Background: an optimization exercise with open tools, aiming at small area, a short achievable clock period and few clock cycles. Do not read the settings as production practice. RTL that was checked went through simulation tests only; none was proved equivalent to the original. The series may have gaps, and a smaller design here may also do less where the tests do not look. The RTL of runs 4 to 10 and 14 to 19 was laid out without a check of its function.

===== flow/run.sh =====
#!/bin/bash
# synth_recipe.tcl (not shown) runs the flow's synth.tcl, then flattens the netlist and writes it again
# the make line also repeats each setting of config.mk as NAME=value (left out here)
make -C /OpenROAD-flow-scripts/flow DESIGN_CONFIG=/design/flow/config.mk WORK_HOME=/design/flow/orfs CLKGATE_MAP_FILE= SYNTH_SCRIPT=/design/flow/synth_recipe.tcl finish

===== flow/config.mk =====
export PLATFORM = sky130hd
export DESIGN_NAME = interpolation
export DESIGN_NICKNAME = interpolation
export VERILOG_FILES = /design/flow/design.v
export SDC_FILE = /design/flow/constraint.sdc
export NUM_CORES = 4
export LEC_CHECK = 0
export CAP_MARGIN = 20
export CORE_MARGIN = 2
export CORE_UTILIZATION = 40
export PLACE_DENSITY = 0.6
export SLEW_MARGIN = 20

===== flow/constraint.sdc =====
create_clock -name core_clock -period 12.0 [get_ports {clk}]
set_input_delay 2.4000 -clock core_clock [delete_from_list [all_inputs] [get_ports {clk}]]
set_output_delay 2.4000 -clock core_clock [all_outputs]
set_load 0.01 [all_outputs]

===== flow/design.v =====
module interpolation (
    input           clk,
    input           RST,
    input           START,
    input   [5:0]   H0,
    input   [5:0]   V0,
    input   [3:0]   SW,
    input   [3:0]   SH,
    output          REN,
    input   [7:0]   R_DATA,
    output  [11:0]  ADDR,
    output  [7:0]   O_DATA,
    output          O_VALID
);
    parameter S_IDLE  = 3'd0;    
    parameter S_START = 3'd1;    
    parameter S_CALC  = 3'd2;    
    parameter S_ASK4  = 3'd3;    
    parameter S_ASK2  = 3'd4;    
    parameter S_FINISH= 3'd5;    
    reg [5:0] h0, h0_next;
    reg [5:0] v0, v0_next;
    reg [3:0] sw, sw_next;
    reg [3:0] sh, sh_next;
    reg [2:0] state, state_next;
    reg [2:0] counter, counter_next;
    reg ren, ren_next;
    reg [11:0] addr, addr_next;
    reg [7:0] o_data, o_data_next;
    reg o_valid, o_valid_next;
    assign REN = ren;
    assign ADDR = addr;
    assign O_DATA = o_data;
    assign O_VALID = o_valid;
    reg [4:0] o_h_index, o_h_index_next;
    reg [4:0] o_v_index, o_v_index_next;
    reg [7:0] left, left_next;
    reg [7:0] right, right_next;
    wire need_ask2;
    Need_ask2 need_ask2_inst(
        .o_h_index(o_h_index),
        .sw(sw),
        .need_ask2(need_ask2)
    );
    wire [3:0] i_h_index, i_v_index, i_v_next_index;
    Edge edge_h(
        .current_index(o_h_index),
        .size(sw),
        .out(i_h_index)
    );
    Edge edge_v(
        .current_index(o_v_index),
        .size(sh),
        .out(i_v_index)
    );
    Edge edge_v_next(
        .current_index(o_v_index + 5'b1),
        .size(sh),
        .out(i_v_next_index)
    );
    wire [7:0] left_interpolate, right_interpolate, middle_interpolate;
    Interpolate2 left_interpolate_inst(
        .o_index(o_v_index),
        .i_index(i_v_index),
        .size(sh),
        .A(left),
        .B(R_DATA),
        .out(left_interpolate)
    );
    Interpolate2 right_interpolate_inst(
        .o_index(o_v_index),
        .i_index(i_v_index),
        .size(sh),
        .A(right),
        .B(R_DATA),
        .out(right_interpolate)
    );
    Interpolate2 middle_interpolate_inst(
        .o_index(o_h_index),
        .i_index(i_h_index),
        .size(sw),
        .A(left),
        .B(right),
        .out(middle_interpolate)
    );
    always @(*) begin
        h0_next = h0;
        v0_next = v0;
        sw_next = sw;
        sh_next = sh;
        if (START) begin
            h0_next = H0;
            v0_next = V0;
            sw_next = SW;
            sh_next = SH;
        end
    end
    always @(*) begin
        state_next = state;
        case (state)
            S_IDLE: begin
                if (START)  state_next = S_START;
                else        state_next = S_IDLE;
            end
            S_START: state_next = S_ASK4;
            S_CALC: begin
                if(o_h_index == 15) begin
                    if(o_v_index == 16) state_next = S_FINISH;
                    else                state_next = S_ASK4;
                end
                else if(need_ask2 == 1) state_next = S_ASK2;
                else                    state_next = S_CALC;
            end
            S_ASK4: begin
                if(counter == 4)    state_next = S_CALC;
                else                state_next = S_ASK4;
            end
            S_ASK2: begin
                if(counter == 2)    state_next = S_CALC;
                else                state_next = S_ASK2;
            end
            S_FINISH: state_next = S_IDLE;
            default: state_next = state;
        endcase
    end
    always @(*) begin
        counter_next = 3'b0;
        case (state)
            S_ASK4: if(counter < 4) counter_next = counter + 1;
            S_ASK2: if(counter < 2) counter_next = counter + 1;
            default: counter_next = 3'b0;
        endcase
    end
    always @(*) begin
        o_h_index_next = o_h_index;
        case (state)
            S_IDLE: o_h_index_next = 5'b0;
            S_CALC: if(o_h_index < 16)                  o_h_index_next = o_h_index + 1;
            S_ASK4: if(counter == 0 && o_h_index == 16) o_h_index_next = 5'b0;
            default: o_h_index_next = o_h_index;
        endcase
    end
    always @(*) begin
        o_v_index_next = o_v_index;
        case (state)
            S_IDLE: o_v_index_next = 5'b0;
            S_ASK4: if(counter == 0 && o_h_index == 16) o_v_index_next = o_v_index + 1;
            default: o_v_index_next = o_v_index;
        endcase
    end
    reg [5:0] h_ask, v_ask;
    always @(*) begin
        h_ask = 7'b0;
        v_ask = 7'b0;
        ren_next = 1'b1;
        addr_next = addr;
        case (state)
            S_START: begin
                ren_next = 1'b0;
                h_ask = h0;
                v_ask = v0;
            end
            S_CALC: begin
                if(o_h_index == 15) begin
                    if(o_v_index < 16) begin
                        ren_next = 1'b0;
                        h_ask = h0;
                        v_ask = v0 + i_v_next_index - 1;
                    end
                end
                else if(need_ask2 == 1) begin
                    ren_next = 1'b0;
                    h_ask = h0 + i_h_index + 1;
                    v_ask = v0 + i_v_index - 1;
                end
            end
            S_ASK4: begin
                case(counter)
                    0: begin
                        if(o_v_index == 15) begin
                            ren_next = 1'b0;
                            h_ask = h0;
                            v_ask = v0 + sh - 1;
                        end
                        else begin
                            ren_next = 1'b0;
                            h_ask = h0;
                            v_ask = v0 + i_v_next_index;
                        end
                    end
                    1: begin
                        ren_next = 1'b0;
                        h_ask = h0 + 1;
                        v_ask = v0 + i_v_index - 1;
                    end
                    2: begin
                        ren_next = 1'b0;
                        h_ask = h0 + 1;
                        v_ask = v0 + i_v_index;
                    end
                endcase
            end
            S_ASK2: begin
                if(counter == 0)begin
                    ren_next = 1'b0;
                    h_ask = h0 + i_h_index;
                    v_ask = v0 + i_v_index;
                end
            end
            default: begin
                ren_next = 1'b1;
                h_ask = 7'b0;
                v_ask = 7'b0;
            end
        endcase
        addr_next = h_ask + (v_ask << 6);
    end
    always @(*) begin
        left_next = left;
        case (state)
            S_ASK4: begin
                case(counter)
                    1: left_next = R_DATA;  
                    2: left_next = left_interpolate;  
                endcase
            end
            S_ASK2: if(counter == 1) left_next = right;  
            default: left_next = left;
        endcase
    end
    always @(*) begin
        right_next = right;
        case (state)
            S_ASK4: begin
                case(counter)
                    3: right_next = R_DATA;  
                    4: right_next = right_interpolate;  
                endcase
            end
            S_ASK2: begin
                case(counter)
                    1: right_next = R_DATA;  
                    2: right_next = right_interpolate;  
                endcase
            end
            default: right_next = right;
        endcase
    end
    always @(*) begin
        o_valid_next = 1'b0;
        o_data_next = o_data;
        case (state)
            S_CALC: begin
                o_valid_next = 1'b1;
                o_data_next = middle_interpolate;
            end
            S_ASK4: begin
                if(counter == 0 && o_h_index == 16) begin
                    o_valid_next = 1'b1;
                    if(sw == 1) o_data_next = left;
                    else        o_data_next = right;       
                end
            end
            S_FINISH: begin
                o_valid_next = 1'b1;
                if(sw == 1) o_data_next = left;
                else        o_data_next = right; 
            end
            default: begin
                o_valid_next = 1'b0;
                o_data_next = o_data;
            end
        endcase
    end
    always @(posedge clk or posedge RST) begin
        if (RST) begin
            h0 <= 6'b0;
            v0 <= 6'b0;
            sw <= 4'b0;
            sh <= 4'b0;
            state <= S_IDLE;
            counter <= 3'b0;
            o_h_index <= 5'b0;
            o_v_index <= 5'b0;
            left <= 8'b0;
            right <= 8'b0;
            ren <= 1'b1;
            addr <= 12'b0;
            o_valid <= 1'b0;
            o_data <= 8'b0;
        end else begin
            h0 <= h0_next;
            v0 <= v0_next;
            sw <= sw_next;
            sh <= sh_next;
            state <= state_next;
            counter <= counter_next;
            o_h_index <= o_h_index_next;
            o_v_index <= o_v_index_next;
            left <= left_next;
            right <= right_next;
            ren <= ren_next;
            addr <= addr_next;
            o_valid <= o_valid_next;
            o_data <= o_data_next;
        end
    end
endmodule
module Need_ask2 (
    input [4:0] o_h_index,
    input [3:0] sw,
    output need_ask2
);
    wire [3:0] edgeNext, edgeCurr;
    Edge edge_next(
        .current_index(o_h_index + 5'b1),
        .size(sw),
        .out(edgeNext)
    );
    Edge edge_curr(
        .current_index(o_h_index),
        .size(sw),
        .out(edgeCurr)
    );
    assign need_ask2 = (edgeNext > edgeCurr) ? 1'b1 : 1'b0;
endmodule
module Edge (
    input [4:0] current_index,
    input [3:0] size,
    output [3:0] out
);
    assign out = (current_index == 16) ? size - 4'b1 : ((current_index * (size - 1)) >> 4) + 4'b1;
endmodule
module Interpolate2 (
    input [4:0] o_index,
    input [3:0] i_index,
    input [3:0] size,
    input [7:0] A,
    input [7:0] B,
    output [7:0] out
);
    wire [11:0] temp;
    assign temp = (B << 4) + ((i_index << 4) - o_index * (size - 4'b1)) * (A - B);
    assign out = temp >> 4;
endmodule

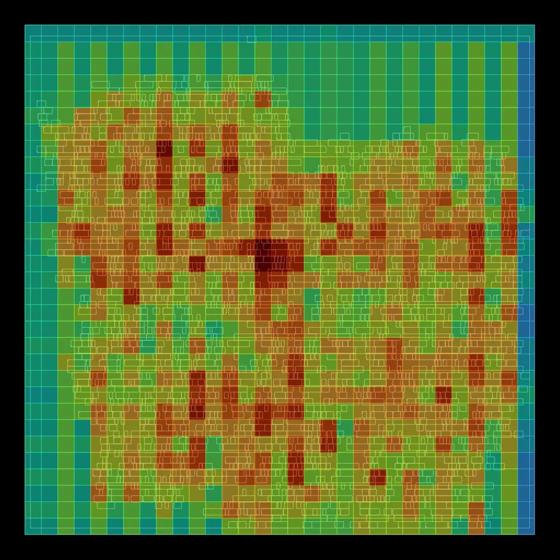
Fig. 1. Track usage over the die (run 1).
GRT met1 Usage: 0.286
GRT met3 Usage: 0.0199
M2 GR Usage: 0.331
fin util: 0.465

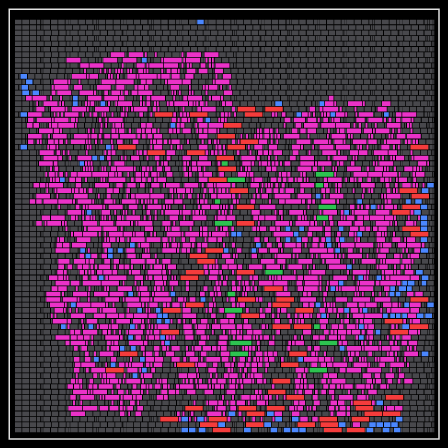
Fig. 2. Placed cells, one color a class (run 1).
Drawn at 2 px/um. Fill, decap, tap and diode cells in gray.
| color | class | cells | share of their area |
|---|---|---|---|
| red | registers | 74 | 9.5% |
| blue | remaining buffers and delay cells | 146 | 6.4% |
| magenta | remaining logic cells | 1969 | 82% |
| green | clock drivers and dummy loads | 16 | 1.6% |

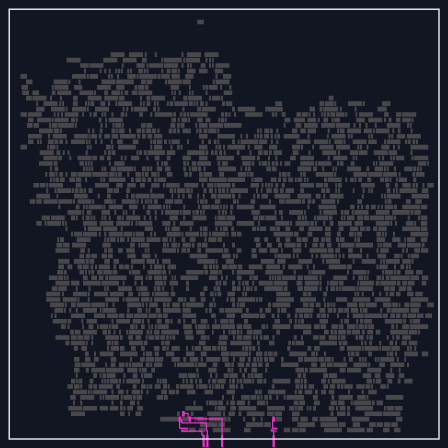
Fig. 3. Port wiring (run 1).
Drawn at 2 px/um.
| color | port | bits | direction | end cells | buffers | wire |
|---|---|---|---|---|---|---|
| magenta | `SH` | 4 | input | 4 | 4 | 91.2 um |

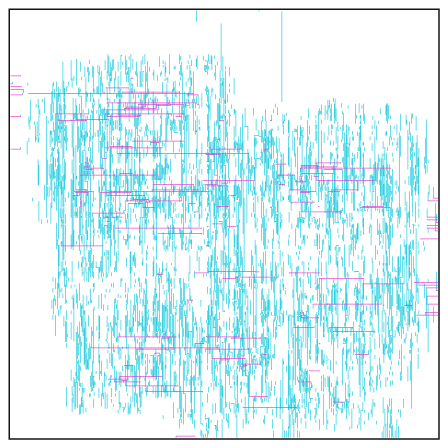
Fig. 4. Wiring by layer (run 1).
Drawn at 2 px/um. Two of the layers only.
| color | layer | wire length |
|---|---|---|
| magenta | M3 | 1990 um |
| cyan | M2 | 20.9 mm |

==> key figures, run 1 <==
Placed design
  • Pre-CTS WS: -0.137 ns
  • Post-detail-place hpwl: 37.6 mm
  • Port bufs: 52
  • Final Wtd Congestion: 0.916

CTS
  • Sink Count: 74
  • # H-tree levels: 3
  • Root Buffer: clkbuf_16
  • CTS clock-pin slew for the worst setup and hold paths: 0.08 ns
  • CTS Hold Bufs: 0
  • Total setup buffers inserted after CTS: 0
  • Cts repair resizes: 7

Detailed routing
  • Drt drc: 0
  • WL final: 45.2 mm
  • Met2 WL post-DR: 20.9 mm
  • Met1 WL: 21.2 mm
  • Via-to-Cell Ratio: 5.09
  • 1st-iter DRT viols: 814
  • DRT Pass-1 Iters: 7

Finish
  • Sequential cell count: 74
  • N_diodes: 0
  • Area delta synth->final: 14.1%
  • Multi-input combinational area share: 0.716
  • Area of the multi-input gates: 14400 um2
  • Most frequent cells in the layout: inv_1 (415), fa_1 (227), nand2_1 (216)
  • Top class by area: multi-input gates
  • Post-route cell area: 20100 um2
  • Layout cells sized above 1: 0.0961
  • Most common cell after layout, fill and taps aside: inv_1

Critical path
  • Origin of the critical flop-to-flop path: sh[0]
  • R2r endpoint: left[7]
  • Worst Path Required: 12.27 ns
  • Worst setup EP type: register
  • CP Data Arrival Time: 11.84 ns
  • Crit-path max FO: 6
  • Slowest stage delay, CP: 0.54 ns
  • Setup crit start kind: register
  • Slowest CP cell: fa_1

Die
  • Die area: 45800 um2
  • Die Ht: 214 um
  • Std cell rows: 76

Global routing
  • Grt total ovfl: 0
  • GRT Overall Usage: 0.203
  • Initial antenna violation count: 0

Outcome
  • Run status: finished clean

Logic synthesis
  • Main synth FF type: dfrtp_1
  • Cell variety after synth: 70
  • Post-synthesis simple-gate area fraction: 0.152

STA
  • Worst Skew: 0.0181 ns
  • Final Max Tran Viols: 0
  • Worst rel slew slack: 0.369
  • Min setup slack post-route: 0.430 ns

Worst hold path
  • Hold path endpoint: o_data[5]
  • HP Start: o_data[5]
  • Min-Delay Path Depth: 2
Testbench counts for the RTL of run 1, summed over its fixed seeds: cycles 65,313.
Fig. 5: run 1, sequential cells colored by netlist name
Drawn at 3 px/um.
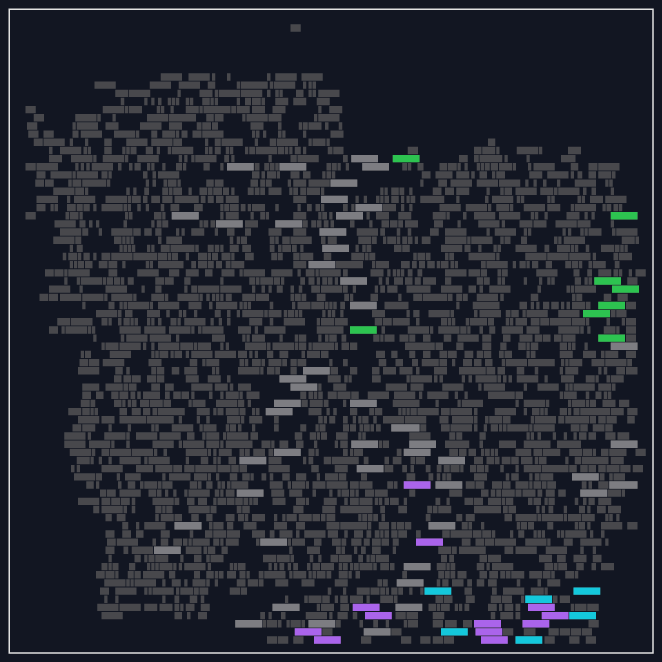

--- run 2 (diff from run 1) ---
==> flow/design.v (replaced) <==
module interpolation (
    input           clk,
    input           RST,
    input           START,
    input   [5:0]   H0,
    input   [5:0]   V0,
    input   [3:0]   SW,
    input   [3:0]   SH,
    output          REN,
    input   [7:0]   R_DATA,
    output  [11:0]  ADDR,
    output  [7:0]   O_DATA,
    output          O_VALID
);
    reg [5:0] h0;
    reg [3:0] dh, dv;            
    reg       ract;
    reg [4:0] rrow;
    reg [3:0] rfv;               
    reg [5:0] rtop;              
    reg [3:0] rj;                
    reg       rph;               
    reg [11:0] addr;
    reg       ren;
    reg [2:0] cr;                
    reg [1:0] k1, k2, k3;
    reg [3:0] f1, f2, f3;
    reg [7:0] rd, tp;
    parameter Q = 4;
    reg [7:0] q [0:Q-1];
    wire [7:0] qL = q[0], qR = q[1];
    reg [2:0] cnt;
    reg       oact;
    reg [4:0] oc, orow;
    reg [3:0] ofh;
    reg [7:0] odata;
    reg       ovalid;
    assign REN = ren;
    assign ADDR = addr;
    assign O_DATA = odata;
    assign O_VALID = ovalid;
    function [7:0] lerp;
        input [7:0] a, b;
        input [3:0] f;
        reg [7:0] m0, m1, m2, m3;
        reg [11:0] s;
        begin
            m0 = f[0] ? b : a;
            m1 = f[1] ? b : a;
            m2 = f[2] ? b : a;
            m3 = f[3] ? b : a;
            s = a + m0 + (m1 << 1) + (m2 << 2) + (m3 << 3);
            lerp = s[11:4];
        end
    endfunction
    wire       prod = k3[0];
    wire [7:0] cval = k3[1] ? lerp(tp, rd, f3) : rd;
    wire       need2 = (ofh != 4'd0);
    wire       fire = oact && (cnt != 3'd0) && (!need2 || cnt > 3'd1);
    wire [4:0] hsum = {1'b0, ofh} + {1'b0, dh};
    wire       rowend = (oc == 5'd16);
    wire       shift = fire && (rowend || hsum[4]);
    wire [7:0] oval = need2 ? lerp(qL, qR, ofh) : qL;
    wire       issue_first = ract && !rph && (cr != 3'd0 || shift);
    wire       issue = issue_first || (ract && rph);
    wire       direct = (rfv == 4'd0);
    wire       col_done = rph || (issue_first && direct);
    wire       row_done = col_done && (rj == dh);
    wire [4:0] vsum = {1'b0, rfv} + {1'b0, dv};
    wire [2:0] wslot = cnt - {2'b0, shift};
    always @(posedge clk or posedge RST) begin
        if (RST) begin
            ract <= 1'b0;
            oact <= 1'b0;
            ren <= 1'b1;
            k1 <= 2'd0;
            k2 <= 2'd0;
            k3 <= 2'd0;
            cnt <= 3'd0;
            cr <= Q;
            ovalid <= 1'b0;
        end else begin
            k1 <= issue ? (rph ? 2'd3 : (direct ? 2'd1 : 2'd2)) : 2'd0;
            k2 <= k1;
            k3 <= k2;
            cr <= cr - {2'b0, issue_first} + {2'b0, shift};
            ren <= !issue;
            if (row_done && rrow == 5'd16) ract <= 1'b0;
            ovalid <= fire;
            if (fire && rowend && orow == 5'd16) oact <= 1'b0;
            cnt <= cnt - {2'b0, shift} + {2'b0, prod};
            if (START) begin
                ract <= 1'b1;
                oact <= 1'b1;
            end
        end
    end
    integer i;
    always @(posedge clk) begin
        rd <= R_DATA;
        tp <= rd;
        f1 <= rfv;
        f2 <= f1;
        f3 <= f2;
        if (issue) begin
            if (rph)
                addr <= {addr[11:6] + 6'd1, addr[5:0]};
            else
                addr <= {rtop, (rj == 4'd0) ? h0 : addr[5:0] + 6'd1};
        end
        if (issue_first && !direct) rph <= 1'b1;
        if (col_done) begin
            rph <= 1'b0;
            if (row_done) begin
                rj <= 4'd0;
                rrow <= rrow + 5'd1;
                rfv <= vsum[3:0];
                rtop <= rtop + {5'd0, vsum[4]};
            end else begin
                rj <= rj + 4'd1;
            end
        end
        for (i = 0; i < Q; i = i + 1) begin
            if (prod && wslot == i)
                q[i] <= cval;
            else if (shift && i < Q - 1)
                q[i] <= q[i + 1];
        end
        if (fire) begin
            odata <= oval;
            if (rowend) begin
                oc <= 5'd0;
                ofh <= 4'd0;
                orow <= orow + 5'd1;
            end else begin
                oc <= oc + 5'd1;
                ofh <= hsum[3:0];
            end
        end
        if (START) begin
            h0 <= H0;
            dh <= SW - 4'd1;
            dv <= SH - 4'd1;
            rtop <= V0;
            rfv <= 4'd0;
            rrow <= 5'd0;
            rj <= 4'd0;
            rph <= 1'b0;
            oc <= 5'd0;
            ofh <= 4'd0;
            orow <= 5'd0;
        end
    end
endmodule
==> flow/flow/run.sh (new file) <==
#!/bin/bash
# Standard layout, with repair_timing aiming well below the clock period.
set -euo pipefail
bash standard.sh SETUP_SLACK_MARGIN=8.5 finish > flow_standard.log 2>&1
==> flow/standard.sh (new file) <==
#!/bin/bash
# synth_recipe.tcl (not shown) runs the flow's synth.tcl, then flattens the netlist and writes it again
# the make line also repeats each setting of config.mk as NAME=value (left out here)
make -C /OpenROAD-flow-scripts/flow DESIGN_CONFIG=/design/flow/config.mk WORK_HOME=/design/flow/orfs CLKGATE_MAP_FILE= SYNTH_SCRIPT=/design/flow/synth_recipe.tcl "${@:-finish}"
removed: flow/run.sh
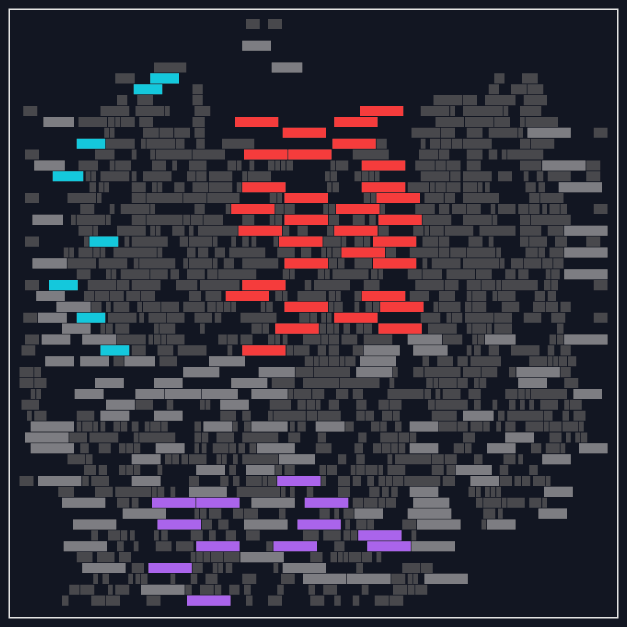
Fig. 6. Sequential cells colored by netlist name (run 2).
Drawn at 4 px/um.
| color | netlist name | placed flops |
|---|---|---|
| purple | `addr` | 12 |
| red | `q` | 32 |
| cyan | `tp` | 8 |
not colored: 92

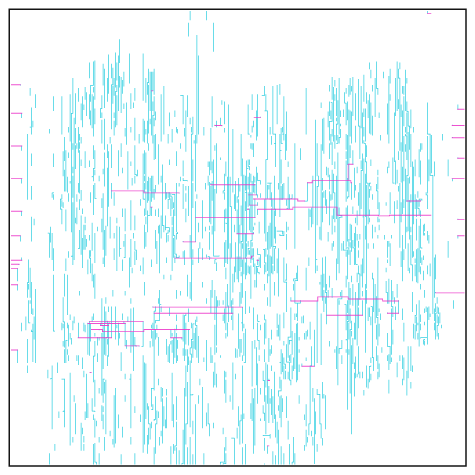
Fig. 7. Wiring by layer (run 2).
Drawn at 3 px/um. Two of the layers only.
| color | layer | wire length |
|---|---|---|
| magenta | M3 | 475 um |
| cyan | M2 | 8960 um |

==> run 2 against run 1 <==
  * Global-route usage shrank 3.5 points
  * Cell count decreased by 55%
  * Flip-flop and latch count grew 70
  * Largest cell class unchanged
==> key figures, run 2 <==
Outcome
  • Run status: finished clean

Logic synthesis
  • Cell variety after synth: 61 (-13%)
  • Main synth FF type: edfxtp_1

Worst hold path
  • Min-Delay Path Depth: 0 (-2)
  • HP Start: f2[1]
  • Hold path endpoint: f3[1]

Critical path
  • Setup crit start kind: register
  • R2r endpoint: q[0][7]
  • Worst Path Required: 12.29 ns (+0.02 ns)
  • Crit-path max FO: 8 (+2)
  • CP Data Arrival Time: 4.41 ns (-7.43 ns)
  • Worst setup EP type: register

Global routing
  • M2 GR Usage: 0.282 (-0.0492)
  • Initial antenna violation count: 0 (unchanged)
  • GRT met3 Usage: 0.0287 (+0.00888)
  • Grt total ovfl: 0 (unchanged)

CTS
  • Cts repair resizes: 117 (+110)
  • # H-tree levels: 4 (+1)
  • CTS Hold Bufs: 0 (unchanged)
  • CTS clock-pin slew for the worst setup and hold paths: 0.06 ns (-0.02 ns)
  • Root Buffer: clkbuf_16
  • Total setup buffers inserted after CTS: 53 (+53)
  • Sink Count: 144 (+95%)

Finish
  • Most common cell after layout, fill and taps aside: inv_1
  • Fin util: 0.522 (+0.0569)
  • N_diodes: 0 (unchanged)
  • Post-route cell area: 11300 um2 (-44%)
  • Layout cells sized above 1: 0.250 (+0.154)
  • Sequential cell count: 144 (+95%)
  • Top class by area: multi-input gates
  • Multi-input combinational area share: 0.456 (-0.260)
  • Area of the multi-input gates: 5140 um2 (-64%)

Detailed routing
  • Met1 WL: 8.38 mm (-61%)
  • DRT Pass-1 Iters: 6 (-1)
  • 1st-iter DRT viols: 275 (-66%)
  • WL final: 18.1 mm (-60%)
  • Via-to-Cell Ratio: 5.03 (-1.2%)

STA
  • Worst rel slew slack: 0.301 (-0.0676)
  • Final Max Tran Viols: 0 (unchanged)
  • Min setup slack post-route: 7.88 ns (+7.45 ns)

Die
  • Die Ht: 152 um (-29%)
  • Die area: 23000 um2 (-50%)
  • Std cell rows: 54 (-29%)

Placed design
  • Pre-CTS WS: 7.04 ns (+7.18 ns)
  • Post-detail-place hpwl: 11.6 mm (-69%)
  • Port bufs: 52 (unchanged)
Testbench counts for the RTL of run 2, summed over its fixed seeds: cycles 32,877.
Fig. 8: run 2, placed cells, one color a class
Drawn at 3 px/um. Fill, decap, tap and diode cells in gray.
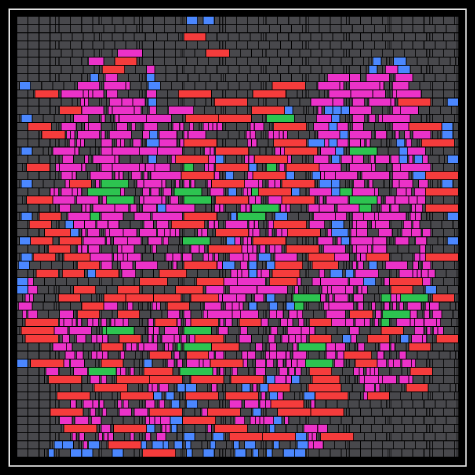

--- run 3 (diff from run 2) ---
==> flow/run.sh (new file) <==
#!/bin/bash
# synth_recipe.tcl (not shown) runs the flow's synth.tcl, then flattens the netlist and writes it again
# the make line also repeats each setting of config.mk as NAME=value (left out here)
make -C /OpenROAD-flow-scripts/flow DESIGN_CONFIG=/design/flow/config.mk WORK_HOME=/design/flow/orfs CLKGATE_MAP_FILE= SYNTH_SCRIPT=/design/flow/synth_recipe.tcl finish
removed: flow/flow/run.sh
removed: flow/standard.sh
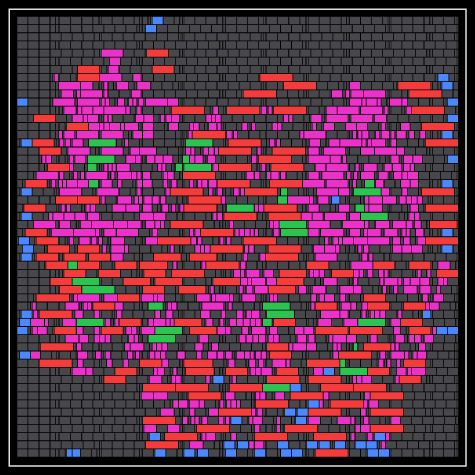
Fig. 9. Placed cells, one color a class (run 3).
Drawn at 3 px/um. Fill, decap, tap and diode cells in gray.
| color | class | cells | share of their area |
|---|---|---|---|
| blue | remaining buffers and delay cells | 55 | 5.5% |
| green | clock drivers and dummy loads | 32 | 6.0% |
| red | registers | 144 | 38% |
| magenta | remaining logic cells | 656 | 50% |

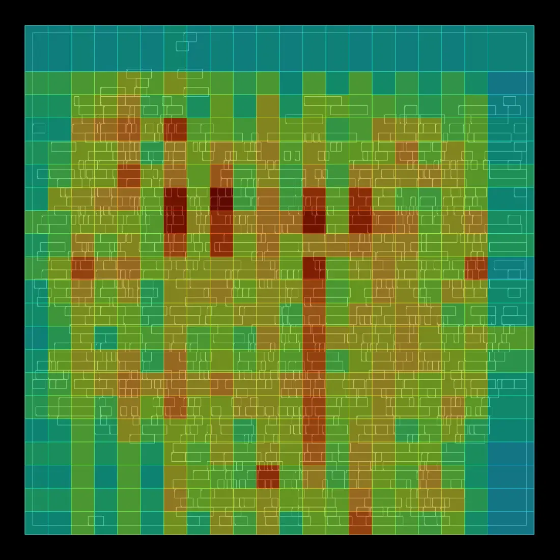
Fig. 10. Track usage over the die (run 3).
GRT Max-Usage Layer: met2
M2 GR Usage: 0.255
GRT Overall Usage: 0.159
GRT met3 Usage: 0.0353

==> run 3 against run 2 <==
  * Critical endpoint is now q[1][7]
  * Clock skew grew 0.0059 ns
  * Worst hold slack lost 0.0071 ns
  * Global-route usage shrank 0.95 points
  * Critical path type unchanged
  * Maximum frequency shrank 15%
==> key figures, run 3 <==
Outcome
  • Run status: finished clean

Finish
  • Post-route cell area: 10100 um2 (-11%)
  • Fin util: 0.465 (-0.0562)
  • Area of the multi-input gates: 4560 um2 (-11%)
  • Layout cells sized above 1: 0.0755 (-0.174)
  • N_diodes: 0 (unchanged)
  • Multi-input combinational area share: 0.453 (-0.00236)
  • Sequential cell count: 144 (unchanged)
  • Most common cell after layout, fill and taps aside: inv_1

STA
  • Final Max Tran Viols: 0 (unchanged)
  • Min setup slack post-route: 7.14 ns (-0.742 ns)

Die
  • Die area: 23000 um2 (unchanged)
  • Std cell rows: 54 (unchanged)
  • Die Ht: 152 um (unchanged)

Critical path
  • CP Data Arrival Time: 5.02 ns (+0.61 ns)
  • Worst setup EP type: register
  • Crit-path max FO: 8 (unchanged)
  • R2r endpoint: q[1][7]
  • Setup crit start kind: register
  • Worst Path Required: 12.16 ns (-0.13 ns)
  • Critical-path cell list: mux2i_1 -> fa_1 -> inv_1 -> fa_1 -> inv_1 -> fa_1 -> nand4bb_1 -> nor2_1 -> fa_1 -> a21o_1 -> a211o_1 -> a2111oi_2 -> or4_1 -> nand3_1

Detailed routing
  • Via-to-Cell Ratio: 5.05 (+0.28%)
  • 1st-iter DRT viols: 301 (+9.5%)
  • DRT Pass-1 Iters: 5 (-1)
  • WL final: 16.9 mm (-6.3%)
  • Met1 WL: 8.09 mm (-3.5%)

Worst hold path
  • Min-Delay Path Depth: 0 (unchanged)
  • HP Start: f2[3]

Placed design
  • Post-detail-place hpwl: 12.4 mm (+7.0%)
  • Port bufs: 52 (unchanged)

Logic synthesis
  • Main synth FF type: edfxtp_1
  • Yosys top cell area share: 0.248
  • Synth Area in Compound Gates: 0.102
  • Synthesized area per cell: 10.5 um2

CTS
  • # H-tree levels: 4 (unchanged)
  • CTS clock-pin slew for the worst setup and hold paths: 0.06 ns (about the same)
  • Root Buffer: clkbuf_16
  • Sink Count: 144 (unchanged)
  • Total setup buffers inserted after CTS: 0 (-100%)
  • CTS Hold Bufs: 0 (unchanged)
  • Cts repair resizes: 0 (-100%)

Global routing
  • Initial antenna violation count: 0 (unchanged)
Fig. 11: run 3, port wiring
Drawn at 3 px/um.
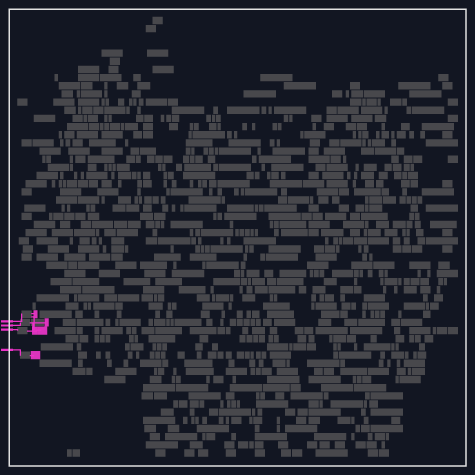

--- run 4 (diff from run 3) ---
--- a/flow/design.v
+++ b/flow/design.v
@@ -13,4 +13,5 @@
     output          O_VALID
 );
+    parameter Q = 5;
     reg [5:0] h0;
     reg [3:0] dh, dv;            
@@ -24,14 +25,16 @@
     reg       ren;
     reg [2:0] cr;                
-    reg [1:0] k1, k2, k3;
+    reg [1:0] k1, k2, k3, k4;
     reg [3:0] f1, f2, f3;
     reg [7:0] rd, tp;
-    parameter Q = 4;
+    reg [9:0] vp;
+    reg [9:0] vr;
     reg [7:0] q [0:Q-1];
-    wire [7:0] qL = q[0], qR = q[1];
     reg [2:0] cnt;
-    reg       oact;
-    reg [4:0] oc, orow;
+    reg [4:0] oc;
     reg [3:0] ofh;
+    reg [9:0] hp;
+    reg [9:0] hr;
+    reg       hv;
     reg [7:0] odata;
     reg       ovalid;
@@ -40,9 +43,8 @@
     assign O_DATA = odata;
     assign O_VALID = ovalid;
-    function [7:0] lerp;
+    function [19:0] lerp_a;
         input [7:0] a, b;
         input [3:0] f;
         reg [7:0] m0, m1, m2, m3;
-        reg [11:0] s;
         begin
             m0 = f[0] ? b : a;
@@ -50,16 +52,26 @@
             m2 = f[2] ? b : a;
             m3 = f[3] ? b : a;
-            s = a + m0 + (m1 << 1) + (m2 << 2) + (m3 << 3);
-            lerp = s[11:4];
+            lerp_a[19:10] = {2'b0, a} + {2'b0, m0} + {1'b0, m1, 1'b0};
+            lerp_a[9:0] = {2'b0, m2} + {1'b0, m3, 1'b0};
         end
     endfunction
-    wire       prod = k3[0];
-    wire [7:0] cval = k3[1] ? lerp(tp, rd, f3) : rd;
+    function [7:0] lerp_b;
+        input [9:0] p;
+        input [9:0] r;
+        reg [11:0] s;
+        begin
+            s = {2'b0, p} + {r, 2'b0};
+            lerp_b = s[11:4];
+        end
+    endfunction
+    wire       prod = k4[0];
+    wire [7:0] cval = lerp_b(vp, vr);
+    wire [7:0] qL = q[0];
+    wire [7:0] qR = q[1];
     wire       need2 = (ofh != 4'd0);
-    wire       fire = oact && (cnt != 3'd0) && (!need2 || cnt > 3'd1);
+    wire       fire = (cnt != 3'd0) && (!need2 || cnt > 3'd1);
     wire [4:0] hsum = {1'b0, ofh} + {1'b0, dh};
     wire       rowend = (oc == 5'd16);
     wire       shift = fire && (rowend || hsum[4]);
-    wire [7:0] oval = need2 ? lerp(qL, qR, ofh) : qL;
     wire       issue_first = ract && !rph && (cr != 3'd0 || shift);
     wire       issue = issue_first || (ract && rph);
@@ -72,11 +84,12 @@
         if (RST) begin
             ract <= 1'b0;
-            oact <= 1'b0;
             ren <= 1'b1;
             k1 <= 2'd0;
             k2 <= 2'd0;
             k3 <= 2'd0;
+            k4 <= 2'd0;
             cnt <= 3'd0;
             cr <= Q;
+            hv <= 1'b0;
             ovalid <= 1'b0;
         end else begin
@@ -84,14 +97,12 @@
             k2 <= k1;
             k3 <= k2;
+            k4 <= k3;
             cr <= cr - {2'b0, issue_first} + {2'b0, shift};
             ren <= !issue;
             if (row_done && rrow == 5'd16) ract <= 1'b0;
-            ovalid <= fire;
-            if (fire && rowend && orow == 5'd16) oact <= 1'b0;
+            if (START) ract <= 1'b1;
             cnt <= cnt - {2'b0, shift} + {2'b0, prod};
-            if (START) begin
-                ract <= 1'b1;
-                oact <= 1'b1;
-            end
+            hv <= fire;
+            ovalid <= hv;
         end
     end
@@ -100,4 +111,5 @@
         rd <= R_DATA;
         tp <= rd;
+        {vp, vr} <= lerp_a(k3[1] ? tp : rd, rd, k3[1] ? f3 : 4'd0);
         f1 <= rfv;
         f2 <= f1;
@@ -127,10 +139,10 @@
                 q[i] <= q[i + 1];
         end
+        {hp, hr} <= lerp_a(qL, qR, ofh);
+        odata <= lerp_b(hp, hr);
         if (fire) begin
-            odata <= oval;
             if (rowend) begin
                 oc <= 5'd0;
                 ofh <= 4'd0;
-                orow <= orow + 5'd1;
             end else begin
                 oc <= oc + 5'd1;
@@ -149,5 +161,4 @@
             oc <= 5'd0;
             ofh <= 4'd0;
-            orow <= 5'd0;
         end
     end
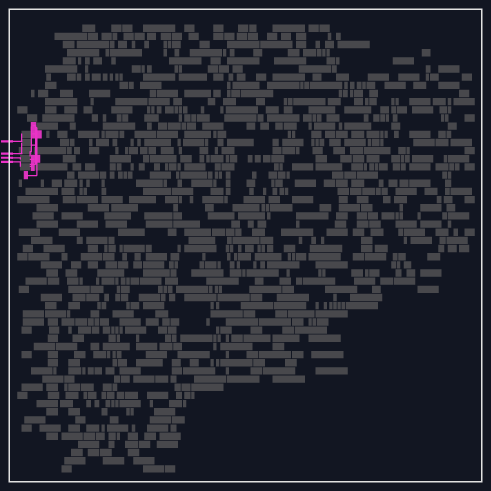
Fig. 12. Port wiring (run 4).
Drawn at 3 px/um.
| color | port | bits | direction | end cells | buffers | wire |
|---|---|---|---|---|---|---|
| magenta | `SH` | 4 | input | 5 | 4 | 72.5 um |

==> run 4 against run 3 <==
  * Still clean
  * Register-to-register slack improved by 0.71 ns
  * Routed wire length fell by 5.3%
  * Worst setup slack improved by 0.71 ns
  * Flip-flop and latch count rose by 40
  * Maximum frequency rose by 17%
  * Area after synthesis rose by 7.3%
  * First-iteration DRC count fell by 28%
  * Clock skew fell by 0.0017 ns
  * Non-clock buffer count did not move
  * Critical endpoint is now q[3][7]
==> key figures, run 4 <==
Die
  • Std cell rows: 55 (+1.9%)
  • Die area: 24700 um2 (+7.1%)
  • Die Ht: 157 um (+3.5%)

Finish
  • Fin util: 0.473 (+0.00766)
  • Sequential cell count: 184 (+28%)
  • Most common cell after layout, fill and taps aside: dfxtp_1
  • Multi-input combinational area share: 0.420 (-0.0337)
  • Post-route cell area: 10800 um2 (+7.4%)
  • Layout cells sized above 1: 0.136 (+0.0608)
  • Area of the multi-input gates: 4540 um2 (-0.58%)
  • N_diodes: 0 (unchanged)

Detailed routing
  • WL final: 16.1 mm (-5.3%)
  • 1st-iter DRT viols: 218 (-28%)
  • DRT Pass-1 Iters: 4 (-1)
  • Met1 WL: 7.71 mm (-4.7%)

Global routing
  • GRT Overall Usage: 0.138 (-0.0214)
  • GRT met3 Usage: 0.0297 (-0.00559)
  • GRT Max-Usage Layer: met2
  • M2 GR Usage: 0.239 (-0.0152)
  • Initial antenna violation count: 0 (unchanged)

Worst hold path
  • Min-Delay Path Depth: 0 (unchanged)
  • HP Start: f1[1]

STA
  • Min setup slack post-route: 7.85 ns (+0.706 ns)
  • Final Max Tran Viols: 0 (unchanged)

Critical path
  • Worst Path Required: 12.17 ns (about the same)
  • Critical-path cell list: ha_1 -> nor2b_1 -> o21a_1 -> o21ai_1 -> inv_1 -> ha_1 -> ha_1 -> xnor2_1 -> nand2_1 -> nor3_1 -> mux2_2
  • Worst setup EP type: register
  • Setup crit start kind: register
  • Crit-path max FO: 12 (+4)
  • R2r endpoint: q[3][7]

CTS
  • Root Buffer: clkbuf_16
  • # H-tree levels: 4 (unchanged)
  • CTS clock-pin slew for the worst setup and hold paths: 0.07 ns (about the same)

Logic synthesis
  • Synthesized area per cell: 11.2 um2 (+6.8%)
  • Main synth FF type: dfxtp_1

Placed design
  • Post-detail-place hpwl: 11.9 mm (-4.7%)
  • Port bufs: 52 (unchanged)

Outcome
  • Run status: finished clean
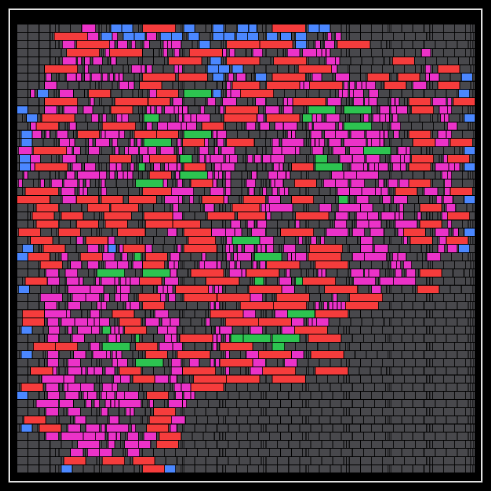
Fig. 13. Placed cells, one color a class (run 4).
Drawn at 3 px/um. Fill, decap, tap and diode cells in gray.
| color | class | cells | share of their area |
|---|---|---|---|
| green | clock drivers and dummy loads | 32 | 5.7% |
| magenta | remaining logic cells | 631 | 46% |
| blue | remaining buffers and delay cells | 55 | 5.2% |
| red | registers | 184 | 43% |

Fig. 14: run 4, sequential cells colored by netlist name
Drawn at 4 px/um.
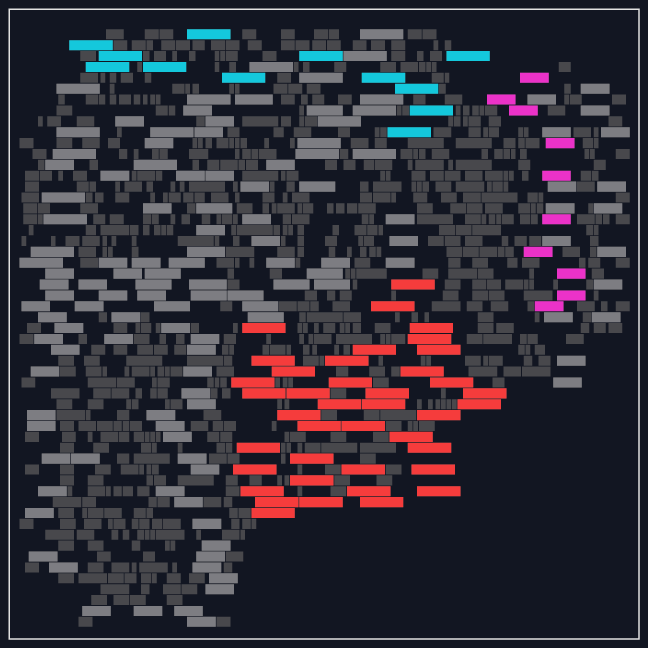

--- run 5 (diff from run 4) ---
==> flow/flow/run.sh (new file) <==
#!/bin/bash
# Standard layout, with repair_timing aiming well below the clock period.
set -euo pipefail
bash standard.sh SETUP_SLACK_MARGIN=8.6 finish > flow_standard.log 2>&1
==> flow/standard.sh (new file) <==
#!/bin/bash
# synth_recipe.tcl (not shown) runs the flow's synth.tcl, then flattens the netlist and writes it again
# the make line also repeats each setting of config.mk as NAME=value (left out here)
make -C /OpenROAD-flow-scripts/flow DESIGN_CONFIG=/design/flow/config.mk WORK_HOME=/design/flow/orfs CLKGATE_MAP_FILE= SYNTH_SCRIPT=/design/flow/synth_recipe.tcl "${@:-finish}"
removed: flow/run.sh
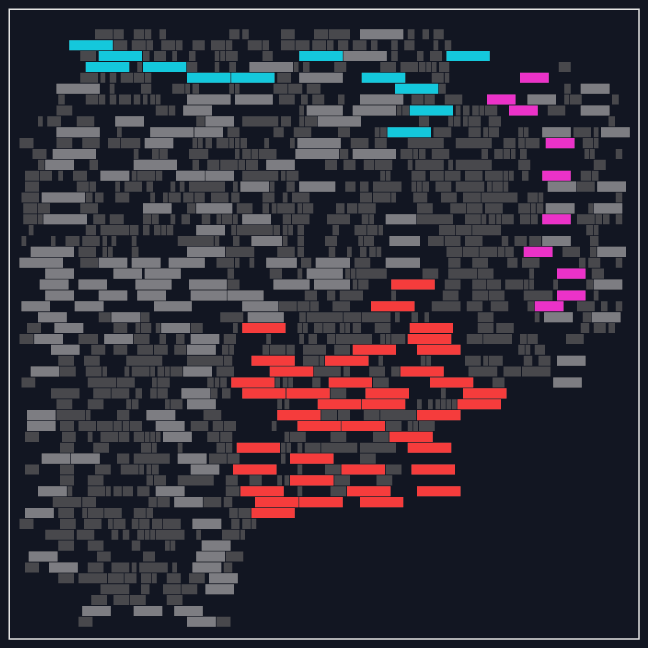
Fig. 15. Sequential cells colored by netlist name (run 5).
Drawn at 4 px/um.
| color | netlist name | placed flops |
|---|---|---|
| red | `q` | 40 |
| cyan | `addr` | 12 |
| magenta | `hr` | 10 |
not colored: 122

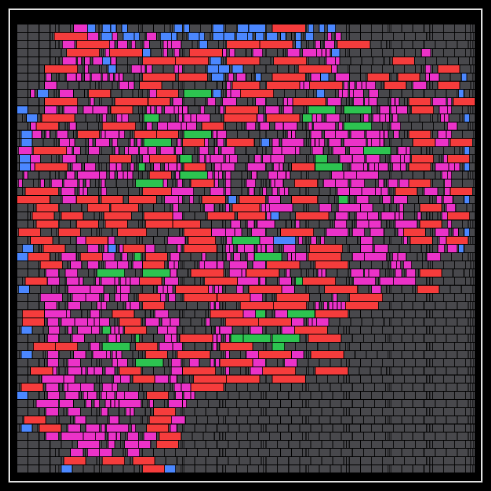
Fig. 16. Placed cells, one color a class (run 5).
Drawn at 3 px/um. Fill, decap, tap and diode cells in gray.
| color | class | cells | share of their area |
|---|---|---|---|
| blue | remaining buffers and delay cells | 72 | 5.6% |
| green | clock drivers and dummy loads | 32 | 5.6% |
| magenta | remaining logic cells | 632 | 46% |
| red | registers | 184 | 43% |

==> run 5 against run 4 <==
  * Maximum frequency up 20%
  * Critical path type is now reg2out
  * Non-clock buffer count up 17
  * Worst hold slack about the same
  * Flip-flop and latch count unchanged
  * Synthesized cell count unchanged
  * First-iteration DRC count down 0.92%
  * Sequential share of layout area down 0.43 points
  * Cell count up 1.5%
==> key figures, run 5 <==
Outcome
  • Run status: finished clean

Detailed routing
  • DRT Pass-1 Iters: 4 (unchanged)
  • WL final: 16.4 mm (+1.9%)
  • Met1 WL: 7.82 mm (+1.4%)

Worst hold path
  • Min-Delay Path Depth: 0 (unchanged)
  • HP Start: f1[1]

Critical path
  • Crit-path max FO: 1 (-11)
  • Worst setup EP type: output pin
  • Worst Path Required: 9.60 ns (-2.57 ns)
  • R2r endpoint: q[1][2]
  • Setup crit start kind: register

Placed design
  • Post-detail-place hpwl: 11.9 mm (unchanged)
  • Port bufs: 52 (unchanged)

Die
  • Std cell rows: 55 (unchanged)
  • Die area: 24700 um2 (unchanged)
  • Die Ht: 157 um (unchanged)

STA
  • Min setup slack post-route: 8.55 ns (+0.706 ns)
  • RSZ-0062 raised after global routing: true
  • Final Max Tran Viols: 0 (unchanged)
  • Worst rel slew slack: 0.485

Logic synthesis
  • Synthesized area per cell: 11.2 um2 (unchanged)
  • Main synth FF type: dfxtp_1

Finish
  • Sequential cell count: 184 (unchanged)
  • N_diodes: 0 (unchanged)
  • Post-route cell area: 11000 um2 (+1.4%)
  • Fin cells: 1233
  • Multi-input combinational area share: 0.422 (+0.00257)

Global routing
  • GRT Max-Usage Layer: met2
  • M2 GR Usage: 0.244 (+0.00418)
  • GRT Overall Usage: 0.140 (+0.00198)
  • GRT met3 Usage: 0.0297 (unchanged)

CTS
  • CTS clock-pin slew for the worst setup and hold paths: 0.07 ns (about the same)
  • Root Buffer: clkbuf_16
  • # H-tree levels: 4 (unchanged)
Fig. 17: run 5, track usage over the die
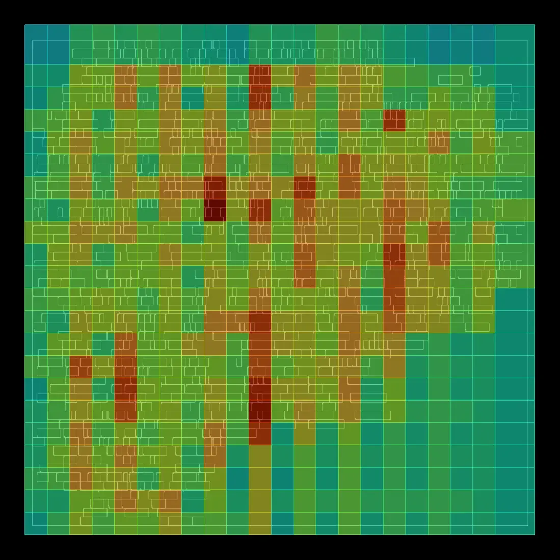

--- run 6 (diff from run 5) ---
==> flow/flow/run.sh (replaced) <==
#!/bin/bash
set -euo pipefail
bash standard.sh SETUP_SLACK_MARGIN=8.6 "BUFFER_PORTS_ARGS=-buffer_cell sky130_fd_sc_hd__buf_1" finish > flow_standard.log 2>&1
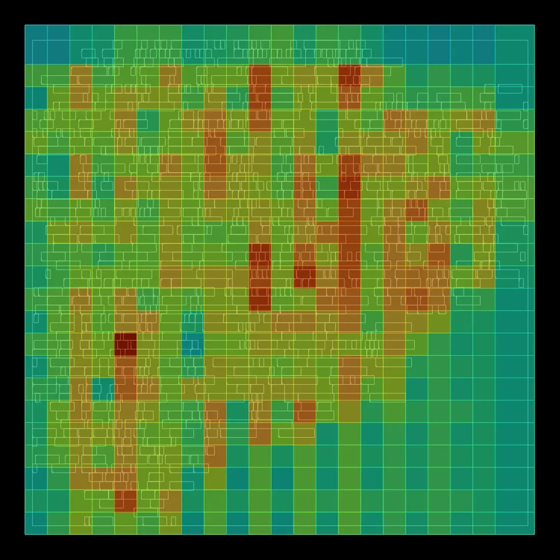
Fig. 18. Track usage over the die (run 6).
GRT Overall Usage: 0.137
GRT met1 Usage: 0.179

==> run 6 against run 5 <==
  * Synthesized cell count unchanged
  * Clock skew decreased by 0.0013 ns
  * Sequential share of layout area increased by 0.26 points
  * Flip-flop and latch count unchanged
  * Worst hold slack about the same
  * Area after synthesis unchanged
  * Routed wire length decreased by 1.0%
  * Largest cell class unchanged
  * Critical endpoint unchanged
  * Core utilization decreased by 0.25 points
  * Critical path type unchanged
  * Register-to-register slack improved by 0.03 ns
==> key figures, run 6 <==
Logic synthesis
  • Synthesized Nets: 953
  • Synthesized area per cell: 11.2 um2 (unchanged)
  • Synthesized area: 9370 um2
  • Post-synth top cells: dfxtp_1 (95), nand2_1 (78), edfxtp_1 (72), mux2_2 (72), ha_1 (67)
  • Area contributors post-synth: edfxtp_1 (23%), dfxtp_1 (20%), ha_1 (8.9%), mux2_2 (8.7%), fa_1 (4.5%)
  • Register area share after synthesis: 0.480
  • Main synth FF type: dfxtp_1
  • XOR/XNOR Fraction of Synth Area: 0.0626

Finish
  • Sequential cell count: 184 (unchanged)
  • Multi-input combinational area share: 0.423 (+0.000968)
  • Fin cells: 1248 (+1.2%)
  • Clock buf/inv share: 0.0559
  • Post-route cell area: 10900 um2 (-0.53%)
  • Inverter count: 66
  • N_diodes: 0 (unchanged)
  • Area delta synth->final: 16.3%
  • Most common cell after layout, fill and taps aside: dfxtp_1

Die
  • Die width: 157 um
  • Initial core utilization: 0.410
  • Die area: 24700 um2 (unchanged)
  • Die Ht: 157 um (unchanged)
  • Std cell rows: 55 (unchanged)

Placed design
  • Final Wtd Congestion: 0.738
  • Port bufs: 52 (unchanged)
  • Post-detail-place hpwl: 11.7 mm (-1.2%)

Global routing
  • Global-route wire length before repair: 27.3 mm
  • GRT Max-Usage Layer: met2
  • GRT met3 Usage: 0.0248 (-0.00496)
  • M2 GR Usage: 0.232 (-0.0111)

Critical path
  • Crit-path max FO: 1 (unchanged)
  • Worst setup EP type: output pin
  • Worst Path Required: 9.60 ns (about the same)
  • Setup crit start kind: register
  • R2r endpoint: q[1][5]

Worst hold path
  • HP Start: f2[2]
  • Min-Delay Path Depth: 0 (unchanged)

CTS
  • Total setup buffers inserted after CTS: 12
  • Root Buffer: clkbuf_16
  • CTS clock-pin slew for the worst setup and hold paths: 0.07 ns (about the same)
  • # H-tree levels: 4 (unchanged)
  • CTS tree: yes

Detailed routing
  • 1st-iter DRT viols: 288
  • Drt drc: 0
  • WL final: 16.2 mm (-1.0%)
  • DRT Pass-1 Iters: 4 (unchanged)
  • Met1 WL: 7.75 mm (-0.87%)

STA
  • RSZ-0062 raised after global routing: true
  • Worst rel slew slack: 0.432 (-0.0527)
  • Final Max Tran Viols: 0 (unchanged)
  • Min setup slack post-route: 8.55 ns (-0.00469 ns)

Outcome
  • Run status: finished clean
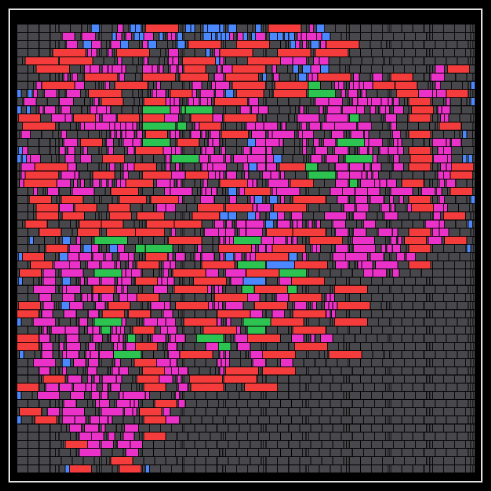
Fig. 19. Placed cells, one color a class (run 6).
Drawn at 3 px/um. Fill, decap, tap and diode cells in gray.
| color | class | cells | share of their area |
|---|---|---|---|
| red | registers | 184 | 43% |
| blue | remaining buffers and delay cells | 88 | 4.9% |
| magenta | remaining logic cells | 631 | 46% |
| green | clock drivers and dummy loads | 32 | 5.8% |

Fig. 20: run 6, wiring by layer
Drawn at 3 px/um. Two of the layers only.
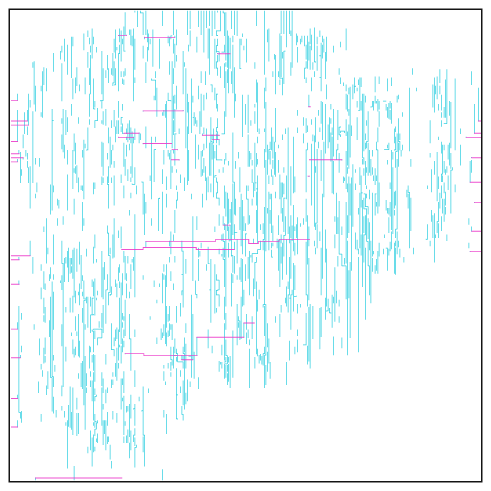

--- run 7 (diff from run 6) ---
--- a/flow/config.mk
+++ b/flow/config.mk
@@ -9,4 +9,5 @@
 export CORE_MARGIN = 2
 export CORE_UTILIZATION = 40
+export CTS_BUF_LIST = sky130_fd_sc_hd__clkbuf_8
 export PLACE_DENSITY = 0.6
 export SLEW_MARGIN = 20
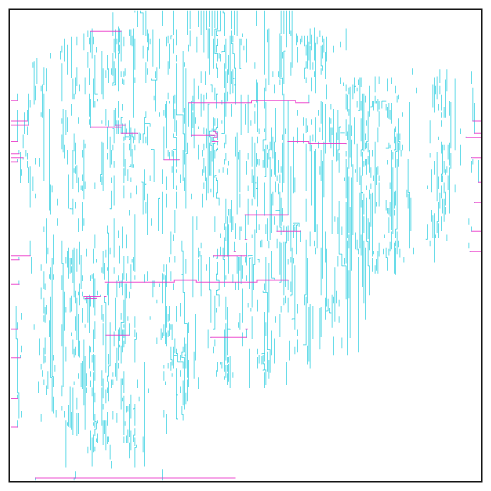
Fig. 21. Wiring by layer (run 7).
Drawn at 3 px/um. Two of the layers only.
| color | layer | wire length |
|---|---|---|
| magenta | M3 | 368 um |
| cyan | M2 | 7770 um |

==> run 7 against run 6 <==
  * Still clean
  * Worst setup slack got worse by 0.044 ns
  * Flip-flop and latch count unchanged
  * Synthesized cell count stayed put
  * Cell count fell by 0.56%
  * Critical endpoint unchanged
==> key figures, run 7 <==
Outcome
  • Run status: finished clean

Detailed routing
  • WL final: 15.9 mm (-1.6%)
  • Met1 WL: 7.69 mm (-0.75%)

Die
  • Die width: 157 um (unchanged)
  • Std cell rows: 55 (unchanged)
  • Die Ht: 157 um (unchanged)
  • Die area: 24700 um2 (unchanged)

Logic synthesis
  • Synthesized area per cell: 11.2 um2 (unchanged)
  • Register area share after synthesis: 0.480 (unchanged)
  • Post-synth top cells: dfxtp_1 (95), nand2_1 (78), edfxtp_1 (72), mux2_2 (72), ha_1 (67)
  • Synthesized area: 9370 um2 (unchanged)
  • Area contributors post-synth: edfxtp_1 (23%), dfxtp_1 (20%), ha_1 (8.9%), mux2_2 (8.7%), fa_1 (4.5%)

Global routing
  • GRT Overall Usage: 0.135 (-0.00203)
  • GRT met1 Usage: 0.178 (-0.00129)
  • GRT met3 Usage: 0.0273 (+0.00248)
  • GRT Max-Usage Layer: met2

Finish
  • Sequential cell count: 184 (unchanged)
  • N_diodes: 0 (unchanged)
  • Fin cells: 1241 (-0.56%)
  • Multi-input combinational area share: 0.434 (+0.0103)
  • Post-route cell area: 10600 um2 (-2.5%)
  • Area delta synth->final: 13.5%
  • Most common cell after layout, fill and taps aside: dfxtp_1

CTS
  • Root Buffer: clkbuf_8
  • CTS clock-pin slew for the worst setup and hold paths: 0.10 ns (+0.03 ns)
  • CTS tree: yes
  • Total setup buffers inserted after CTS: 12 (unchanged)
  • # H-tree levels: 4 (unchanged)

Placed design
  • Port bufs: 52 (unchanged)
  • Final Wtd Congestion: 0.738 (unchanged)

Worst hold path
  • Min-Delay Path Depth: 0 (unchanged)

STA
  • Worst rel slew slack: 0.429 (-0.00278)
  • Min setup slack post-route: 8.50 ns (-0.0438 ns)
  • RSZ-0062 raised after global routing: true

Critical path
  • Worst Path Required: 9.60 ns (about the same)
  • Crit-path max FO: 1 (unchanged)
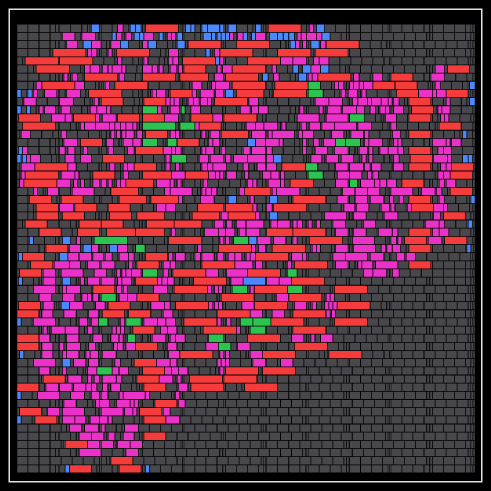
Fig. 22. Placed cells, one color a class (run 7).
Drawn at 3 px/um. Fill, decap, tap and diode cells in gray.
| color | class | cells | share of their area |
|---|---|---|---|
| magenta | remaining logic cells | 632 | 47% |
| red | registers | 184 | 44% |
| green | clock drivers and dummy loads | 32 | 4.1% |
| blue | remaining buffers and delay cells | 80 | 4.4% |

--- run 8 (diff from run 7) ---
--- a/flow/config.mk
+++ b/flow/config.mk
@@ -9,5 +9,5 @@
 export CORE_MARGIN = 2
 export CORE_UTILIZATION = 40
-export CTS_BUF_LIST = sky130_fd_sc_hd__clkbuf_8
+export CTS_BUF_LIST = sky130_fd_sc_hd__clkbuf_4 sky130_fd_sc_hd__clkbuf_8
 export PLACE_DENSITY = 0.6
 export SLEW_MARGIN = 20
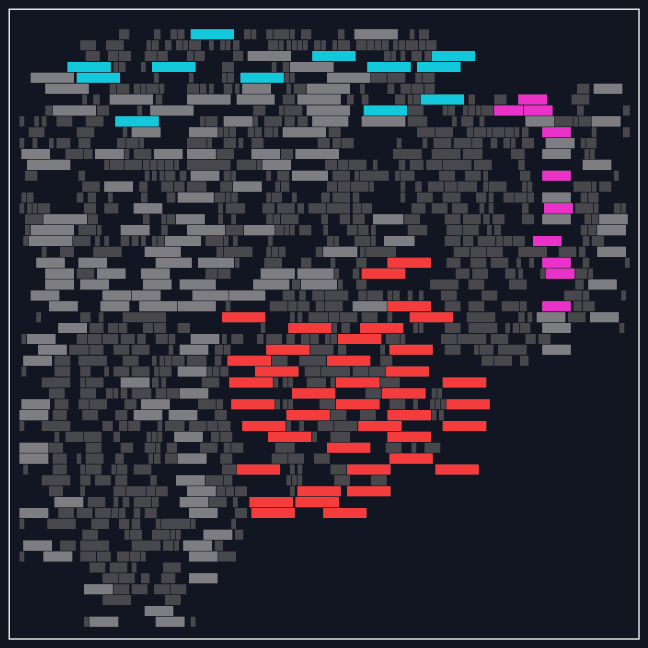
Fig. 23. Sequential cells colored by netlist name (run 8).
Drawn at 4 px/um.
| color | netlist name | placed flops |
|---|---|---|
| magenta | `hr` | 10 |
| red | `q` | 40 |
| cyan | `addr` | 12 |

==> run 8 against run 7 <==
  * Routed wire length stayed put
  * Global-route usage unchanged
  * Worst setup slack stayed put
  * Area after synthesis unchanged
  * Count of clock-buffer cells in the layout stayed put
  * Largest cell class unchanged
  * Worst hold slack is the same
  * Critical path type unchanged
  * Highest routed layer unchanged
  * Non-clock buffer count stayed put
  * Synthesized cell count did not move
  * Core utilization unchanged
==> key figures, run 8 <==
Logic synthesis
  • Area contributors post-synth: edfxtp_1 (23%), dfxtp_1 (20%), ha_1 (8.9%), mux2_2 (8.7%), fa_1 (4.5%)
  • Area leader, netlist: edfxtp_1
  • Register area share after synthesis: 0.480 (unchanged)
  • Post-synth top cells: dfxtp_1 (95), nand2_1 (78), edfxtp_1 (72), mux2_2 (72), ha_1 (67)

Finish
  • Sequential cell count: 184 (unchanged)
  • Multi-input combinational area share: 0.434 (unchanged)
  • Fin cells: 1241 (unchanged)
  • Area delta synth->final: 13.5% (unchanged)
  • Post-route cell area: 10600 um2 (unchanged)
  • N_diodes: 0 (unchanged)
  • Top class by area: multi-input gates
  • Area of the multi-input gates: 4610 um2
  • Most common cell after layout, fill and taps aside: dfxtp_1
  • Final #Nets: 1034

Detailed routing
  • 1st-iter DRT viols: 216
  • Via-to-Cell Ratio: 4.76
  • Met1 WL: 7.69 mm (unchanged)
  • WL final: 15.9 mm (unchanged)

Die
  • Die Ht: 157 um (unchanged)
  • Tap Cells: 313
  • Die area: 24700 um2 (unchanged)
  • Die width: 157 um (unchanged)

CTS
  • # H-tree levels: 4 (unchanged)
  • CTS tree: yes
  • Total setup buffers inserted after CTS: 12 (unchanged)
  • Root Buffer: clkbuf_8
  • CTS clock-pin slew for the worst setup and hold paths: 0.10 ns (about the same)

STA
  • Fin crit period: 3.50 ns
  • Min setup slack post-route: 8.50 ns (unchanged)
  • Worst rel slew slack: 0.429 (unchanged)
  • RSZ-0062 raised after global routing: true

Critical path
  • Critical path origin: ren
  • Reg2Reg Setup Slack: 8.73 ns
  • CP Data Arrival Time: 1.10 ns
  • Worst Path Required: 9.60 ns (about the same)

Global routing
  • Grt total ovfl: 0

Placed design
  • Port bufs: 52 (unchanged)
  • Post-detail-place hpwl: 11.7 mm
  • Final Wtd Congestion: 0.738 (unchanged)

Run
  • Max-cap violations: 0

Outcome
  • Run status: finished clean
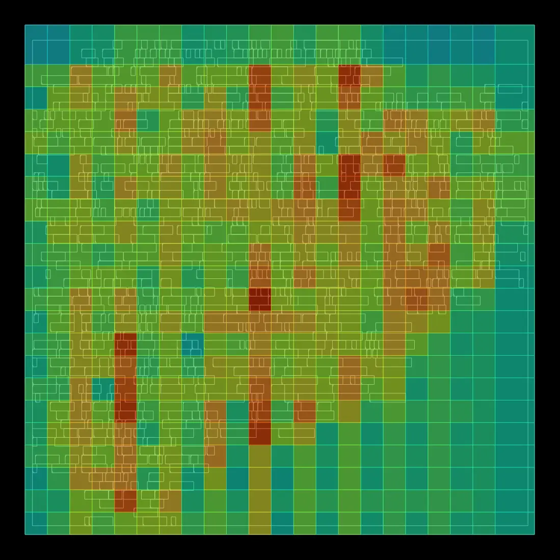
Fig. 24. Track usage over the die (run 8).
GRT met3 Usage: 0.0273
GRT Overall Usage: 0.135
GRT met1 Usage: 0.178

Fig. 25: run 8, port wiring
Drawn at 3 px/um.
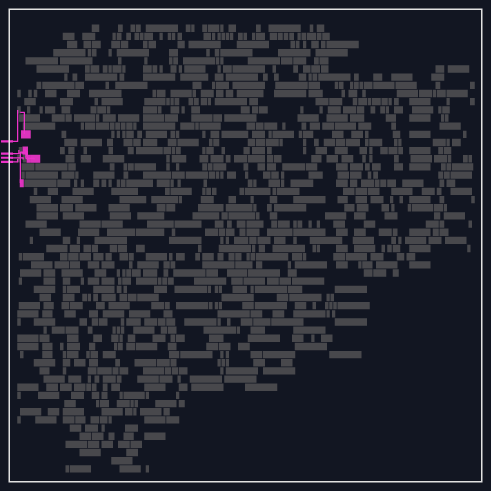

--- run 9 (diff from run 8) ---
--- a/flow/design.v
+++ b/flow/design.v
@@ -17,5 +17,5 @@
     reg [3:0] dh, dv;            
     reg       ract;
-    reg [4:0] rrow;
+    reg [4:0] rrow;              
     reg [3:0] rfv;               
     reg [5:0] rtop;              
@@ -25,5 +25,5 @@
     reg       ren;
     reg [2:0] cr;                
-    reg [1:0] k1, k2, k3, k4;
+    reg       b1, v2, b2, v3, b3, p4;
     reg [3:0] f1, f2, f3;
     reg [7:0] rd, tp;
@@ -32,5 +32,5 @@
     reg [7:0] q [0:Q-1];
     reg [2:0] cnt;
-    reg [4:0] oc;
+    reg [4:0] oc;                
     reg [3:0] ofh;
     reg [9:0] hp;
@@ -43,4 +43,9 @@
     assign O_DATA = odata;
     assign O_VALID = ovalid;
+    localparam [4:0] FIRST = 5'd1, LAST = 5'd24;
+    function [4:0] step;
+        input [4:0] x;
+        step = {x[3:0], x[4] ^ x[2]};
+    endfunction
     function [19:0] lerp_a;
         input [7:0] a, b;
@@ -65,5 +70,5 @@
         end
     endfunction
-    wire       prod = k4[0];
+    wire       prod = p4;
     wire [7:0] cval = lerp_b(vp, vr);
     wire [7:0] qL = q[0];
@@ -72,5 +77,5 @@
     wire       fire = (cnt != 3'd0) && (!need2 || cnt > 3'd1);
     wire [4:0] hsum = {1'b0, ofh} + {1'b0, dh};
-    wire       rowend = (oc == 5'd16);
+    wire       rowend = (oc == LAST);
     wire       shift = fire && (rowend || hsum[4]);
     wire       issue_first = ract && !rph && (cr != 3'd0 || shift);
@@ -80,4 +85,5 @@
     wire       row_done = col_done && (rj == dh);
     wire [4:0] vsum = {1'b0, rfv} + {1'b0, dv};
+    wire [5:0] rbot = rtop + 6'd1;
     wire [2:0] wslot = cnt - {2'b0, shift};
     always @(posedge clk or posedge RST) begin
@@ -85,8 +91,7 @@
             ract <= 1'b0;
             ren <= 1'b1;
-            k1 <= 2'd0;
-            k2 <= 2'd0;
-            k3 <= 2'd0;
-            k4 <= 2'd0;
+            v2 <= 1'b0;
+            v3 <= 1'b0;
+            p4 <= 1'b0;
             cnt <= 3'd0;
             cr <= Q;
@@ -94,11 +99,10 @@
             ovalid <= 1'b0;
         end else begin
-            k1 <= issue ? (rph ? 2'd3 : (direct ? 2'd1 : 2'd2)) : 2'd0;
-            k2 <= k1;
-            k3 <= k2;
-            k4 <= k3;
+            v2 <= !ren;
+            v3 <= v2;
+            p4 <= v3 && (b3 || f3 == 4'd0);
             cr <= cr - {2'b0, issue_first} + {2'b0, shift};
             ren <= !issue;
-            if (row_done && rrow == 5'd16) ract <= 1'b0;
+            if (row_done && rrow == LAST) ract <= 1'b0;
             if (START) ract <= 1'b1;
             cnt <= cnt - {2'b0, shift} + {2'b0, prod};
@@ -111,5 +115,8 @@
         rd <= R_DATA;
         tp <= rd;
-        {vp, vr} <= lerp_a(k3[1] ? tp : rd, rd, k3[1] ? f3 : 4'd0);
+        b1 <= rph;
+        b2 <= b1;
+        b3 <= b2;
+        {vp, vr} <= lerp_a(b3 ? tp : rd, rd, f3);
         f1 <= rfv;
         f2 <= f1;
@@ -117,5 +124,5 @@
         if (issue) begin
             if (rph)
-                addr <= {addr[11:6] + 6'd1, addr[5:0]};
+                addr <= {rbot, addr[5:0]};
             else
                 addr <= {rtop, (rj == 4'd0) ? h0 : addr[5:0] + 6'd1};
@@ -126,7 +133,7 @@
             if (row_done) begin
                 rj <= 4'd0;
-                rrow <= rrow + 5'd1;
+                rrow <= step(rrow);
                 rfv <= vsum[3:0];
-                rtop <= rtop + {5'd0, vsum[4]};
+                if (vsum[4]) rtop <= rbot;
             end else begin
                 rj <= rj + 4'd1;
@@ -143,8 +150,8 @@
         if (fire) begin
             if (rowend) begin
-                oc <= 5'd0;
+                oc <= FIRST;
                 ofh <= 4'd0;
             end else begin
-                oc <= oc + 5'd1;
+                oc <= step(oc);
                 ofh <= hsum[3:0];
             end
@@ -156,8 +163,8 @@
             rtop <= V0;
             rfv <= 4'd0;
-            rrow <= 5'd0;
+            rrow <= FIRST;
             rj <= 4'd0;
             rph <= 1'b0;
-            oc <= 5'd0;
+            oc <= FIRST;
             ofh <= 4'd0;
         end
==> flow/flow/run.sh (replaced) <==
#!/bin/bash
# The standard layout, with repair_timing aiming below the clock period and
# port buffers of the smallest buffer cell.
set -euo pipefail
bash standard.sh SETUP_SLACK_MARGIN=8.6 "BUFFER_PORTS_ARGS=-buffer_cell sky130_fd_sc_hd__buf_1"  finish > flow_standard.log 2>&1
--- a/flow/config.mk
+++ b/flow/config.mk
@@ -9,5 +9,5 @@
 export CORE_MARGIN = 2
 export CORE_UTILIZATION = 40
-export CTS_BUF_LIST = sky130_fd_sc_hd__clkbuf_4 sky130_fd_sc_hd__clkbuf_8
+export CTS_BUF_LIST = sky130_fd_sc_hd__clkbuf_8
 export PLACE_DENSITY = 0.6
 export SLEW_MARGIN = 20
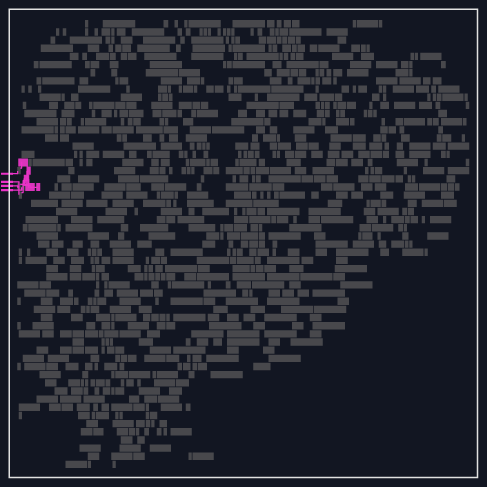
Fig. 26. Port wiring (run 9).
Drawn at 3 px/um.
| color | port | bits | direction | end cells | buffers | wire |
|---|---|---|---|---|---|---|
| magenta | `SH` | 4 | input | 5 | 4 | 41.1 um |

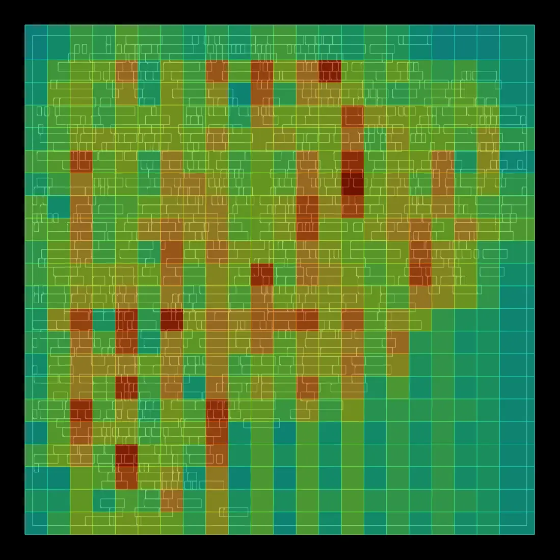
Fig. 27. Track usage over the die (run 9).
WL/cell: 13.2 um
M2 GR Usage: 0.223
GRT met1 Usage: 0.172
GRT Overall Usage: 0.133
GRT met3 Usage: 0.0242

==> run 9 against run 8 <==
  * Maximum frequency hardly changed
  * Sequential share of layout area rose by 1.0 points
  * Non-clock buffer count fell by 8
  * Final area is 3.3% lower
  * Count of clock-buffer cells in the layout unchanged
  * Via count fell by 3.7%
  * First-iteration DRC count grew 23%
  * Critical endpoint unchanged
  * Largest cell class unchanged
==> key figures, run 9 <==
Logic synthesis
  • Register area share after synthesis: 0.485 (+0.00505)
  • Area leader, netlist: edfxtp_1
  • Synthesized area: 9190 um2

Finish
  • Sequential cell count: 183 (-0.54%)
  • Post-route cell area: 10300 um2 (-3.3%)
  • Fin cells: 1161 (-6.4%)
  • Final #Nets: 977 (-5.5%)
  • Area delta synth->final: 11.8%
  • Multi-input combinational area share: 0.436 (+0.00208)
  • Area of the multi-input gates: 4480 um2 (-2.9%)
  • Fillers: 2112
  • Most common cell after layout, fill and taps aside: dfxtp_1

Critical path
  • Worst Path Required: 9.60 ns (about the same)
  • Critical path origin: ren
  • CP Data Arrival Time: 1.09 ns (about the same)
  • Reg2Reg Setup Slack: 8.78 ns (+0.05 ns)

CTS
  • Clock Path Buffers: 2
  • Total setup buffers inserted after CTS: 12 (unchanged)
  • Root Buffer: clkbuf_8
  • # H-tree levels: 4 (unchanged)
  • CTS tree: yes
  • CTS clock-pin slew for the worst setup and hold paths: 0.09 ns (about the same)

Global routing
  • Grt total ovfl: 0 (unchanged)
  • GRT Max-Usage Layer: met2

STA
  • Worst rel slew slack: 0.439 (+0.00945)

Placed design
  • Port bufs: 52 (unchanged)
  • Final Wtd Congestion: 0.779 (+5.6%)
  • Post-detail-place hpwl: 11.2 mm (-4.1%)

Detailed routing
  • Via-to-Cell Ratio: 4.90 (+2.9%)
  • Met1 WL: 7.50 mm (-2.4%)
  • 1st-iter DRT viols: 265 (+23%)
  • WL final: 15.4 mm (-3.5%)

Die
  • Die area: 24200 um2 (-1.9%)
  • Tap Cells: 285 (-8.9%)
  • Die width: 156 um (-0.94%)

Run
  • Max-cap violations: 0 (unchanged)

Outcome
  • Run status: finished clean
Fig. 28: run 9, wiring by layer
Drawn at 3 px/um. Two of the layers only.
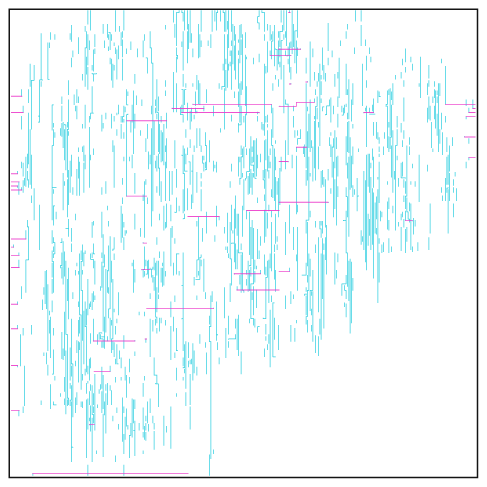

--- run 10 (diff from run 9) ---
==> flow/flow/run.sh (replaced) <==
#!/bin/bash
# The standard layout, with repair_timing aiming below the clock period and
# port buffers of the smallest buffer cell.
set -euo pipefail
bash standard.sh SETUP_SLACK_MARGIN=8.4 "BUFFER_PORTS_ARGS=-buffer_cell sky130_fd_sc_hd__buf_1"  finish > flow_standard.log 2>&1
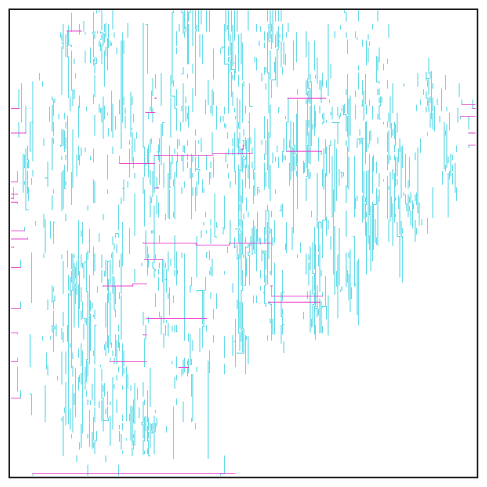
Fig. 29. Wiring by layer (run 10).
Drawn at 3 px/um. Two of the layers only.
| color | layer | wire length |
|---|---|---|
| magenta | M3 | 335 um |
| cyan | M2 | 7150 um |

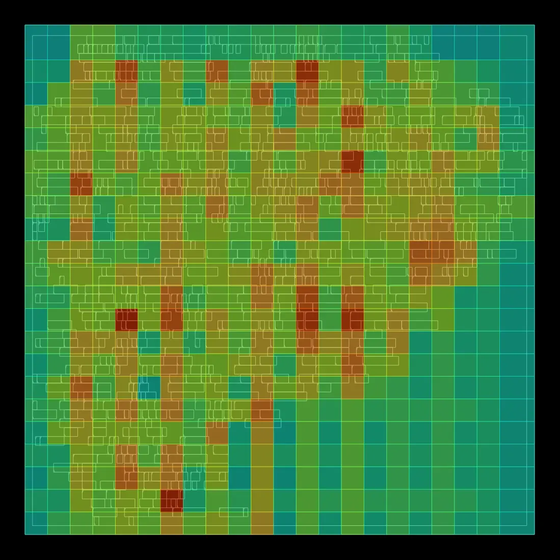
Fig. 30. Track usage over the die (run 10).
fin util: 0.450
GRT Overall Usage: 0.132

==> run 10 against run 9 <==
  * Still clean
  * Via count down 1.9%
  * Core utilization down 0.54 points
  * Die area unchanged
  * Critical path type unchanged
  * Critical endpoint unchanged
==> key figures, run 10 <==
STA
  • Slew @ Worst Pin: 1.02 ns
  • Worst rel slew slack: 0.323 (-0.116)
  • Worst Skew: 0.0165 ns
  • Final Max Tran Viols: 0

Global routing
  • GRT met1 Usage: 0.174 (+0.00230)
  • M2 GR Usage: 0.216 (-0.00695)
  • Grt total ovfl: 0 (unchanged)
  • GRT met3 Usage: 0.0328 (+0.00861)
  • GRT Max-Usage Layer: met2

Finish
  • Area of the multi-input gates: 4460 um2 (-0.42%)
  • Number of clock buffers in the layout: 20
  • Area delta synth->final: 10.5%
  • Sequential cell count: 183 (unchanged)
  • Post-route cell area: 10200 um2 (-1.2%)
  • Fin cells: 1145 (-1.4%)
  • Register area: 4460 um2
  • Layout cells sized above 1: 0.176
  • Fillers: 2083 (-1.4%)
  • Final #Nets: 961 (-1.6%)
  • Multi-input combinational area share: 0.439 (+0.00336)
  • Most common cell after layout, fill and taps aside: dfxtp_1

Die
  • Die width: 156 um (unchanged)
  • Die area: 24200 um2 (unchanged)
  • Core Box Area: 22600 um2
  • Tap Cells: 285 (unchanged)

Logic synthesis
  • Post-Synth Adder-Cell Area: 0.130
  • Synthesized area: 9190 um2 (unchanged)
  • Most numerous cell in the Yosys netlist: dfxtp_1
  • Register area share after synthesis: 0.485 (unchanged)
  • Area leader, netlist: edfxtp_1
  • EDFF count, synth: 72

Placed design
  • Post-detail-place hpwl: 11.0 mm (-1.9%)
  • Final Wtd Congestion: 0.778 (-0.10%)
  • Port bufs: 52 (unchanged)

Detailed routing
  • WL/cell: 13.1 um (-1.1%)
  • Met1 WL: 7.32 mm (-2.4%)
  • WL final: 15.0 mm (-2.5%)
  • 1st-iter DRT viols: 228 (-14%)
  • DR vias: 5584

CTS
  • CTS Hold Bufs: 0
  • Root Buffer: clkbuf_8
  • CTS tree: yes
  • Clock Path Buffers: 2 (unchanged)
  • Total setup buffers inserted after CTS: 2 (-10)
  • CTS clock-pin slew for the worst setup and hold paths: 0.10 ns (about the same)

Critical path
  • Worst Path Required: 9.60 ns (about the same)
  • Setup crit end: REN
  • CP Data Arrival Time: 1.13 ns (+0.04 ns)
  • Reg2Reg Setup Slack: 8.60 ns (-0.18 ns)
  • Critical path origin: ren

Worst hold path
  • HP Start: f1[1]

Run
  • Max-cap violations: 0 (unchanged)

Outcome
  • Run status: finished clean
Fig. 31: run 10, sequential cells colored by netlist name
Drawn at 4 px/um.
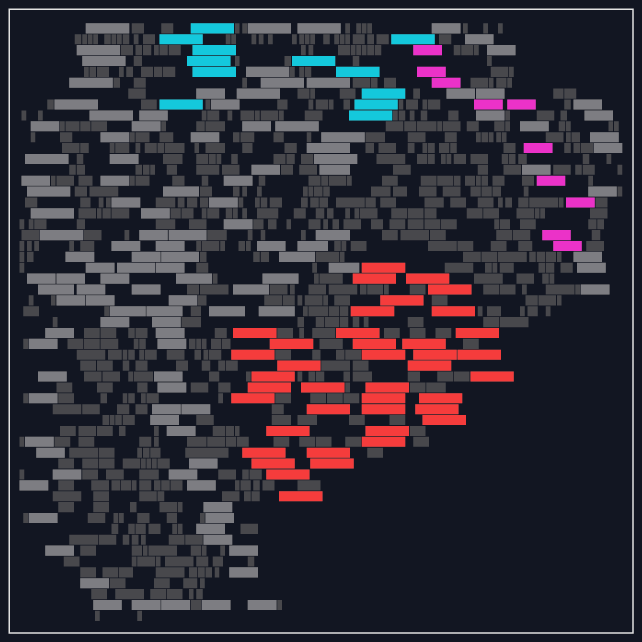

--- run 11 (diff from run 10) ---
--- a/flow/design.v
+++ b/flow/design.v
@@ -34,4 +34,5 @@
     reg [4:0] oc;                
     reg [3:0] ofh;
+    reg       hz, hc, hl;        
     reg [9:0] hp;
     reg [9:0] hr;
@@ -74,9 +75,9 @@
     wire [7:0] qL = q[0];
     wire [7:0] qR = q[1];
-    wire       need2 = (ofh != 4'd0);
-    wire       fire = (cnt != 3'd0) && (!need2 || cnt > 3'd1);
+    wire       fire = (cnt != 3'd0) && (hz || cnt > 3'd1);
+    wire       shift = fire && (hl || hc);
     wire [4:0] hsum = {1'b0, ofh} + {1'b0, dh};
-    wire       rowend = (oc == LAST);
-    wire       shift = fire && (rowend || hsum[4]);
+    wire [4:0] hnext = {1'b0, hsum[3:0]} + {1'b0, dh};
+    wire [4:0] ocnext = step(oc);
     wire       issue_first = ract && !rph && (cr != 3'd0 || shift);
     wire       issue = issue_first || (ract && rph);
@@ -90,5 +91,4 @@
         if (RST) begin
             ract <= 1'b0;
-            ren <= 1'b1;
             v2 <= 1'b0;
             v3 <= 1'b0;
@@ -103,5 +103,4 @@
             p4 <= v3 && (b3 || f3 == 4'd0);
             cr <= cr - {2'b0, issue_first} + {2'b0, shift};
-            ren <= !issue;
             if (row_done && rrow == LAST) ract <= 1'b0;
             if (START) ract <= 1'b1;
@@ -122,10 +121,6 @@
         f2 <= f1;
         f3 <= f2;
-        if (issue) begin
-            if (rph)
-                addr <= {rbot, addr[5:0]};
-            else
-                addr <= {rtop, (rj == 4'd0) ? h0 : addr[5:0] + 6'd1};
-        end
+        ren <= !issue;
+        addr <= {rph ? rbot : rtop, h0 + {2'b0, rj}};
         if (issue_first && !direct) rph <= 1'b1;
         if (col_done) begin
@@ -149,10 +144,16 @@
         odata <= lerp_b(hp, hr);
         if (fire) begin
-            if (rowend) begin
+            if (hl) begin
                 oc <= FIRST;
                 ofh <= 4'd0;
+                hz <= 1'b1;
+                hc <= 1'b0;
+                hl <= 1'b0;
             end else begin
-                oc <= step(oc);
+                oc <= ocnext;
                 ofh <= hsum[3:0];
+                hz <= (hsum[3:0] == 4'd0);
+                hc <= hnext[4];
+                hl <= (ocnext == LAST);
             end
         end
@@ -168,4 +169,7 @@
             oc <= FIRST;
             ofh <= 4'd0;
+            hz <= 1'b1;
+            hc <= 1'b0;
+            hl <= 1'b0;
         end
     end
==> flow/flow/run.sh (replaced) <==
#!/bin/bash
# The standard layout, with repair_timing aiming below the clock period and
# port buffers of the smallest buffer cell.
set -euo pipefail
bash standard.sh SETUP_SLACK_MARGIN=8.8 "BUFFER_PORTS_ARGS=-buffer_cell sky130_fd_sc_hd__buf_1"  finish > flow_standard.log 2>&1
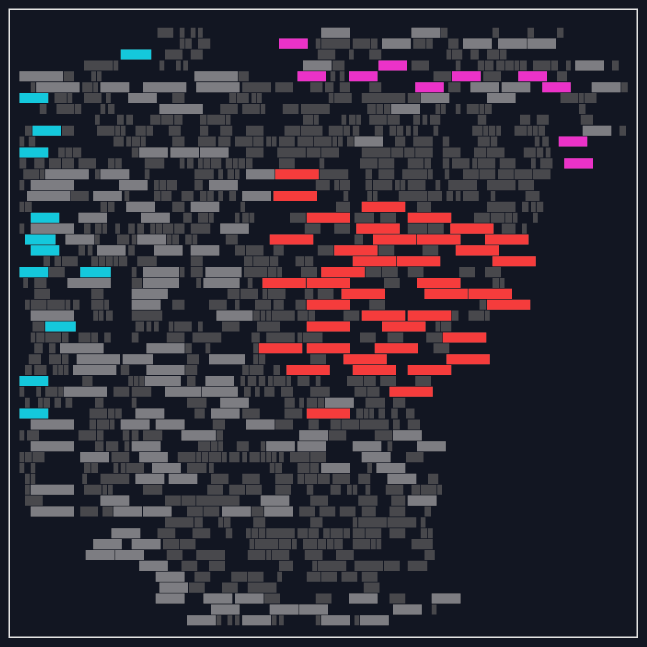
Fig. 32. Sequential cells colored by netlist name (run 11).
Drawn at 4 px/um.
| color | netlist name | placed flops |
|---|---|---|
| cyan | `addr` | 12 |
| magenta | `hr` | 10 |
| red | `q` | 40 |

==> run 11 against run 10 <==
  * Largest cell class is now multi-input gates
  * Global-route usage is 1.0 points higher
  * First-iteration DRC count fell by 8.3%
  * Area after synthesis increased by 1.5%
  * Still clean on timing, DRC and antenna
==> key figures, run 11 <==
Finish
  • Sequential cell count: 186 (+1.6%)
  • Layout cells sized above 1: 0.192 (+0.0167)
  • Number of clock buffers in the layout: 18 (-10%)
  • Most common cell after layout, fill and taps aside: dfxtp_1
  • Area of the multi-input gates: 4580 um2 (+2.8%)
  • Multi-input combinational area share: 0.441 (+0.00202)
  • Fillers: 2123 (+1.9%)
  • Register area: 4400 um2 (-1.4%)
  • Fin util: 0.456 (+0.00609)
  • Final #Nets: 1012 (+5.3%)
  • Fin cells: 1218 (+6.4%)

Logic synthesis
  • EDFF count, synth: 60 (-17%)
  • Synthesized area: 9320 um2 (+1.5%)
  • Most numerous cell in the Yosys netlist: dfxtp_1
  • Register area share after synthesis: 0.471 (-0.0141)

Outcome
  • Run status: finished clean

Detailed routing
  • WL/cell: 13.0 um (-0.40%)
  • Met1 WL: 7.76 mm (+5.9%)
  • 1st-iter DRT viols: 209 (-8.3%)
  • WL final: 15.9 mm (+6.0%)

CTS
  • Clock Path Buffers: 2 (unchanged)
  • CTS tree: yes
  • CTS Hold Bufs: 0 (unchanged)
  • CTS clock-pin slew for the worst setup and hold paths: 0.08 ns (-0.02 ns)

STA
  • Slew @ Worst Pin: 0.707 ns (-0.309 ns)
  • Final Max Tran Viols: 0 (unchanged)
  • Worst Skew: 0.0198 ns (+0.00329 ns)
  • Worst rel slew slack: 0.527 (+0.204)

Die
  • Die width: 157 um (+0.71%)
  • Die area: 24500 um2 (+1.4%)
  • Core Box Area: 22800 um2 (+0.91%)

Critical path
  • CP Data Arrival Time: 0.98 ns (-0.15 ns)
  • Setup crit end: O_VALID
  • Worst Path Required: 9.60 ns (about the same)
  • Reg2Reg Setup Slack: 9.01 ns (+0.41 ns)

Worst hold path
  • HP Start: b2

Placed design
  • Port bufs: 52 (unchanged)
  • Post-detail-place hpwl: 11.6 mm (+5.0%)
  • Final Wtd Congestion: 0.758 (-2.6%)

Run
  • Max-cap violations: 0 (unchanged)

Global routing
  • GRT met1 Usage: 0.187 (+0.0132)
  • GRT Overall Usage: 0.142 (+0.0100)
Testbench counts for the RTL of run 11, summed over its fixed seeds: cycles 32,963.
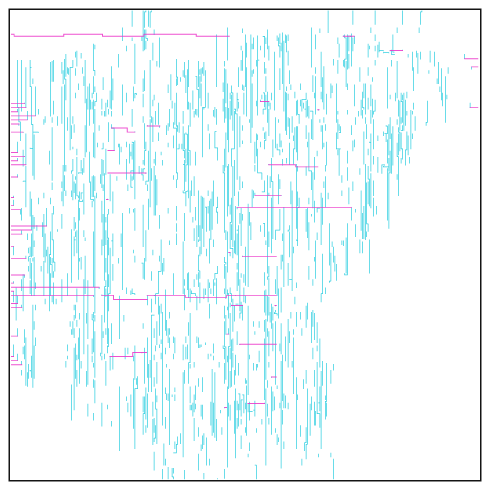
Fig. 33. Wiring by layer (run 11).
Drawn at 3 px/um. Two of the layers only.
| color | layer | wire length |
|---|---|---|
| cyan | M2 | 7420 um |
| magenta | M3 | 453 um |

Fig. 34: run 11, track usage over the die
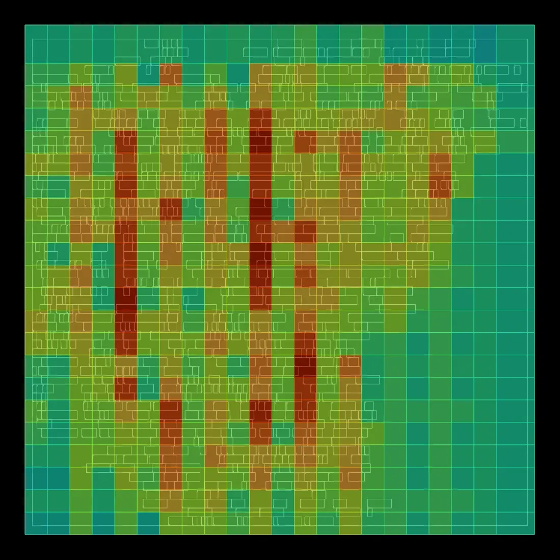

--- run 12 (diff from run 11) ---
==> flow/flow/run.sh (replaced) <==
#!/bin/bash
# The standard layout, with repair_timing aiming below the clock period and
# port buffers of the smallest buffer cell.
set -euo pipefail
bash standard.sh SETUP_SLACK_MARGIN=8.6 "BUFFER_PORTS_ARGS=-buffer_cell sky130_fd_sc_hd__buf_1"  finish > flow_standard.log 2>&1
--- a/flow/config.mk
+++ b/flow/config.mk
@@ -6,4 +6,5 @@
 export NUM_CORES = 4
 export LEC_CHECK = 0
+export ABC_AREA = 1
 export CAP_MARGIN = 20
 export CORE_MARGIN = 2
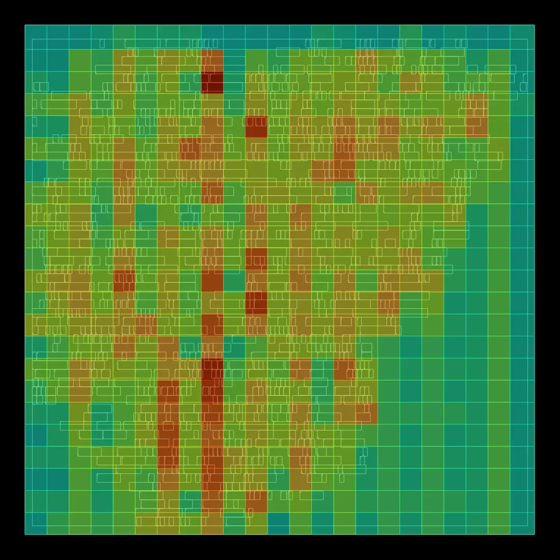
Fig. 35. Track usage over the die (run 12).
GRT met3 Usage: 0.0258
fin util: 0.451
M2 GR Usage: 0.237
GRT Overall Usage: 0.145

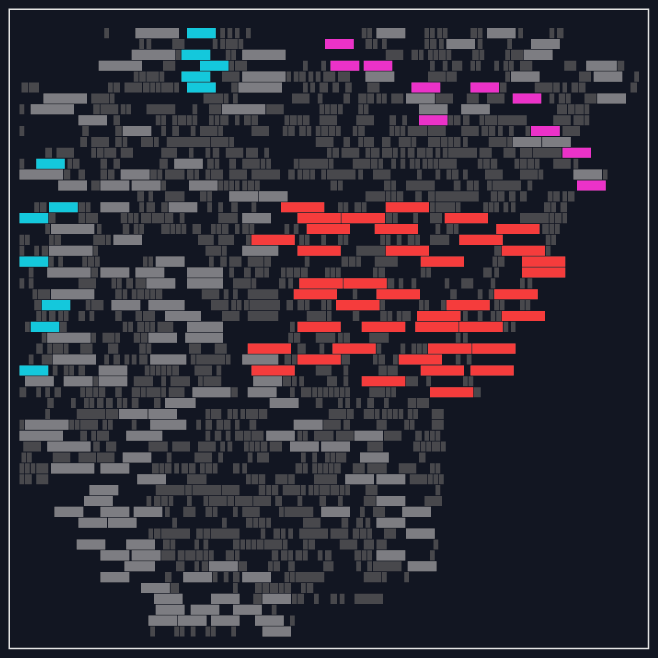
Fig. 36. Sequential cells colored by netlist name (run 12).
Drawn at 4 px/um.
| color | netlist name | placed flops |
|---|---|---|
| magenta | `hr` | 10 |
| red | `q` | 40 |
| cyan | `addr` | 12 |

==> run 12 against run 11 <==
  * Highest routed layer unchanged
  * Via count grew 21%
  * Global-route usage up 0.28 points
  * Critical path type unchanged
==> key figures, run 12 <==
Outcome
  • Run status: finished clean

Critical path
  • Reg2Reg Setup Slack: 8.89 ns (-0.12 ns)
  • Setup crit end: O_VALID
  • Worst Path Required: 9.60 ns (about the same)
  • CP Data Arrival Time: 0.97 ns (about the same)

Run
  • Max-cap violations: 0 (unchanged)

Detailed routing
  • Antenna Nets Post-Route: 0
  • Met1 WL: 8.91 mm (+15%)
  • WL/cell: 11.7 um (-11%)
  • Via-to-Cell Ratio: 4.71
  • 1st-iter DRT viols: 291 (+39%)
  • WL final: 17.6 mm (+11%)

Finish
  • Layout cells sized above 1: 0.0657 (-0.127)
  • Area of the multi-input gates: 4630 um2 (+1.1%)
  • Fin cells: 1506 (+24%)
  • Most common cell after layout, fill and taps aside: nand2_1
  • Register area: 4390 um2 (-0.14%)
  • Area delta synth->final: 10.2%
  • Non-clock buffer share of cell area: 0.0230
  • Fillers: 2318 (+9.2%)
  • Multi-input combinational area share: 0.435 (-0.00639)
  • Number of clock buffers in the layout: 17 (-1)
  • Inverter count: 146
  • Final #Nets: 1294 (+28%)

Placed design
  • Post-detail-place hpwl: 13.5 mm (+16%)
  • Port bufs: 52 (unchanged)
  • Final Wtd Congestion: 0.780 (+2.9%)

Logic synthesis
  • Most numerous cell in the Yosys netlist: nand2_1
  • Yosys top cell area share: 0.236
  • Register area share after synthesis: 0.454 (-0.0169)
  • EDFF count, synth: 60 (unchanged)

STA
  • Slew @ Worst Pin: 0.827 ns (+0.121 ns)
  • Worst rel slew slack: 0.448 (-0.0787)
  • Worst Skew: 0.0200 ns (+0.000147 ns)
  • Final Max Tran Viols: 0 (unchanged)

CTS
  • Root Buffer: clkbuf_8
  • CTS Hold Bufs: 0 (unchanged)
  • CTS clock-pin slew for the worst setup and hold paths: 0.11 ns (+0.03 ns)
  • Clock Path Buffers: 2 (unchanged)
  • CTS tree: yes

Die
  • Num ports: 53
  • Core Box Area: 23600 um2 (+3.7%)
  • Die area: 25400 um2 (+3.6%)
  • Die width: 159 um (+1.8%)

Global routing
  • GRT Max-Usage Layer: met2
  • GRT met1 Usage: 0.196 (+0.00907)
  • Initial antenna violation count: 0

Worst hold path
  • Hold path endpoint: b3
  • HP Start: b2
Fig. 37: run 12, placed cells, one color a class
Drawn at 3 px/um. Fill, decap, tap and diode cells in gray.
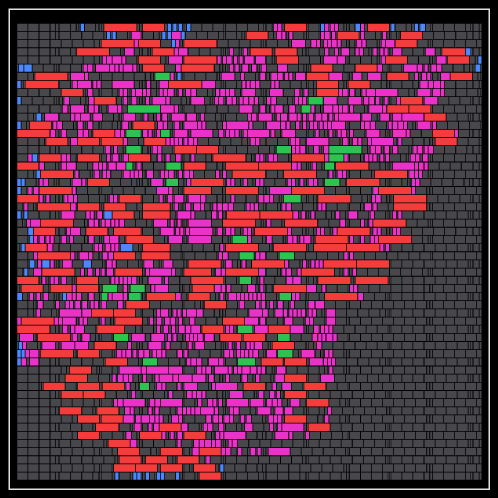

--- run 13 (diff from run 12) ---
--- a/flow/config.mk
+++ b/flow/config.mk
@@ -6,5 +6,4 @@
 export NUM_CORES = 4
 export LEC_CHECK = 0
-export ABC_AREA = 1
 export CAP_MARGIN = 20
 export CORE_MARGIN = 2
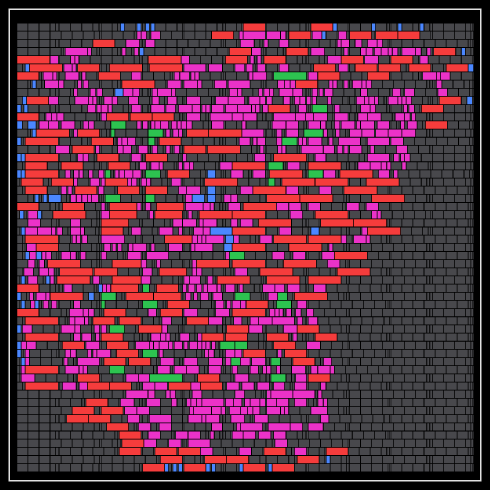
Fig. 38. Placed cells, one color a class (run 13).
Drawn at 3 px/um. Fill, decap, tap and diode cells in gray.
| color | class | cells | share of their area |
|---|---|---|---|
| magenta | remaining logic cells | 625 | 49% |
| green | clock drivers and dummy loads | 32 | 4.1% |
| red | registers | 186 | 44% |
| blue | remaining buffers and delay cells | 62 | 3.0% |

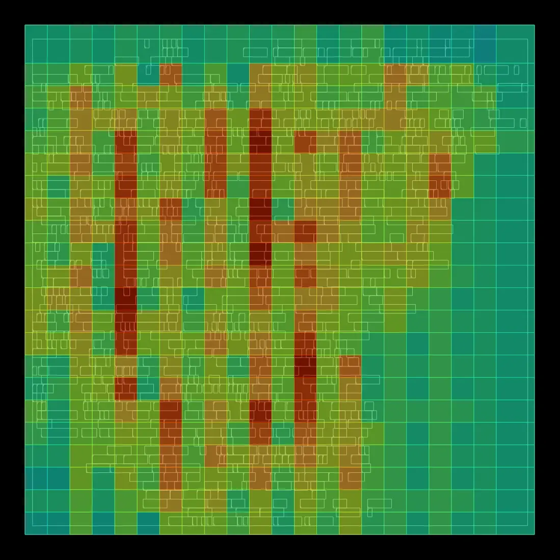
Fig. 39. Track usage over the die (run 13).
WL/cell: 12.9 um
GRT met1 Usage: 0.187
fin util: 0.453
M2 GR Usage: 0.232

==> run 13 against run 12 <==
  * Still clean on timing, DRC and antenna
  * Sequential share of layout area up 1.3 points
  * Cell count down 19%
  * Worst hold slack worse by 0.0041 ns
  * Critical path type unchanged
==> key figures, run 13 <==
Outcome
  • Run status: finished clean

STA
  • Worst rel slew slack: 0.530 (+0.0812)
  • Final Max Tran Viols: 0 (unchanged)
  • Slew @ Worst Pin: 0.703 ns (-0.124 ns)

Detailed routing
  • WL final: 15.7 mm (-10%)
  • Antenna Nets Post-Route: 0 (unchanged)
  • Via-to-Cell Ratio: 4.80 (+1.9%)
  • 1st-iter DRT viols: 244 (-16%)

Worst hold path
  • HP Start: b2

Critical path
  • Setup crit end: O_VALID
  • Worst Path Required: 9.60 ns (about the same)
  • Reg2Reg Setup Slack: 8.84 ns (-0.05 ns)

Global routing
  • GRT Max-Usage Layer: met2
  • GRT met3 Usage: 0.0296 (+0.00384)
  • GRT Overall Usage: 0.142 (-0.00318)
  • Initial antenna violation count: 0 (unchanged)

CTS
  • CTS Hold Bufs: 0 (unchanged)
  • Root Buffer: clkbuf_8
  • CTS clock-pin slew for the worst setup and hold paths: 0.08 ns (-0.03 ns)
  • Clock Path Buffers: 2 (unchanged)

Die
  • Die area: 24500 um2 (-3.5%)
  • Num ports: 53 (unchanged)
  • Die width: 157 um (-1.8%)

Finish
  • Most common cell after layout, fill and taps aside: dfxtp_1
  • Non-clock buffer share of cell area: 0.0291 (+0.00608)

Placed design
  • Final Wtd Congestion: 0.758 (-2.8%)
Fig. 40: run 13, port wiring
Drawn at 3 px/um.
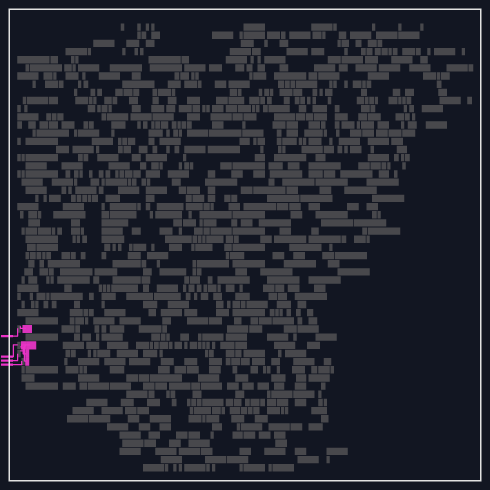

--- run 14 (diff from run 13) ---
--- a/flow/design.v
+++ b/flow/design.v
@@ -27,5 +27,5 @@
     reg       b1, v2, b2, v3, b3, p4;
     reg [3:0] f1, f2, f3;
-    reg [7:0] rd, tp;
+    reg [7:0] rd, ta;              
     reg [9:0] vp;
     reg [9:0] vr;
@@ -113,9 +113,9 @@
     always @(posedge clk) begin
         rd <= R_DATA;
-        tp <= rd;
+        ta <= b2 ? rd : R_DATA;
         b1 <= rph;
         b2 <= b1;
         b3 <= b2;
-        {vp, vr} <= lerp_a(b3 ? tp : rd, rd, f3);
+        {vp, vr} <= lerp_a(ta, rd, f3);
         f1 <= rfv;
         f2 <= f1;
--- a/flow/config.mk
+++ b/flow/config.mk
@@ -10,4 +10,5 @@
 export CORE_UTILIZATION = 40
 export CTS_BUF_LIST = sky130_fd_sc_hd__clkbuf_8
+export CTS_CLUSTER_SIZE = 30
 export PLACE_DENSITY = 0.6
 export SLEW_MARGIN = 20
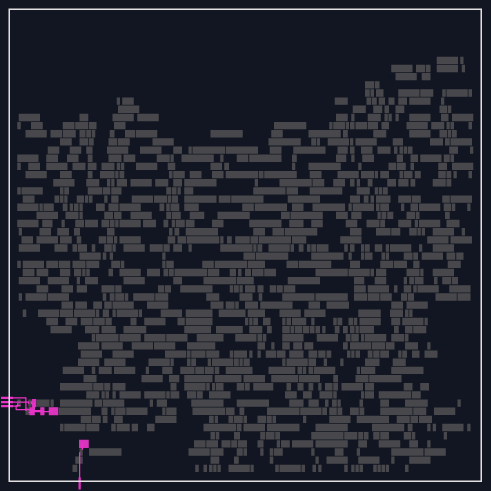
Fig. 41. Port wiring (run 14).
Drawn at 3 px/um.
| color | port | bits | direction | end cells | buffers | wire |
|---|---|---|---|---|---|---|
| magenta | `SH` | 4 | input | 5 | 4 | 53.0 um |

==> run 14 against run 13 <==
  * Still clean
  * Via count rose by 0.10%
  * Worst setup slack improved by 0.017 ns
  * Die area rose by 0.26%
  * Count of clock-buffer cells in the layout rose by 1
  * Critical path depth did not move
  * Register-to-register slack barely moved
  * Worst hold slack got worse by 0.0014 ns
  * Flip-flop and latch count did not move
  * Final area barely moved
  * Critical endpoint unchanged
  * Largest cell class unchanged
==> key figures, run 14 <==
Outcome
  • Run status: finished clean

Critical path
  • Worst Path Required: 9.60 ns (about the same)
  • Setup crit end: O_VALID
  • Reg2Reg Setup Slack: 8.85 ns (about the same)
  • Instance count on the critical path: 1
  • WS Path Type: reg2out

Detailed routing
  • WL final: 15.1 mm (-4.1%)
  • Antenna Nets Post-Route: 0 (unchanged)
  • Via-to-Cell Ratio: 4.80 (+0.10%)
  • 1st-iter DRT viols: 244 (unchanged)
  • WL/cell: 12.4 um (-4.1%)

Logic synthesis
  • Cells after synthesis: 841
  • EDFF count, synth: 60
  • Seq cells post-synth: 186

Finish
  • Non-clock buffer share of cell area: 0.0242 (-0.00495)
  • Most frequent cells in the layout: dfxtp_1 (110), inv_1 (72), mux2_2 (69)
  • Most common cell after layout, fill and taps aside: dfxtp_1
  • Fin util: 0.453 (about the same)

STA
  • Fin. Hold Viols: 0
  • Slew @ Worst Pin: 0.756 ns (+0.0526 ns)
  • Final Max Tran Viols: 0 (unchanged)
  • Worst rel slew slack: 0.496 (-0.0339)

Global routing
  • Initial antenna violation count: 0 (unchanged)
  • GRT met3 Usage: 0.0282 (-0.00138)
  • GRT met1 Usage: 0.173 (-0.0135)
  • GRT Overall Usage: 0.131 (-0.0113)
  • GRT Max-Usage Layer: met2
  • M2 GR Usage: 0.216 (-0.0156)

CTS
  • Clock Path Buffers: 2 (unchanged)
  • CTS Hold Bufs: 0 (unchanged)
  • TritonCTS Buffers: 17
  • CTS clock-pin slew for the worst setup and hold paths: 0.10 ns (+0.02 ns)
  • Root Buffer: clkbuf_8

Die
  • Die area: 24600 um2 (+0.26%)
  • Die width: 157 um (+0.13%)
  • Num ports: 53 (unchanged)
  • Core Box Area: 22800 um2

Placed design
  • Final Wtd Congestion: 0.731 (-3.5%)
  • Pre-CTS WS: 8.14 ns

Worst hold path
  • Min-Delay Path Depth: 0
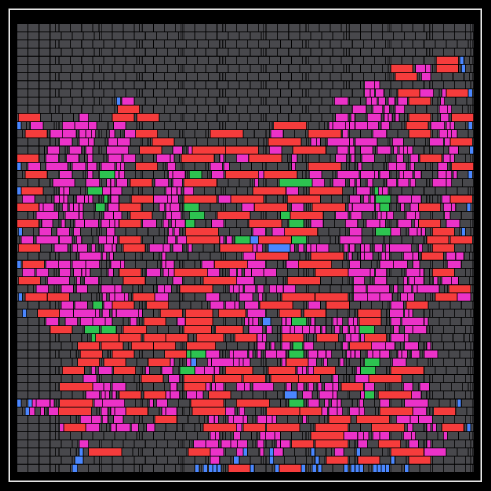
Fig. 42. Placed cells, one color a class (run 14).
Drawn at 3 px/um. Fill, decap, tap and diode cells in gray.
| color | class | cells | share of their area |
|---|---|---|---|
| magenta | remaining logic cells | 631 | 49% |
| red | registers | 186 | 44% |
| green | clock drivers and dummy loads | 32 | 3.8% |
| blue | remaining buffers and delay cells | 56 | 2.5% |

--- run 15 (diff from run 14) ---
--- a/flow/config.mk
+++ b/flow/config.mk
@@ -10,5 +10,5 @@
 export CORE_UTILIZATION = 40
 export CTS_BUF_LIST = sky130_fd_sc_hd__clkbuf_8
-export CTS_CLUSTER_SIZE = 30
+export CTS_CLUSTER_SIZE = 22
 export PLACE_DENSITY = 0.6
 export SLEW_MARGIN = 20
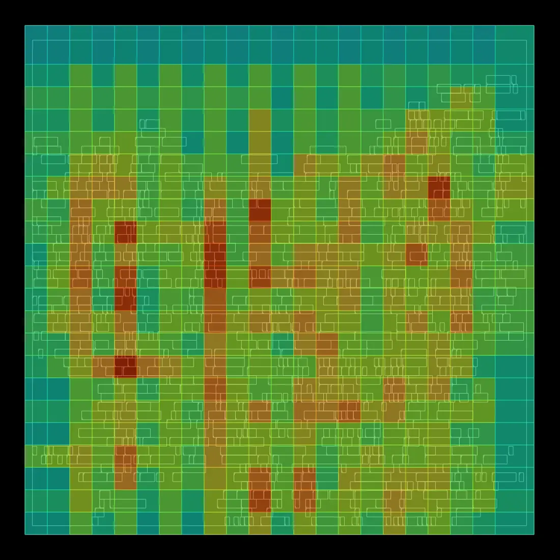
Fig. 43. Track usage over the die (run 15).
fin util: 0.453
GRT met3 Usage: 0.0282
WL/cell: 12.4 um
GRT Overall Usage: 0.131
GRT met1 Usage: 0.173

==> run 15 against run 14 <==
  * Still clean on timing, DRC and antenna
  * Non-clock buffer count is the same
  * Cell count is the same
  * Critical path depth is the same
  * Register-to-register slack is essentially flat
  * Global-route usage is the same
  * Critical path type unchanged
  * Largest cell class unchanged
==> key figures, run 15 <==
Finish
  • N_diodes: 0
  • Area delta synth->final: 10.3%
  • Max FFs per register: 40
  • Non-clock buffer share of cell area: 0.0242 (unchanged)
  • Largest register by flop count: q
  • Most frequent cells in the layout: dfxtp_1 (110), inv_1 (72), mux2_2 (69)

Logic synthesis
  • Cells after synthesis: 841 (unchanged)
  • EDFF count, synth: 60 (unchanged)
  • Synthesized area: 9350 um2
  • Area leader, netlist: dfxtp_1
  • Seq cells post-synth: 186 (unchanged)
  • XOR/XNOR Fraction of Synth Area: 0.0544

Critical path
  • Worst setup EP type: output pin
  • Setup crit end: O_VALID
  • Slowest CP cell: dfrtp_1
  • Worst Path Required: 9.60 ns (about the same)
  • WS Path Type: reg2out
  • Critical path origin: ovalid
  • Instance count on the critical path: 1 (unchanged)
  • Reg2Reg Setup Slack: 8.85 ns (about the same)

CTS
  • TritonCTS Buffers: 17 (unchanged)
  • Cts repair resizes: 5
  • Clock Path Buffers: 2 (unchanged)
  • CTS Hold Bufs: 0 (unchanged)
  • Root Buffer: clkbuf_8
  • Sink Count: 186
  • CTS clock-pin slew for the worst setup and hold paths: 0.10 ns (about the same)

Outcome
  • Run status: finished clean

STA
  • Slew @ Worst Pin: 0.756 ns (unchanged)
  • Worst rel slew slack: 0.496 (unchanged)
  • Fin. Hold Viols: 0 (unchanged)
  • Final Max Tran Viols: 0 (unchanged)

Detailed routing
  • Via-to-Cell Ratio: 4.80 (unchanged)
  • WL final: 15.1 mm (unchanged)
  • 1st-iter DRT viols: 244 (unchanged)
  • Antenna Nets Post-Route: 0 (unchanged)

Worst hold path
  • Min-Delay Path Depth: 0 (unchanged)

Placed design
  • Pre-CTS WS: 8.14 ns (unchanged)
  • Final Wtd Congestion: 0.731 (unchanged)
  • Dpl cells: 1184

Die
  • Die width: 157 um (unchanged)
  • Core Box Area: 22800 um2 (unchanged)
  • Die area: 24600 um2 (unchanged)
  • Tap Cells: 313
  • Num ports: 53 (unchanged)

Global routing
  • M2 GR Usage: 0.216 (unchanged)
  • GRT Max-Usage Layer: met2
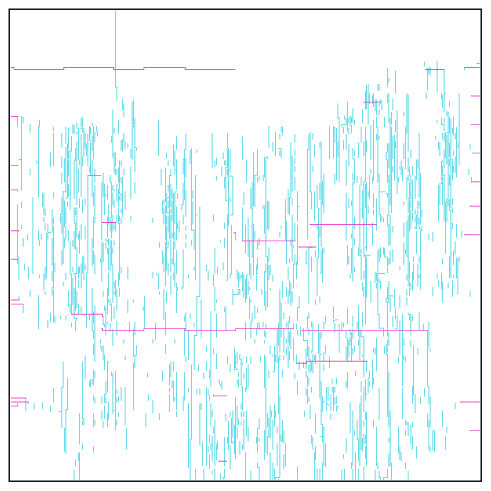
Fig. 44. Wiring by layer (run 15).
Drawn at 3 px/um. Two of the layers only.
| color | layer | wire length |
|---|---|---|
| magenta | M3 | 357 um |
| cyan | M2 | 7180 um |

--- run 16 (diff from run 15) ---
--- a/flow/config.mk
+++ b/flow/config.mk
@@ -6,9 +6,9 @@
 export NUM_CORES = 4
 export LEC_CHECK = 0
+export ABC_CLOCK_PERIOD_IN_PS = 3000
 export CAP_MARGIN = 20
 export CORE_MARGIN = 2
 export CORE_UTILIZATION = 40
 export CTS_BUF_LIST = sky130_fd_sc_hd__clkbuf_8
-export CTS_CLUSTER_SIZE = 22
 export PLACE_DENSITY = 0.6
 export SLEW_MARGIN = 20
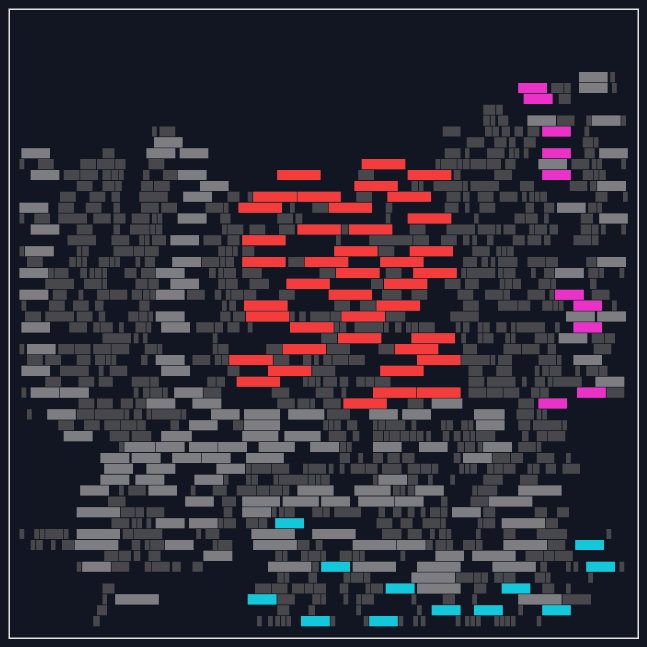
Fig. 45. Sequential cells colored by netlist name (run 16).
Drawn at 4 px/um.
| color | netlist name | placed flops |
|---|---|---|
| magenta | `hr` | 10 |
| red | `q` | 40 |
| cyan | `addr` | 12 |
not colored: 124

==> run 16 against run 15 <==
  * First-iteration DRC count unchanged
  * Routed wire length unchanged
  * Final area unchanged
  * Critical endpoint unchanged
  * Die area unchanged
  * Area after synthesis unchanged
  * Worst hold slack unchanged
  * Still clean
  * Cell count unchanged
  * Worst setup slack unchanged
  * Flip-flop and latch count unchanged
  * Critical path depth unchanged
==> key figures, run 16 <==
Outcome
  • Run status: finished clean

Detailed routing
  • Via-to-Cell Ratio: 4.80 (unchanged)
  • WL/cell: 12.4 um (unchanged)
  • Antenna Nets Post-Route: 0 (unchanged)

Logic synthesis
  • Cells after synthesis: 841 (unchanged)
  • Synthesized area: 9350 um2 (unchanged)
  • Area leader, netlist: dfxtp_1
  • EDFF count, synth: 60 (unchanged)

Die
  • Die area: 24600 um2 (unchanged)
  • Num ports: 53 (unchanged)
  • Core Box Area: 22800 um2 (unchanged)
  • Die width: 157 um (unchanged)

STA
  • Fin. Hold Viols: 0 (unchanged)
  • Slew @ Worst Pin: 0.756 ns (unchanged)
  • Final Max Tran Viols: 0 (unchanged)

Global routing
  • GRT met3 Usage: 0.0282 (unchanged)
  • M2 GR Usage: 0.216 (unchanged)
  • GRT Max-Usage Layer: met2

CTS
  • Clock Path Buffers: 2 (unchanged)
  • CTS clock-pin slew for the worst setup and hold paths: 0.10 ns (about the same)
  • TritonCTS Buffers: 17 (unchanged)
  • Root Buffer: clkbuf_8
  • Sink Count: 186 (unchanged)
  • CTS Hold Bufs: 0 (unchanged)
  • Cts repair resizes: 5 (unchanged)

Critical path
  • Reg2Reg Setup Slack: 8.85 ns (about the same)
  • Setup crit end: O_VALID
  • Instance count on the critical path: 1 (unchanged)
  • Slowest CP cell: dfrtp_1
  • Worst setup EP type: output pin
  • WS Path Type: reg2out
  • Worst Path Required: 9.60 ns (about the same)
  • Critical path origin: ovalid

Placed design
  • Pre-CTS WS: 8.14 ns (unchanged)
  • Dpl cells: 1184 (unchanged)

Finish
  • Fin util: 0.453 (unchanged)
  • Non-clock buffer share of cell area: 0.0242 (unchanged)
  • Area delta synth->final: 10.3% (unchanged)

Worst hold path
  • Min-Delay Path Depth: 0 (unchanged)
--- run 17 (diff from run 16) ---
--- a/flow/config.mk
+++ b/flow/config.mk
@@ -6,5 +6,5 @@
 export NUM_CORES = 4
 export LEC_CHECK = 0
-export ABC_CLOCK_PERIOD_IN_PS = 3000
+export ABC_CLOCK_PERIOD_IN_PS = 6000
 export CAP_MARGIN = 20
 export CORE_MARGIN = 2
==> run 17 against run 16 <==
  * Still clean on timing, DRC and antenna
  * Maximum frequency did not move
  * Worst hold slack did not move
  * Final area did not move
  * Count of clock-buffer cells in the layout did not move
  * Via count did not move
  * Synthesized cell count did not move
  * Critical path depth did not move
  * Flip-flop and latch count did not move
  * Sequential share of layout area did not move
  * First-iteration DRC count did not move
  * Critical path type unchanged
==> key figures, run 17 <==
Logic synthesis
  • Area leader, netlist: dfxtp_1
  • EDFF count, synth: 60 (unchanged)
  • Synthesized area: 9350 um2 (unchanged)

Worst hold path
  • Min-Delay Path Depth: 0 (unchanged)

Global routing
  • M2 GR Usage: 0.216 (unchanged)
  • GRT met3 Usage: 0.0282 (unchanged)
  • GRT Max-Usage Layer: met2

CTS
  • Sink Count: 186 (unchanged)
  • CTS clock-pin slew for the worst setup and hold paths: 0.10 ns (about the same)
  • Cts repair resizes: 5 (unchanged)
  • TritonCTS Buffers: 17 (unchanged)

Critical path
  • WS Path Type: reg2out
  • Reg2Reg Setup Slack: 8.85 ns (about the same)
  • Critical path origin: ovalid
  • Instance count on the critical path: 1 (unchanged)

Finish
  • Fin util: 0.453 (unchanged)
  • Non-clock buffer share of cell area: 0.0242 (unchanged)

Placed design
  • Pre-CTS WS: 8.14 ns (unchanged)
  • Dpl cells: 1184 (unchanged)

STA
  • Final Max Tran Viols: 0 (unchanged)
  • Fin. Hold Viols: 0 (unchanged)
  • Slew @ Worst Pin: 0.756 ns (unchanged)

Detailed routing
  • WL/cell: 12.4 um (unchanged)
  • Antenna Nets Post-Route: 0 (unchanged)
  • Via-to-Cell Ratio: 4.80 (unchanged)

Outcome
  • Run status: finished clean

Die
  • Die area: 24600 um2 (unchanged)
  • Core Box Area: 22800 um2 (unchanged)
  • Die width: 157 um (unchanged)
--- run 18 (diff from run 17) ---
--- a/flow/design.v
+++ b/flow/design.v
@@ -28,6 +28,5 @@
     reg [3:0] f1, f2, f3;
     reg [7:0] rd, ta;              
-    reg [9:0] vp;
-    reg [9:0] vr;
+    reg [7:0] cv;
     reg [7:0] q [0:Q-1];
     reg [2:0] cnt;
@@ -62,4 +61,13 @@
         end
     endfunction
+    function [7:0] lerp;
+        input [7:0] a, b;
+        input [3:0] f;
+        reg [19:0] pr;
+        begin
+            pr = lerp_a(a, b, f);
+            lerp = lerp_b(pr[19:10], pr[9:0]);
+        end
+    endfunction
     function [7:0] lerp_b;
         input [9:0] p;
@@ -72,5 +80,5 @@
     endfunction
     wire       prod = p4;
-    wire [7:0] cval = lerp_b(vp, vr);
+    wire [7:0] cval = cv;
     wire [7:0] qL = q[0];
     wire [7:0] qR = q[1];
@@ -117,5 +125,5 @@
         b2 <= b1;
         b3 <= b2;
-        {vp, vr} <= lerp_a(ta, rd, f3);
+        cv <= lerp(ta, rd, f3);
         f1 <= rfv;
         f2 <= f1;
--- a/flow/config.mk
+++ b/flow/config.mk
@@ -6,5 +6,4 @@
 export NUM_CORES = 4
 export LEC_CHECK = 0
-export ABC_CLOCK_PERIOD_IN_PS = 6000
 export CAP_MARGIN = 20
 export CORE_MARGIN = 2
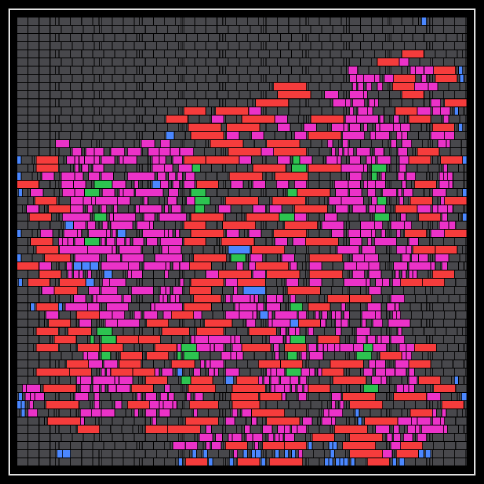
Fig. 46. Placed cells, one color a class (run 18).
Drawn at 3 px/um. Fill, decap, tap and diode cells in gray.
| color | class | cells | share of their area |
|---|---|---|---|
| red | registers | 176 | 43% |
| blue | remaining buffers and delay cells | 67 | 3.5% |
| green | clock drivers and dummy loads | 32 | 3.6% |
| magenta | remaining logic cells | 587 | 50% |

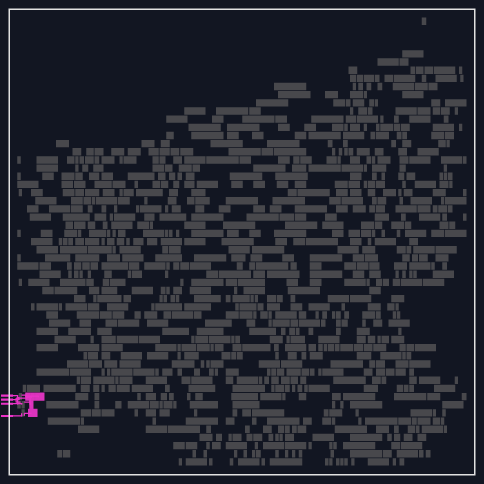
Fig. 47. Port wiring (run 18).
Drawn at 3 px/um.
| color | port | bits | direction | end cells | buffers | wire |
|---|---|---|---|---|---|---|
| magenta | `SH` | 4 | input | 5 | 4 | 38.1 um |

==> run 18 against run 17 <==
  * Die area is 2.7% lower
  * Final area is 0.72% lower
  * First-iteration DRC count is 4.5% lower
  * Core utilization is 0.37 points higher
  * Sequential share of layout area is 1.6 points lower
  * Largest cell class unchanged
==> key figures, run 18 <==
Outcome
  • Run status: finished clean

Critical path
  • Reg2Reg Setup Slack: 7.99 ns (-0.86 ns)
  • Instance count on the critical path: 17 (+16)
  • Critical-path cell list: mux2_4 -> ha_4 -> inv_2 -> fa_2 -> nor2b_2 -> o21a_1 -> nor3_2 -> nor2_1 -> fa_1 -> inv_2 -> fa_1 -> inv_2 -> ha_4 -> and3_4 -> a221o_1 -> a221o_1 -> xor2_1
  • Most Frequent Cell on Critical Path: inv_2
  • WS Path Type: reg2reg
  • R2R cell count: 17
  • Critical path origin: f3[3]

Logic synthesis
  • Cells after synthesis: 785
  • EDFF count, synth: 60 (unchanged)
  • Area leader, netlist: dfxtp_1
  • Post-synth top cells: dfxtp_1 (104), mux2_2 (78), inv_1 (70)
  • Synthesized area: 9080 um2 (-2.8%)

Placed design
  • Pre-CTS WS: 7.81 ns (-0.330 ns)

CTS
  • Total setup buffers inserted after CTS: 9
  • CTS clock-pin slew for the worst setup and hold paths: 0.09 ns (about the same)
  • Sink Count: 176 (-5.4%)
  • TritonCTS Buffers: 17 (unchanged)
  • Clock Latency Late Sink: 0.46 ns
  • Cts repair resizes: 18 (+13)

STA
  • Fin. Hold Viols: 0 (unchanged)
  • Slew @ Worst Pin: 0.681 ns (-0.0744 ns)
  • Fin crit share: 0.334
  • Final Max Tran Viols: 0 (unchanged)

Detailed routing
  • Via-to-Cell Ratio: 4.81 (+0.13%)
  • Antenna Nets Post-Route: 0 (unchanged)
  • WL/cell: 13.0 um (+5.5%)

Global routing
  • GRT met3 Usage: 0.0350 (+0.00678)
  • M2 GR Usage: 0.218 (+0.00173)
  • GRT Max-Usage Layer: met2

Die
  • Die area: 23900 um2 (-2.7%)
  • Core Box Area: 22400 um2 (-1.5%)
  • Die width: 155 um (-1.4%)

Finish
  • Sequential share of cell area: 0.410
  • Non-clock buffer share of cell area: 0.0335 (+0.00934)
  • Fin util: 0.456 (+0.00365)
  • Inverter count: 70

Worst hold path
  • Min-Delay Path Depth: 0 (unchanged)
Fig. 48: run 18, wiring by layer
Drawn at 3 px/um. Two of the layers only.
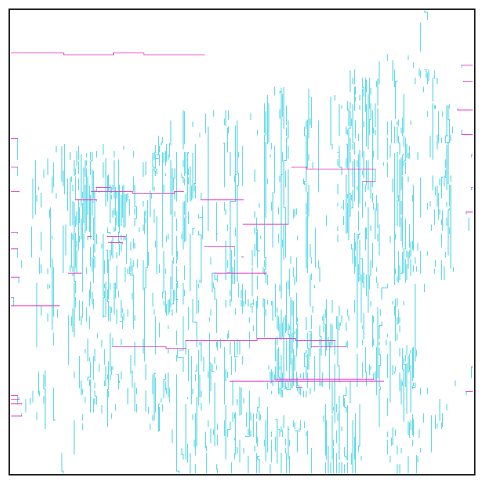

--- run 19 (diff from run 18) ---
--- a/flow/design.v
+++ b/flow/design.v
@@ -34,7 +34,4 @@
     reg [3:0] ofh;
     reg       hz, hc, hl;        
-    reg [9:0] hp;
-    reg [9:0] hr;
-    reg       hv;
     reg [7:0] odata;
     reg       ovalid;
@@ -104,5 +101,4 @@
             cnt <= 3'd0;
             cr <= Q;
-            hv <= 1'b0;
             ovalid <= 1'b0;
         end else begin
@@ -114,6 +110,5 @@
             if (START) ract <= 1'b1;
             cnt <= cnt - {2'b0, shift} + {2'b0, prod};
-            hv <= fire;
-            ovalid <= hv;
+            ovalid <= fire;
         end
     end
@@ -149,6 +144,5 @@
                 q[i] <= q[i + 1];
         end
-        {hp, hr} <= lerp_a(qL, qR, ofh);
-        odata <= lerp_b(hp, hr);
+        odata <= lerp(qL, qR, ofh);
         if (fire) begin
             if (hl) begin
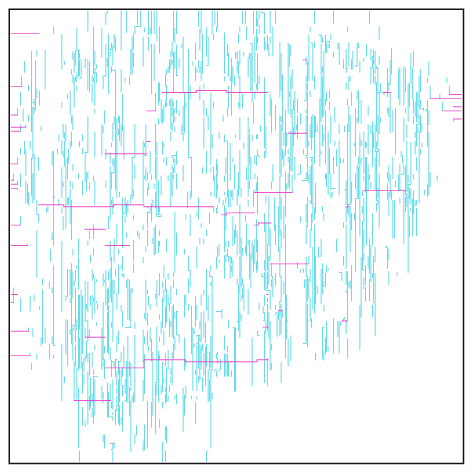
Fig. 49. Wiring by layer (run 19).
Drawn at 3 px/um. Two of the layers only.
| color | layer | wire length |
|---|---|---|
| cyan | M2 | 7930 um |
| magenta | M3 | 358 um |

==> run 19 against run 18 <==
  * First-iteration DRC count grew 7.7%
  * Critical endpoint is now cv[6]
  * Still clean on timing, DRC and antenna
  * Routed wire length up 7.4%
  * Core utilization rose by 3.0 points
==> key figures, run 19 <==
Die
  • Die area: 22800 um2 (-4.8%)
  • Core Box Area: 21100 um2 (-6.0%)

STA
  • Slew @ Worst Pin: 0.781 ns (+0.0999 ns)
  • Fin. Hold Viols: 0 (unchanged)
  • Fin crit share: 0.309 (-0.0255)
  • Final Max Tran Viols: 0 (unchanged)

Critical path
  • Critical-path cell list: mux2_4 -> ha_4 -> fa_2 -> a21o_1 -> a21oi_4 -> xnor2_2 -> fa_1 -> inv_2 -> fa_1 -> inv_2 -> ha_4 -> and3_4 -> o31ai_4 -> a31oi_1 -> xor2_1
  • Instance count on the critical path: 15 (-2)
  • Critical path origin: f3[2]
  • R2R cell count: 15 (-2)
  • Reg2Reg Setup Slack: 8.30 ns (+0.31 ns)

CTS
  • CTS clock-pin slew for the worst setup and hold paths: 0.09 ns (about the same)
  • Cts repair resizes: 36 (+18)
  • TritonCTS Buffers: 17 (unchanged)
  • Clock Latency Late Sink: 0.47 ns (about the same)

Detailed routing
  • Via-to-Cell Ratio: 4.91 (+2.2%)
  • Antenna Nets Post-Route: 0 (unchanged)

Logic synthesis
  • Area leader, netlist: edfxtp_1
  • Synthesized area: 8630 um2 (-5.0%)
  • Cells after synthesis: 767 (-2.3%)
  • Post-synth top cells: dfxtp_1 (86), inv_1 (80), mux2_2 (70)

Finish
  • Inverter count: 80 (+14%)
  • Non-clock buffer share of cell area: 0.0531 (+0.0196)
  • Sequential share of cell area: 0.372 (-0.0379)
  • Fin util: 0.486 (+0.0300)

Placed design
  • Pre-CTS WS: 7.98 ns (+0.173 ns)

Outcome
  • Run status: finished clean

Global routing
  • GRT Max-Usage Layer: met2
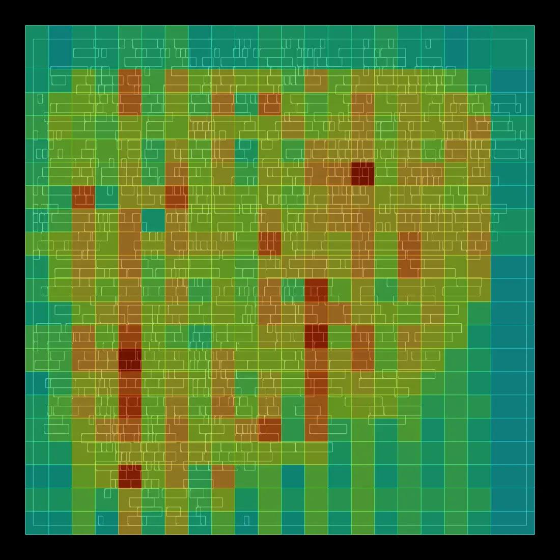
Fig. 50. Track usage over the die (run 19).
GRT met3 Usage: 0.0331
WL/cell: 14.1 um
M2 GR Usage: 0.258
GRT met1 Usage: 0.190
GRT Overall Usage: 0.151

==> what the ideal ports hide <==
No port has a modelled driver above. Below, the same layouts with a new extraction and two added sets of constraints. Step 1: set_driving_cell puts a clkbuf_16 on clk and a buf_2 on each other input, an assumption about the parent block. Step 2 times the ports against the registers' clock, not the clock port: input delays grow and output delays shrink by t, the midpoint of the rising clock arrivals with the driver on. a / b / c = ideal ports / drivers / drivers and shift; a / b = the first two.
run	t (ns)	setup WS [ns]	worst hold slack (ns)	latest minus earliest clock arrival (ns)	cell pins on the clock port's net
run 1	0.400	0.430 / 0.430 / 0.430	0.486 / 0.486 / 0.486	0.018 / 0.018	1
run 2	0.474	7.883 / 7.883 / 7.883	0.325 / 0.325 / 0.325	0.014 / 0.015	1
run 3	0.460	7.141 / 7.141 / 7.141	0.318 / 0.318 / 0.318	0.018 / 0.019	1
run 4	0.469	7.847 / 7.847 / 7.847	0.329 / 0.329 / 0.329	0.017 / 0.017	1
run 5	0.467	8.553 / 8.510 / 8.178	0.329 / 0.329 / 0.329	0.015 / 0.015	1
run 6	0.470	8.549 / 8.503 / 8.326	0.329 / 0.329 / 0.329	0.013 / 0.014	1
run 7	0.493	8.505 / 8.468 / 8.336	0.336 / 0.336 / 0.336	0.022 / 0.022	1
run 8	0.493	8.505 / 8.468 / 8.336	0.336 / 0.336 / 0.336	0.022 / 0.022	1
run 9	0.486	8.507 / 8.467 / 8.381	0.330 / 0.330 / 0.330	0.020 / 0.020	1
run 10	0.495	8.469 / 8.431 / 8.060	0.334 / 0.334 / 0.334	0.019 / 0.020	1
run 11	0.499	8.619 / 8.576 / 8.391	0.329 / 0.329 / 0.329	0.019 / 0.020	1
run 12	0.499	8.632 / 8.590 / 8.228	0.334 / 0.334 / 0.334	0.020 / 0.020	1
run 13	0.496	8.622 / 8.579 / 8.395	0.330 / 0.330 / 0.330	0.020 / 0.020	1
run 14	0.481	8.639 / 8.603 / 8.393	0.329 / 0.329 / 0.329	0.024 / 0.025	1
run 15	0.481	8.639 / 8.603 / 8.393	0.329 / 0.329 / 0.329	0.024 / 0.025	1
run 16	0.481	8.639 / 8.603 / 8.393	0.329 / 0.329 / 0.329	0.024 / 0.025	1
run 17	0.481	8.639 / 8.603 / 8.393	0.329 / 0.329 / 0.329	0.024 / 0.025	1
run 18	0.490	7.989 / 7.989 / 7.989	0.335 / 0.335 / 0.335	0.022 / 0.023	1
run 19	0.503	8.296 / 8.296 / 8.296	0.331 / 0.331 / 0.331	0.017 / 0.018	1
After both steps every run listed still meets setup and hold. For run 10, which loses most, drivers alone change the setup slack by -0.038 ns; drivers and shift together by -0.409 ns.
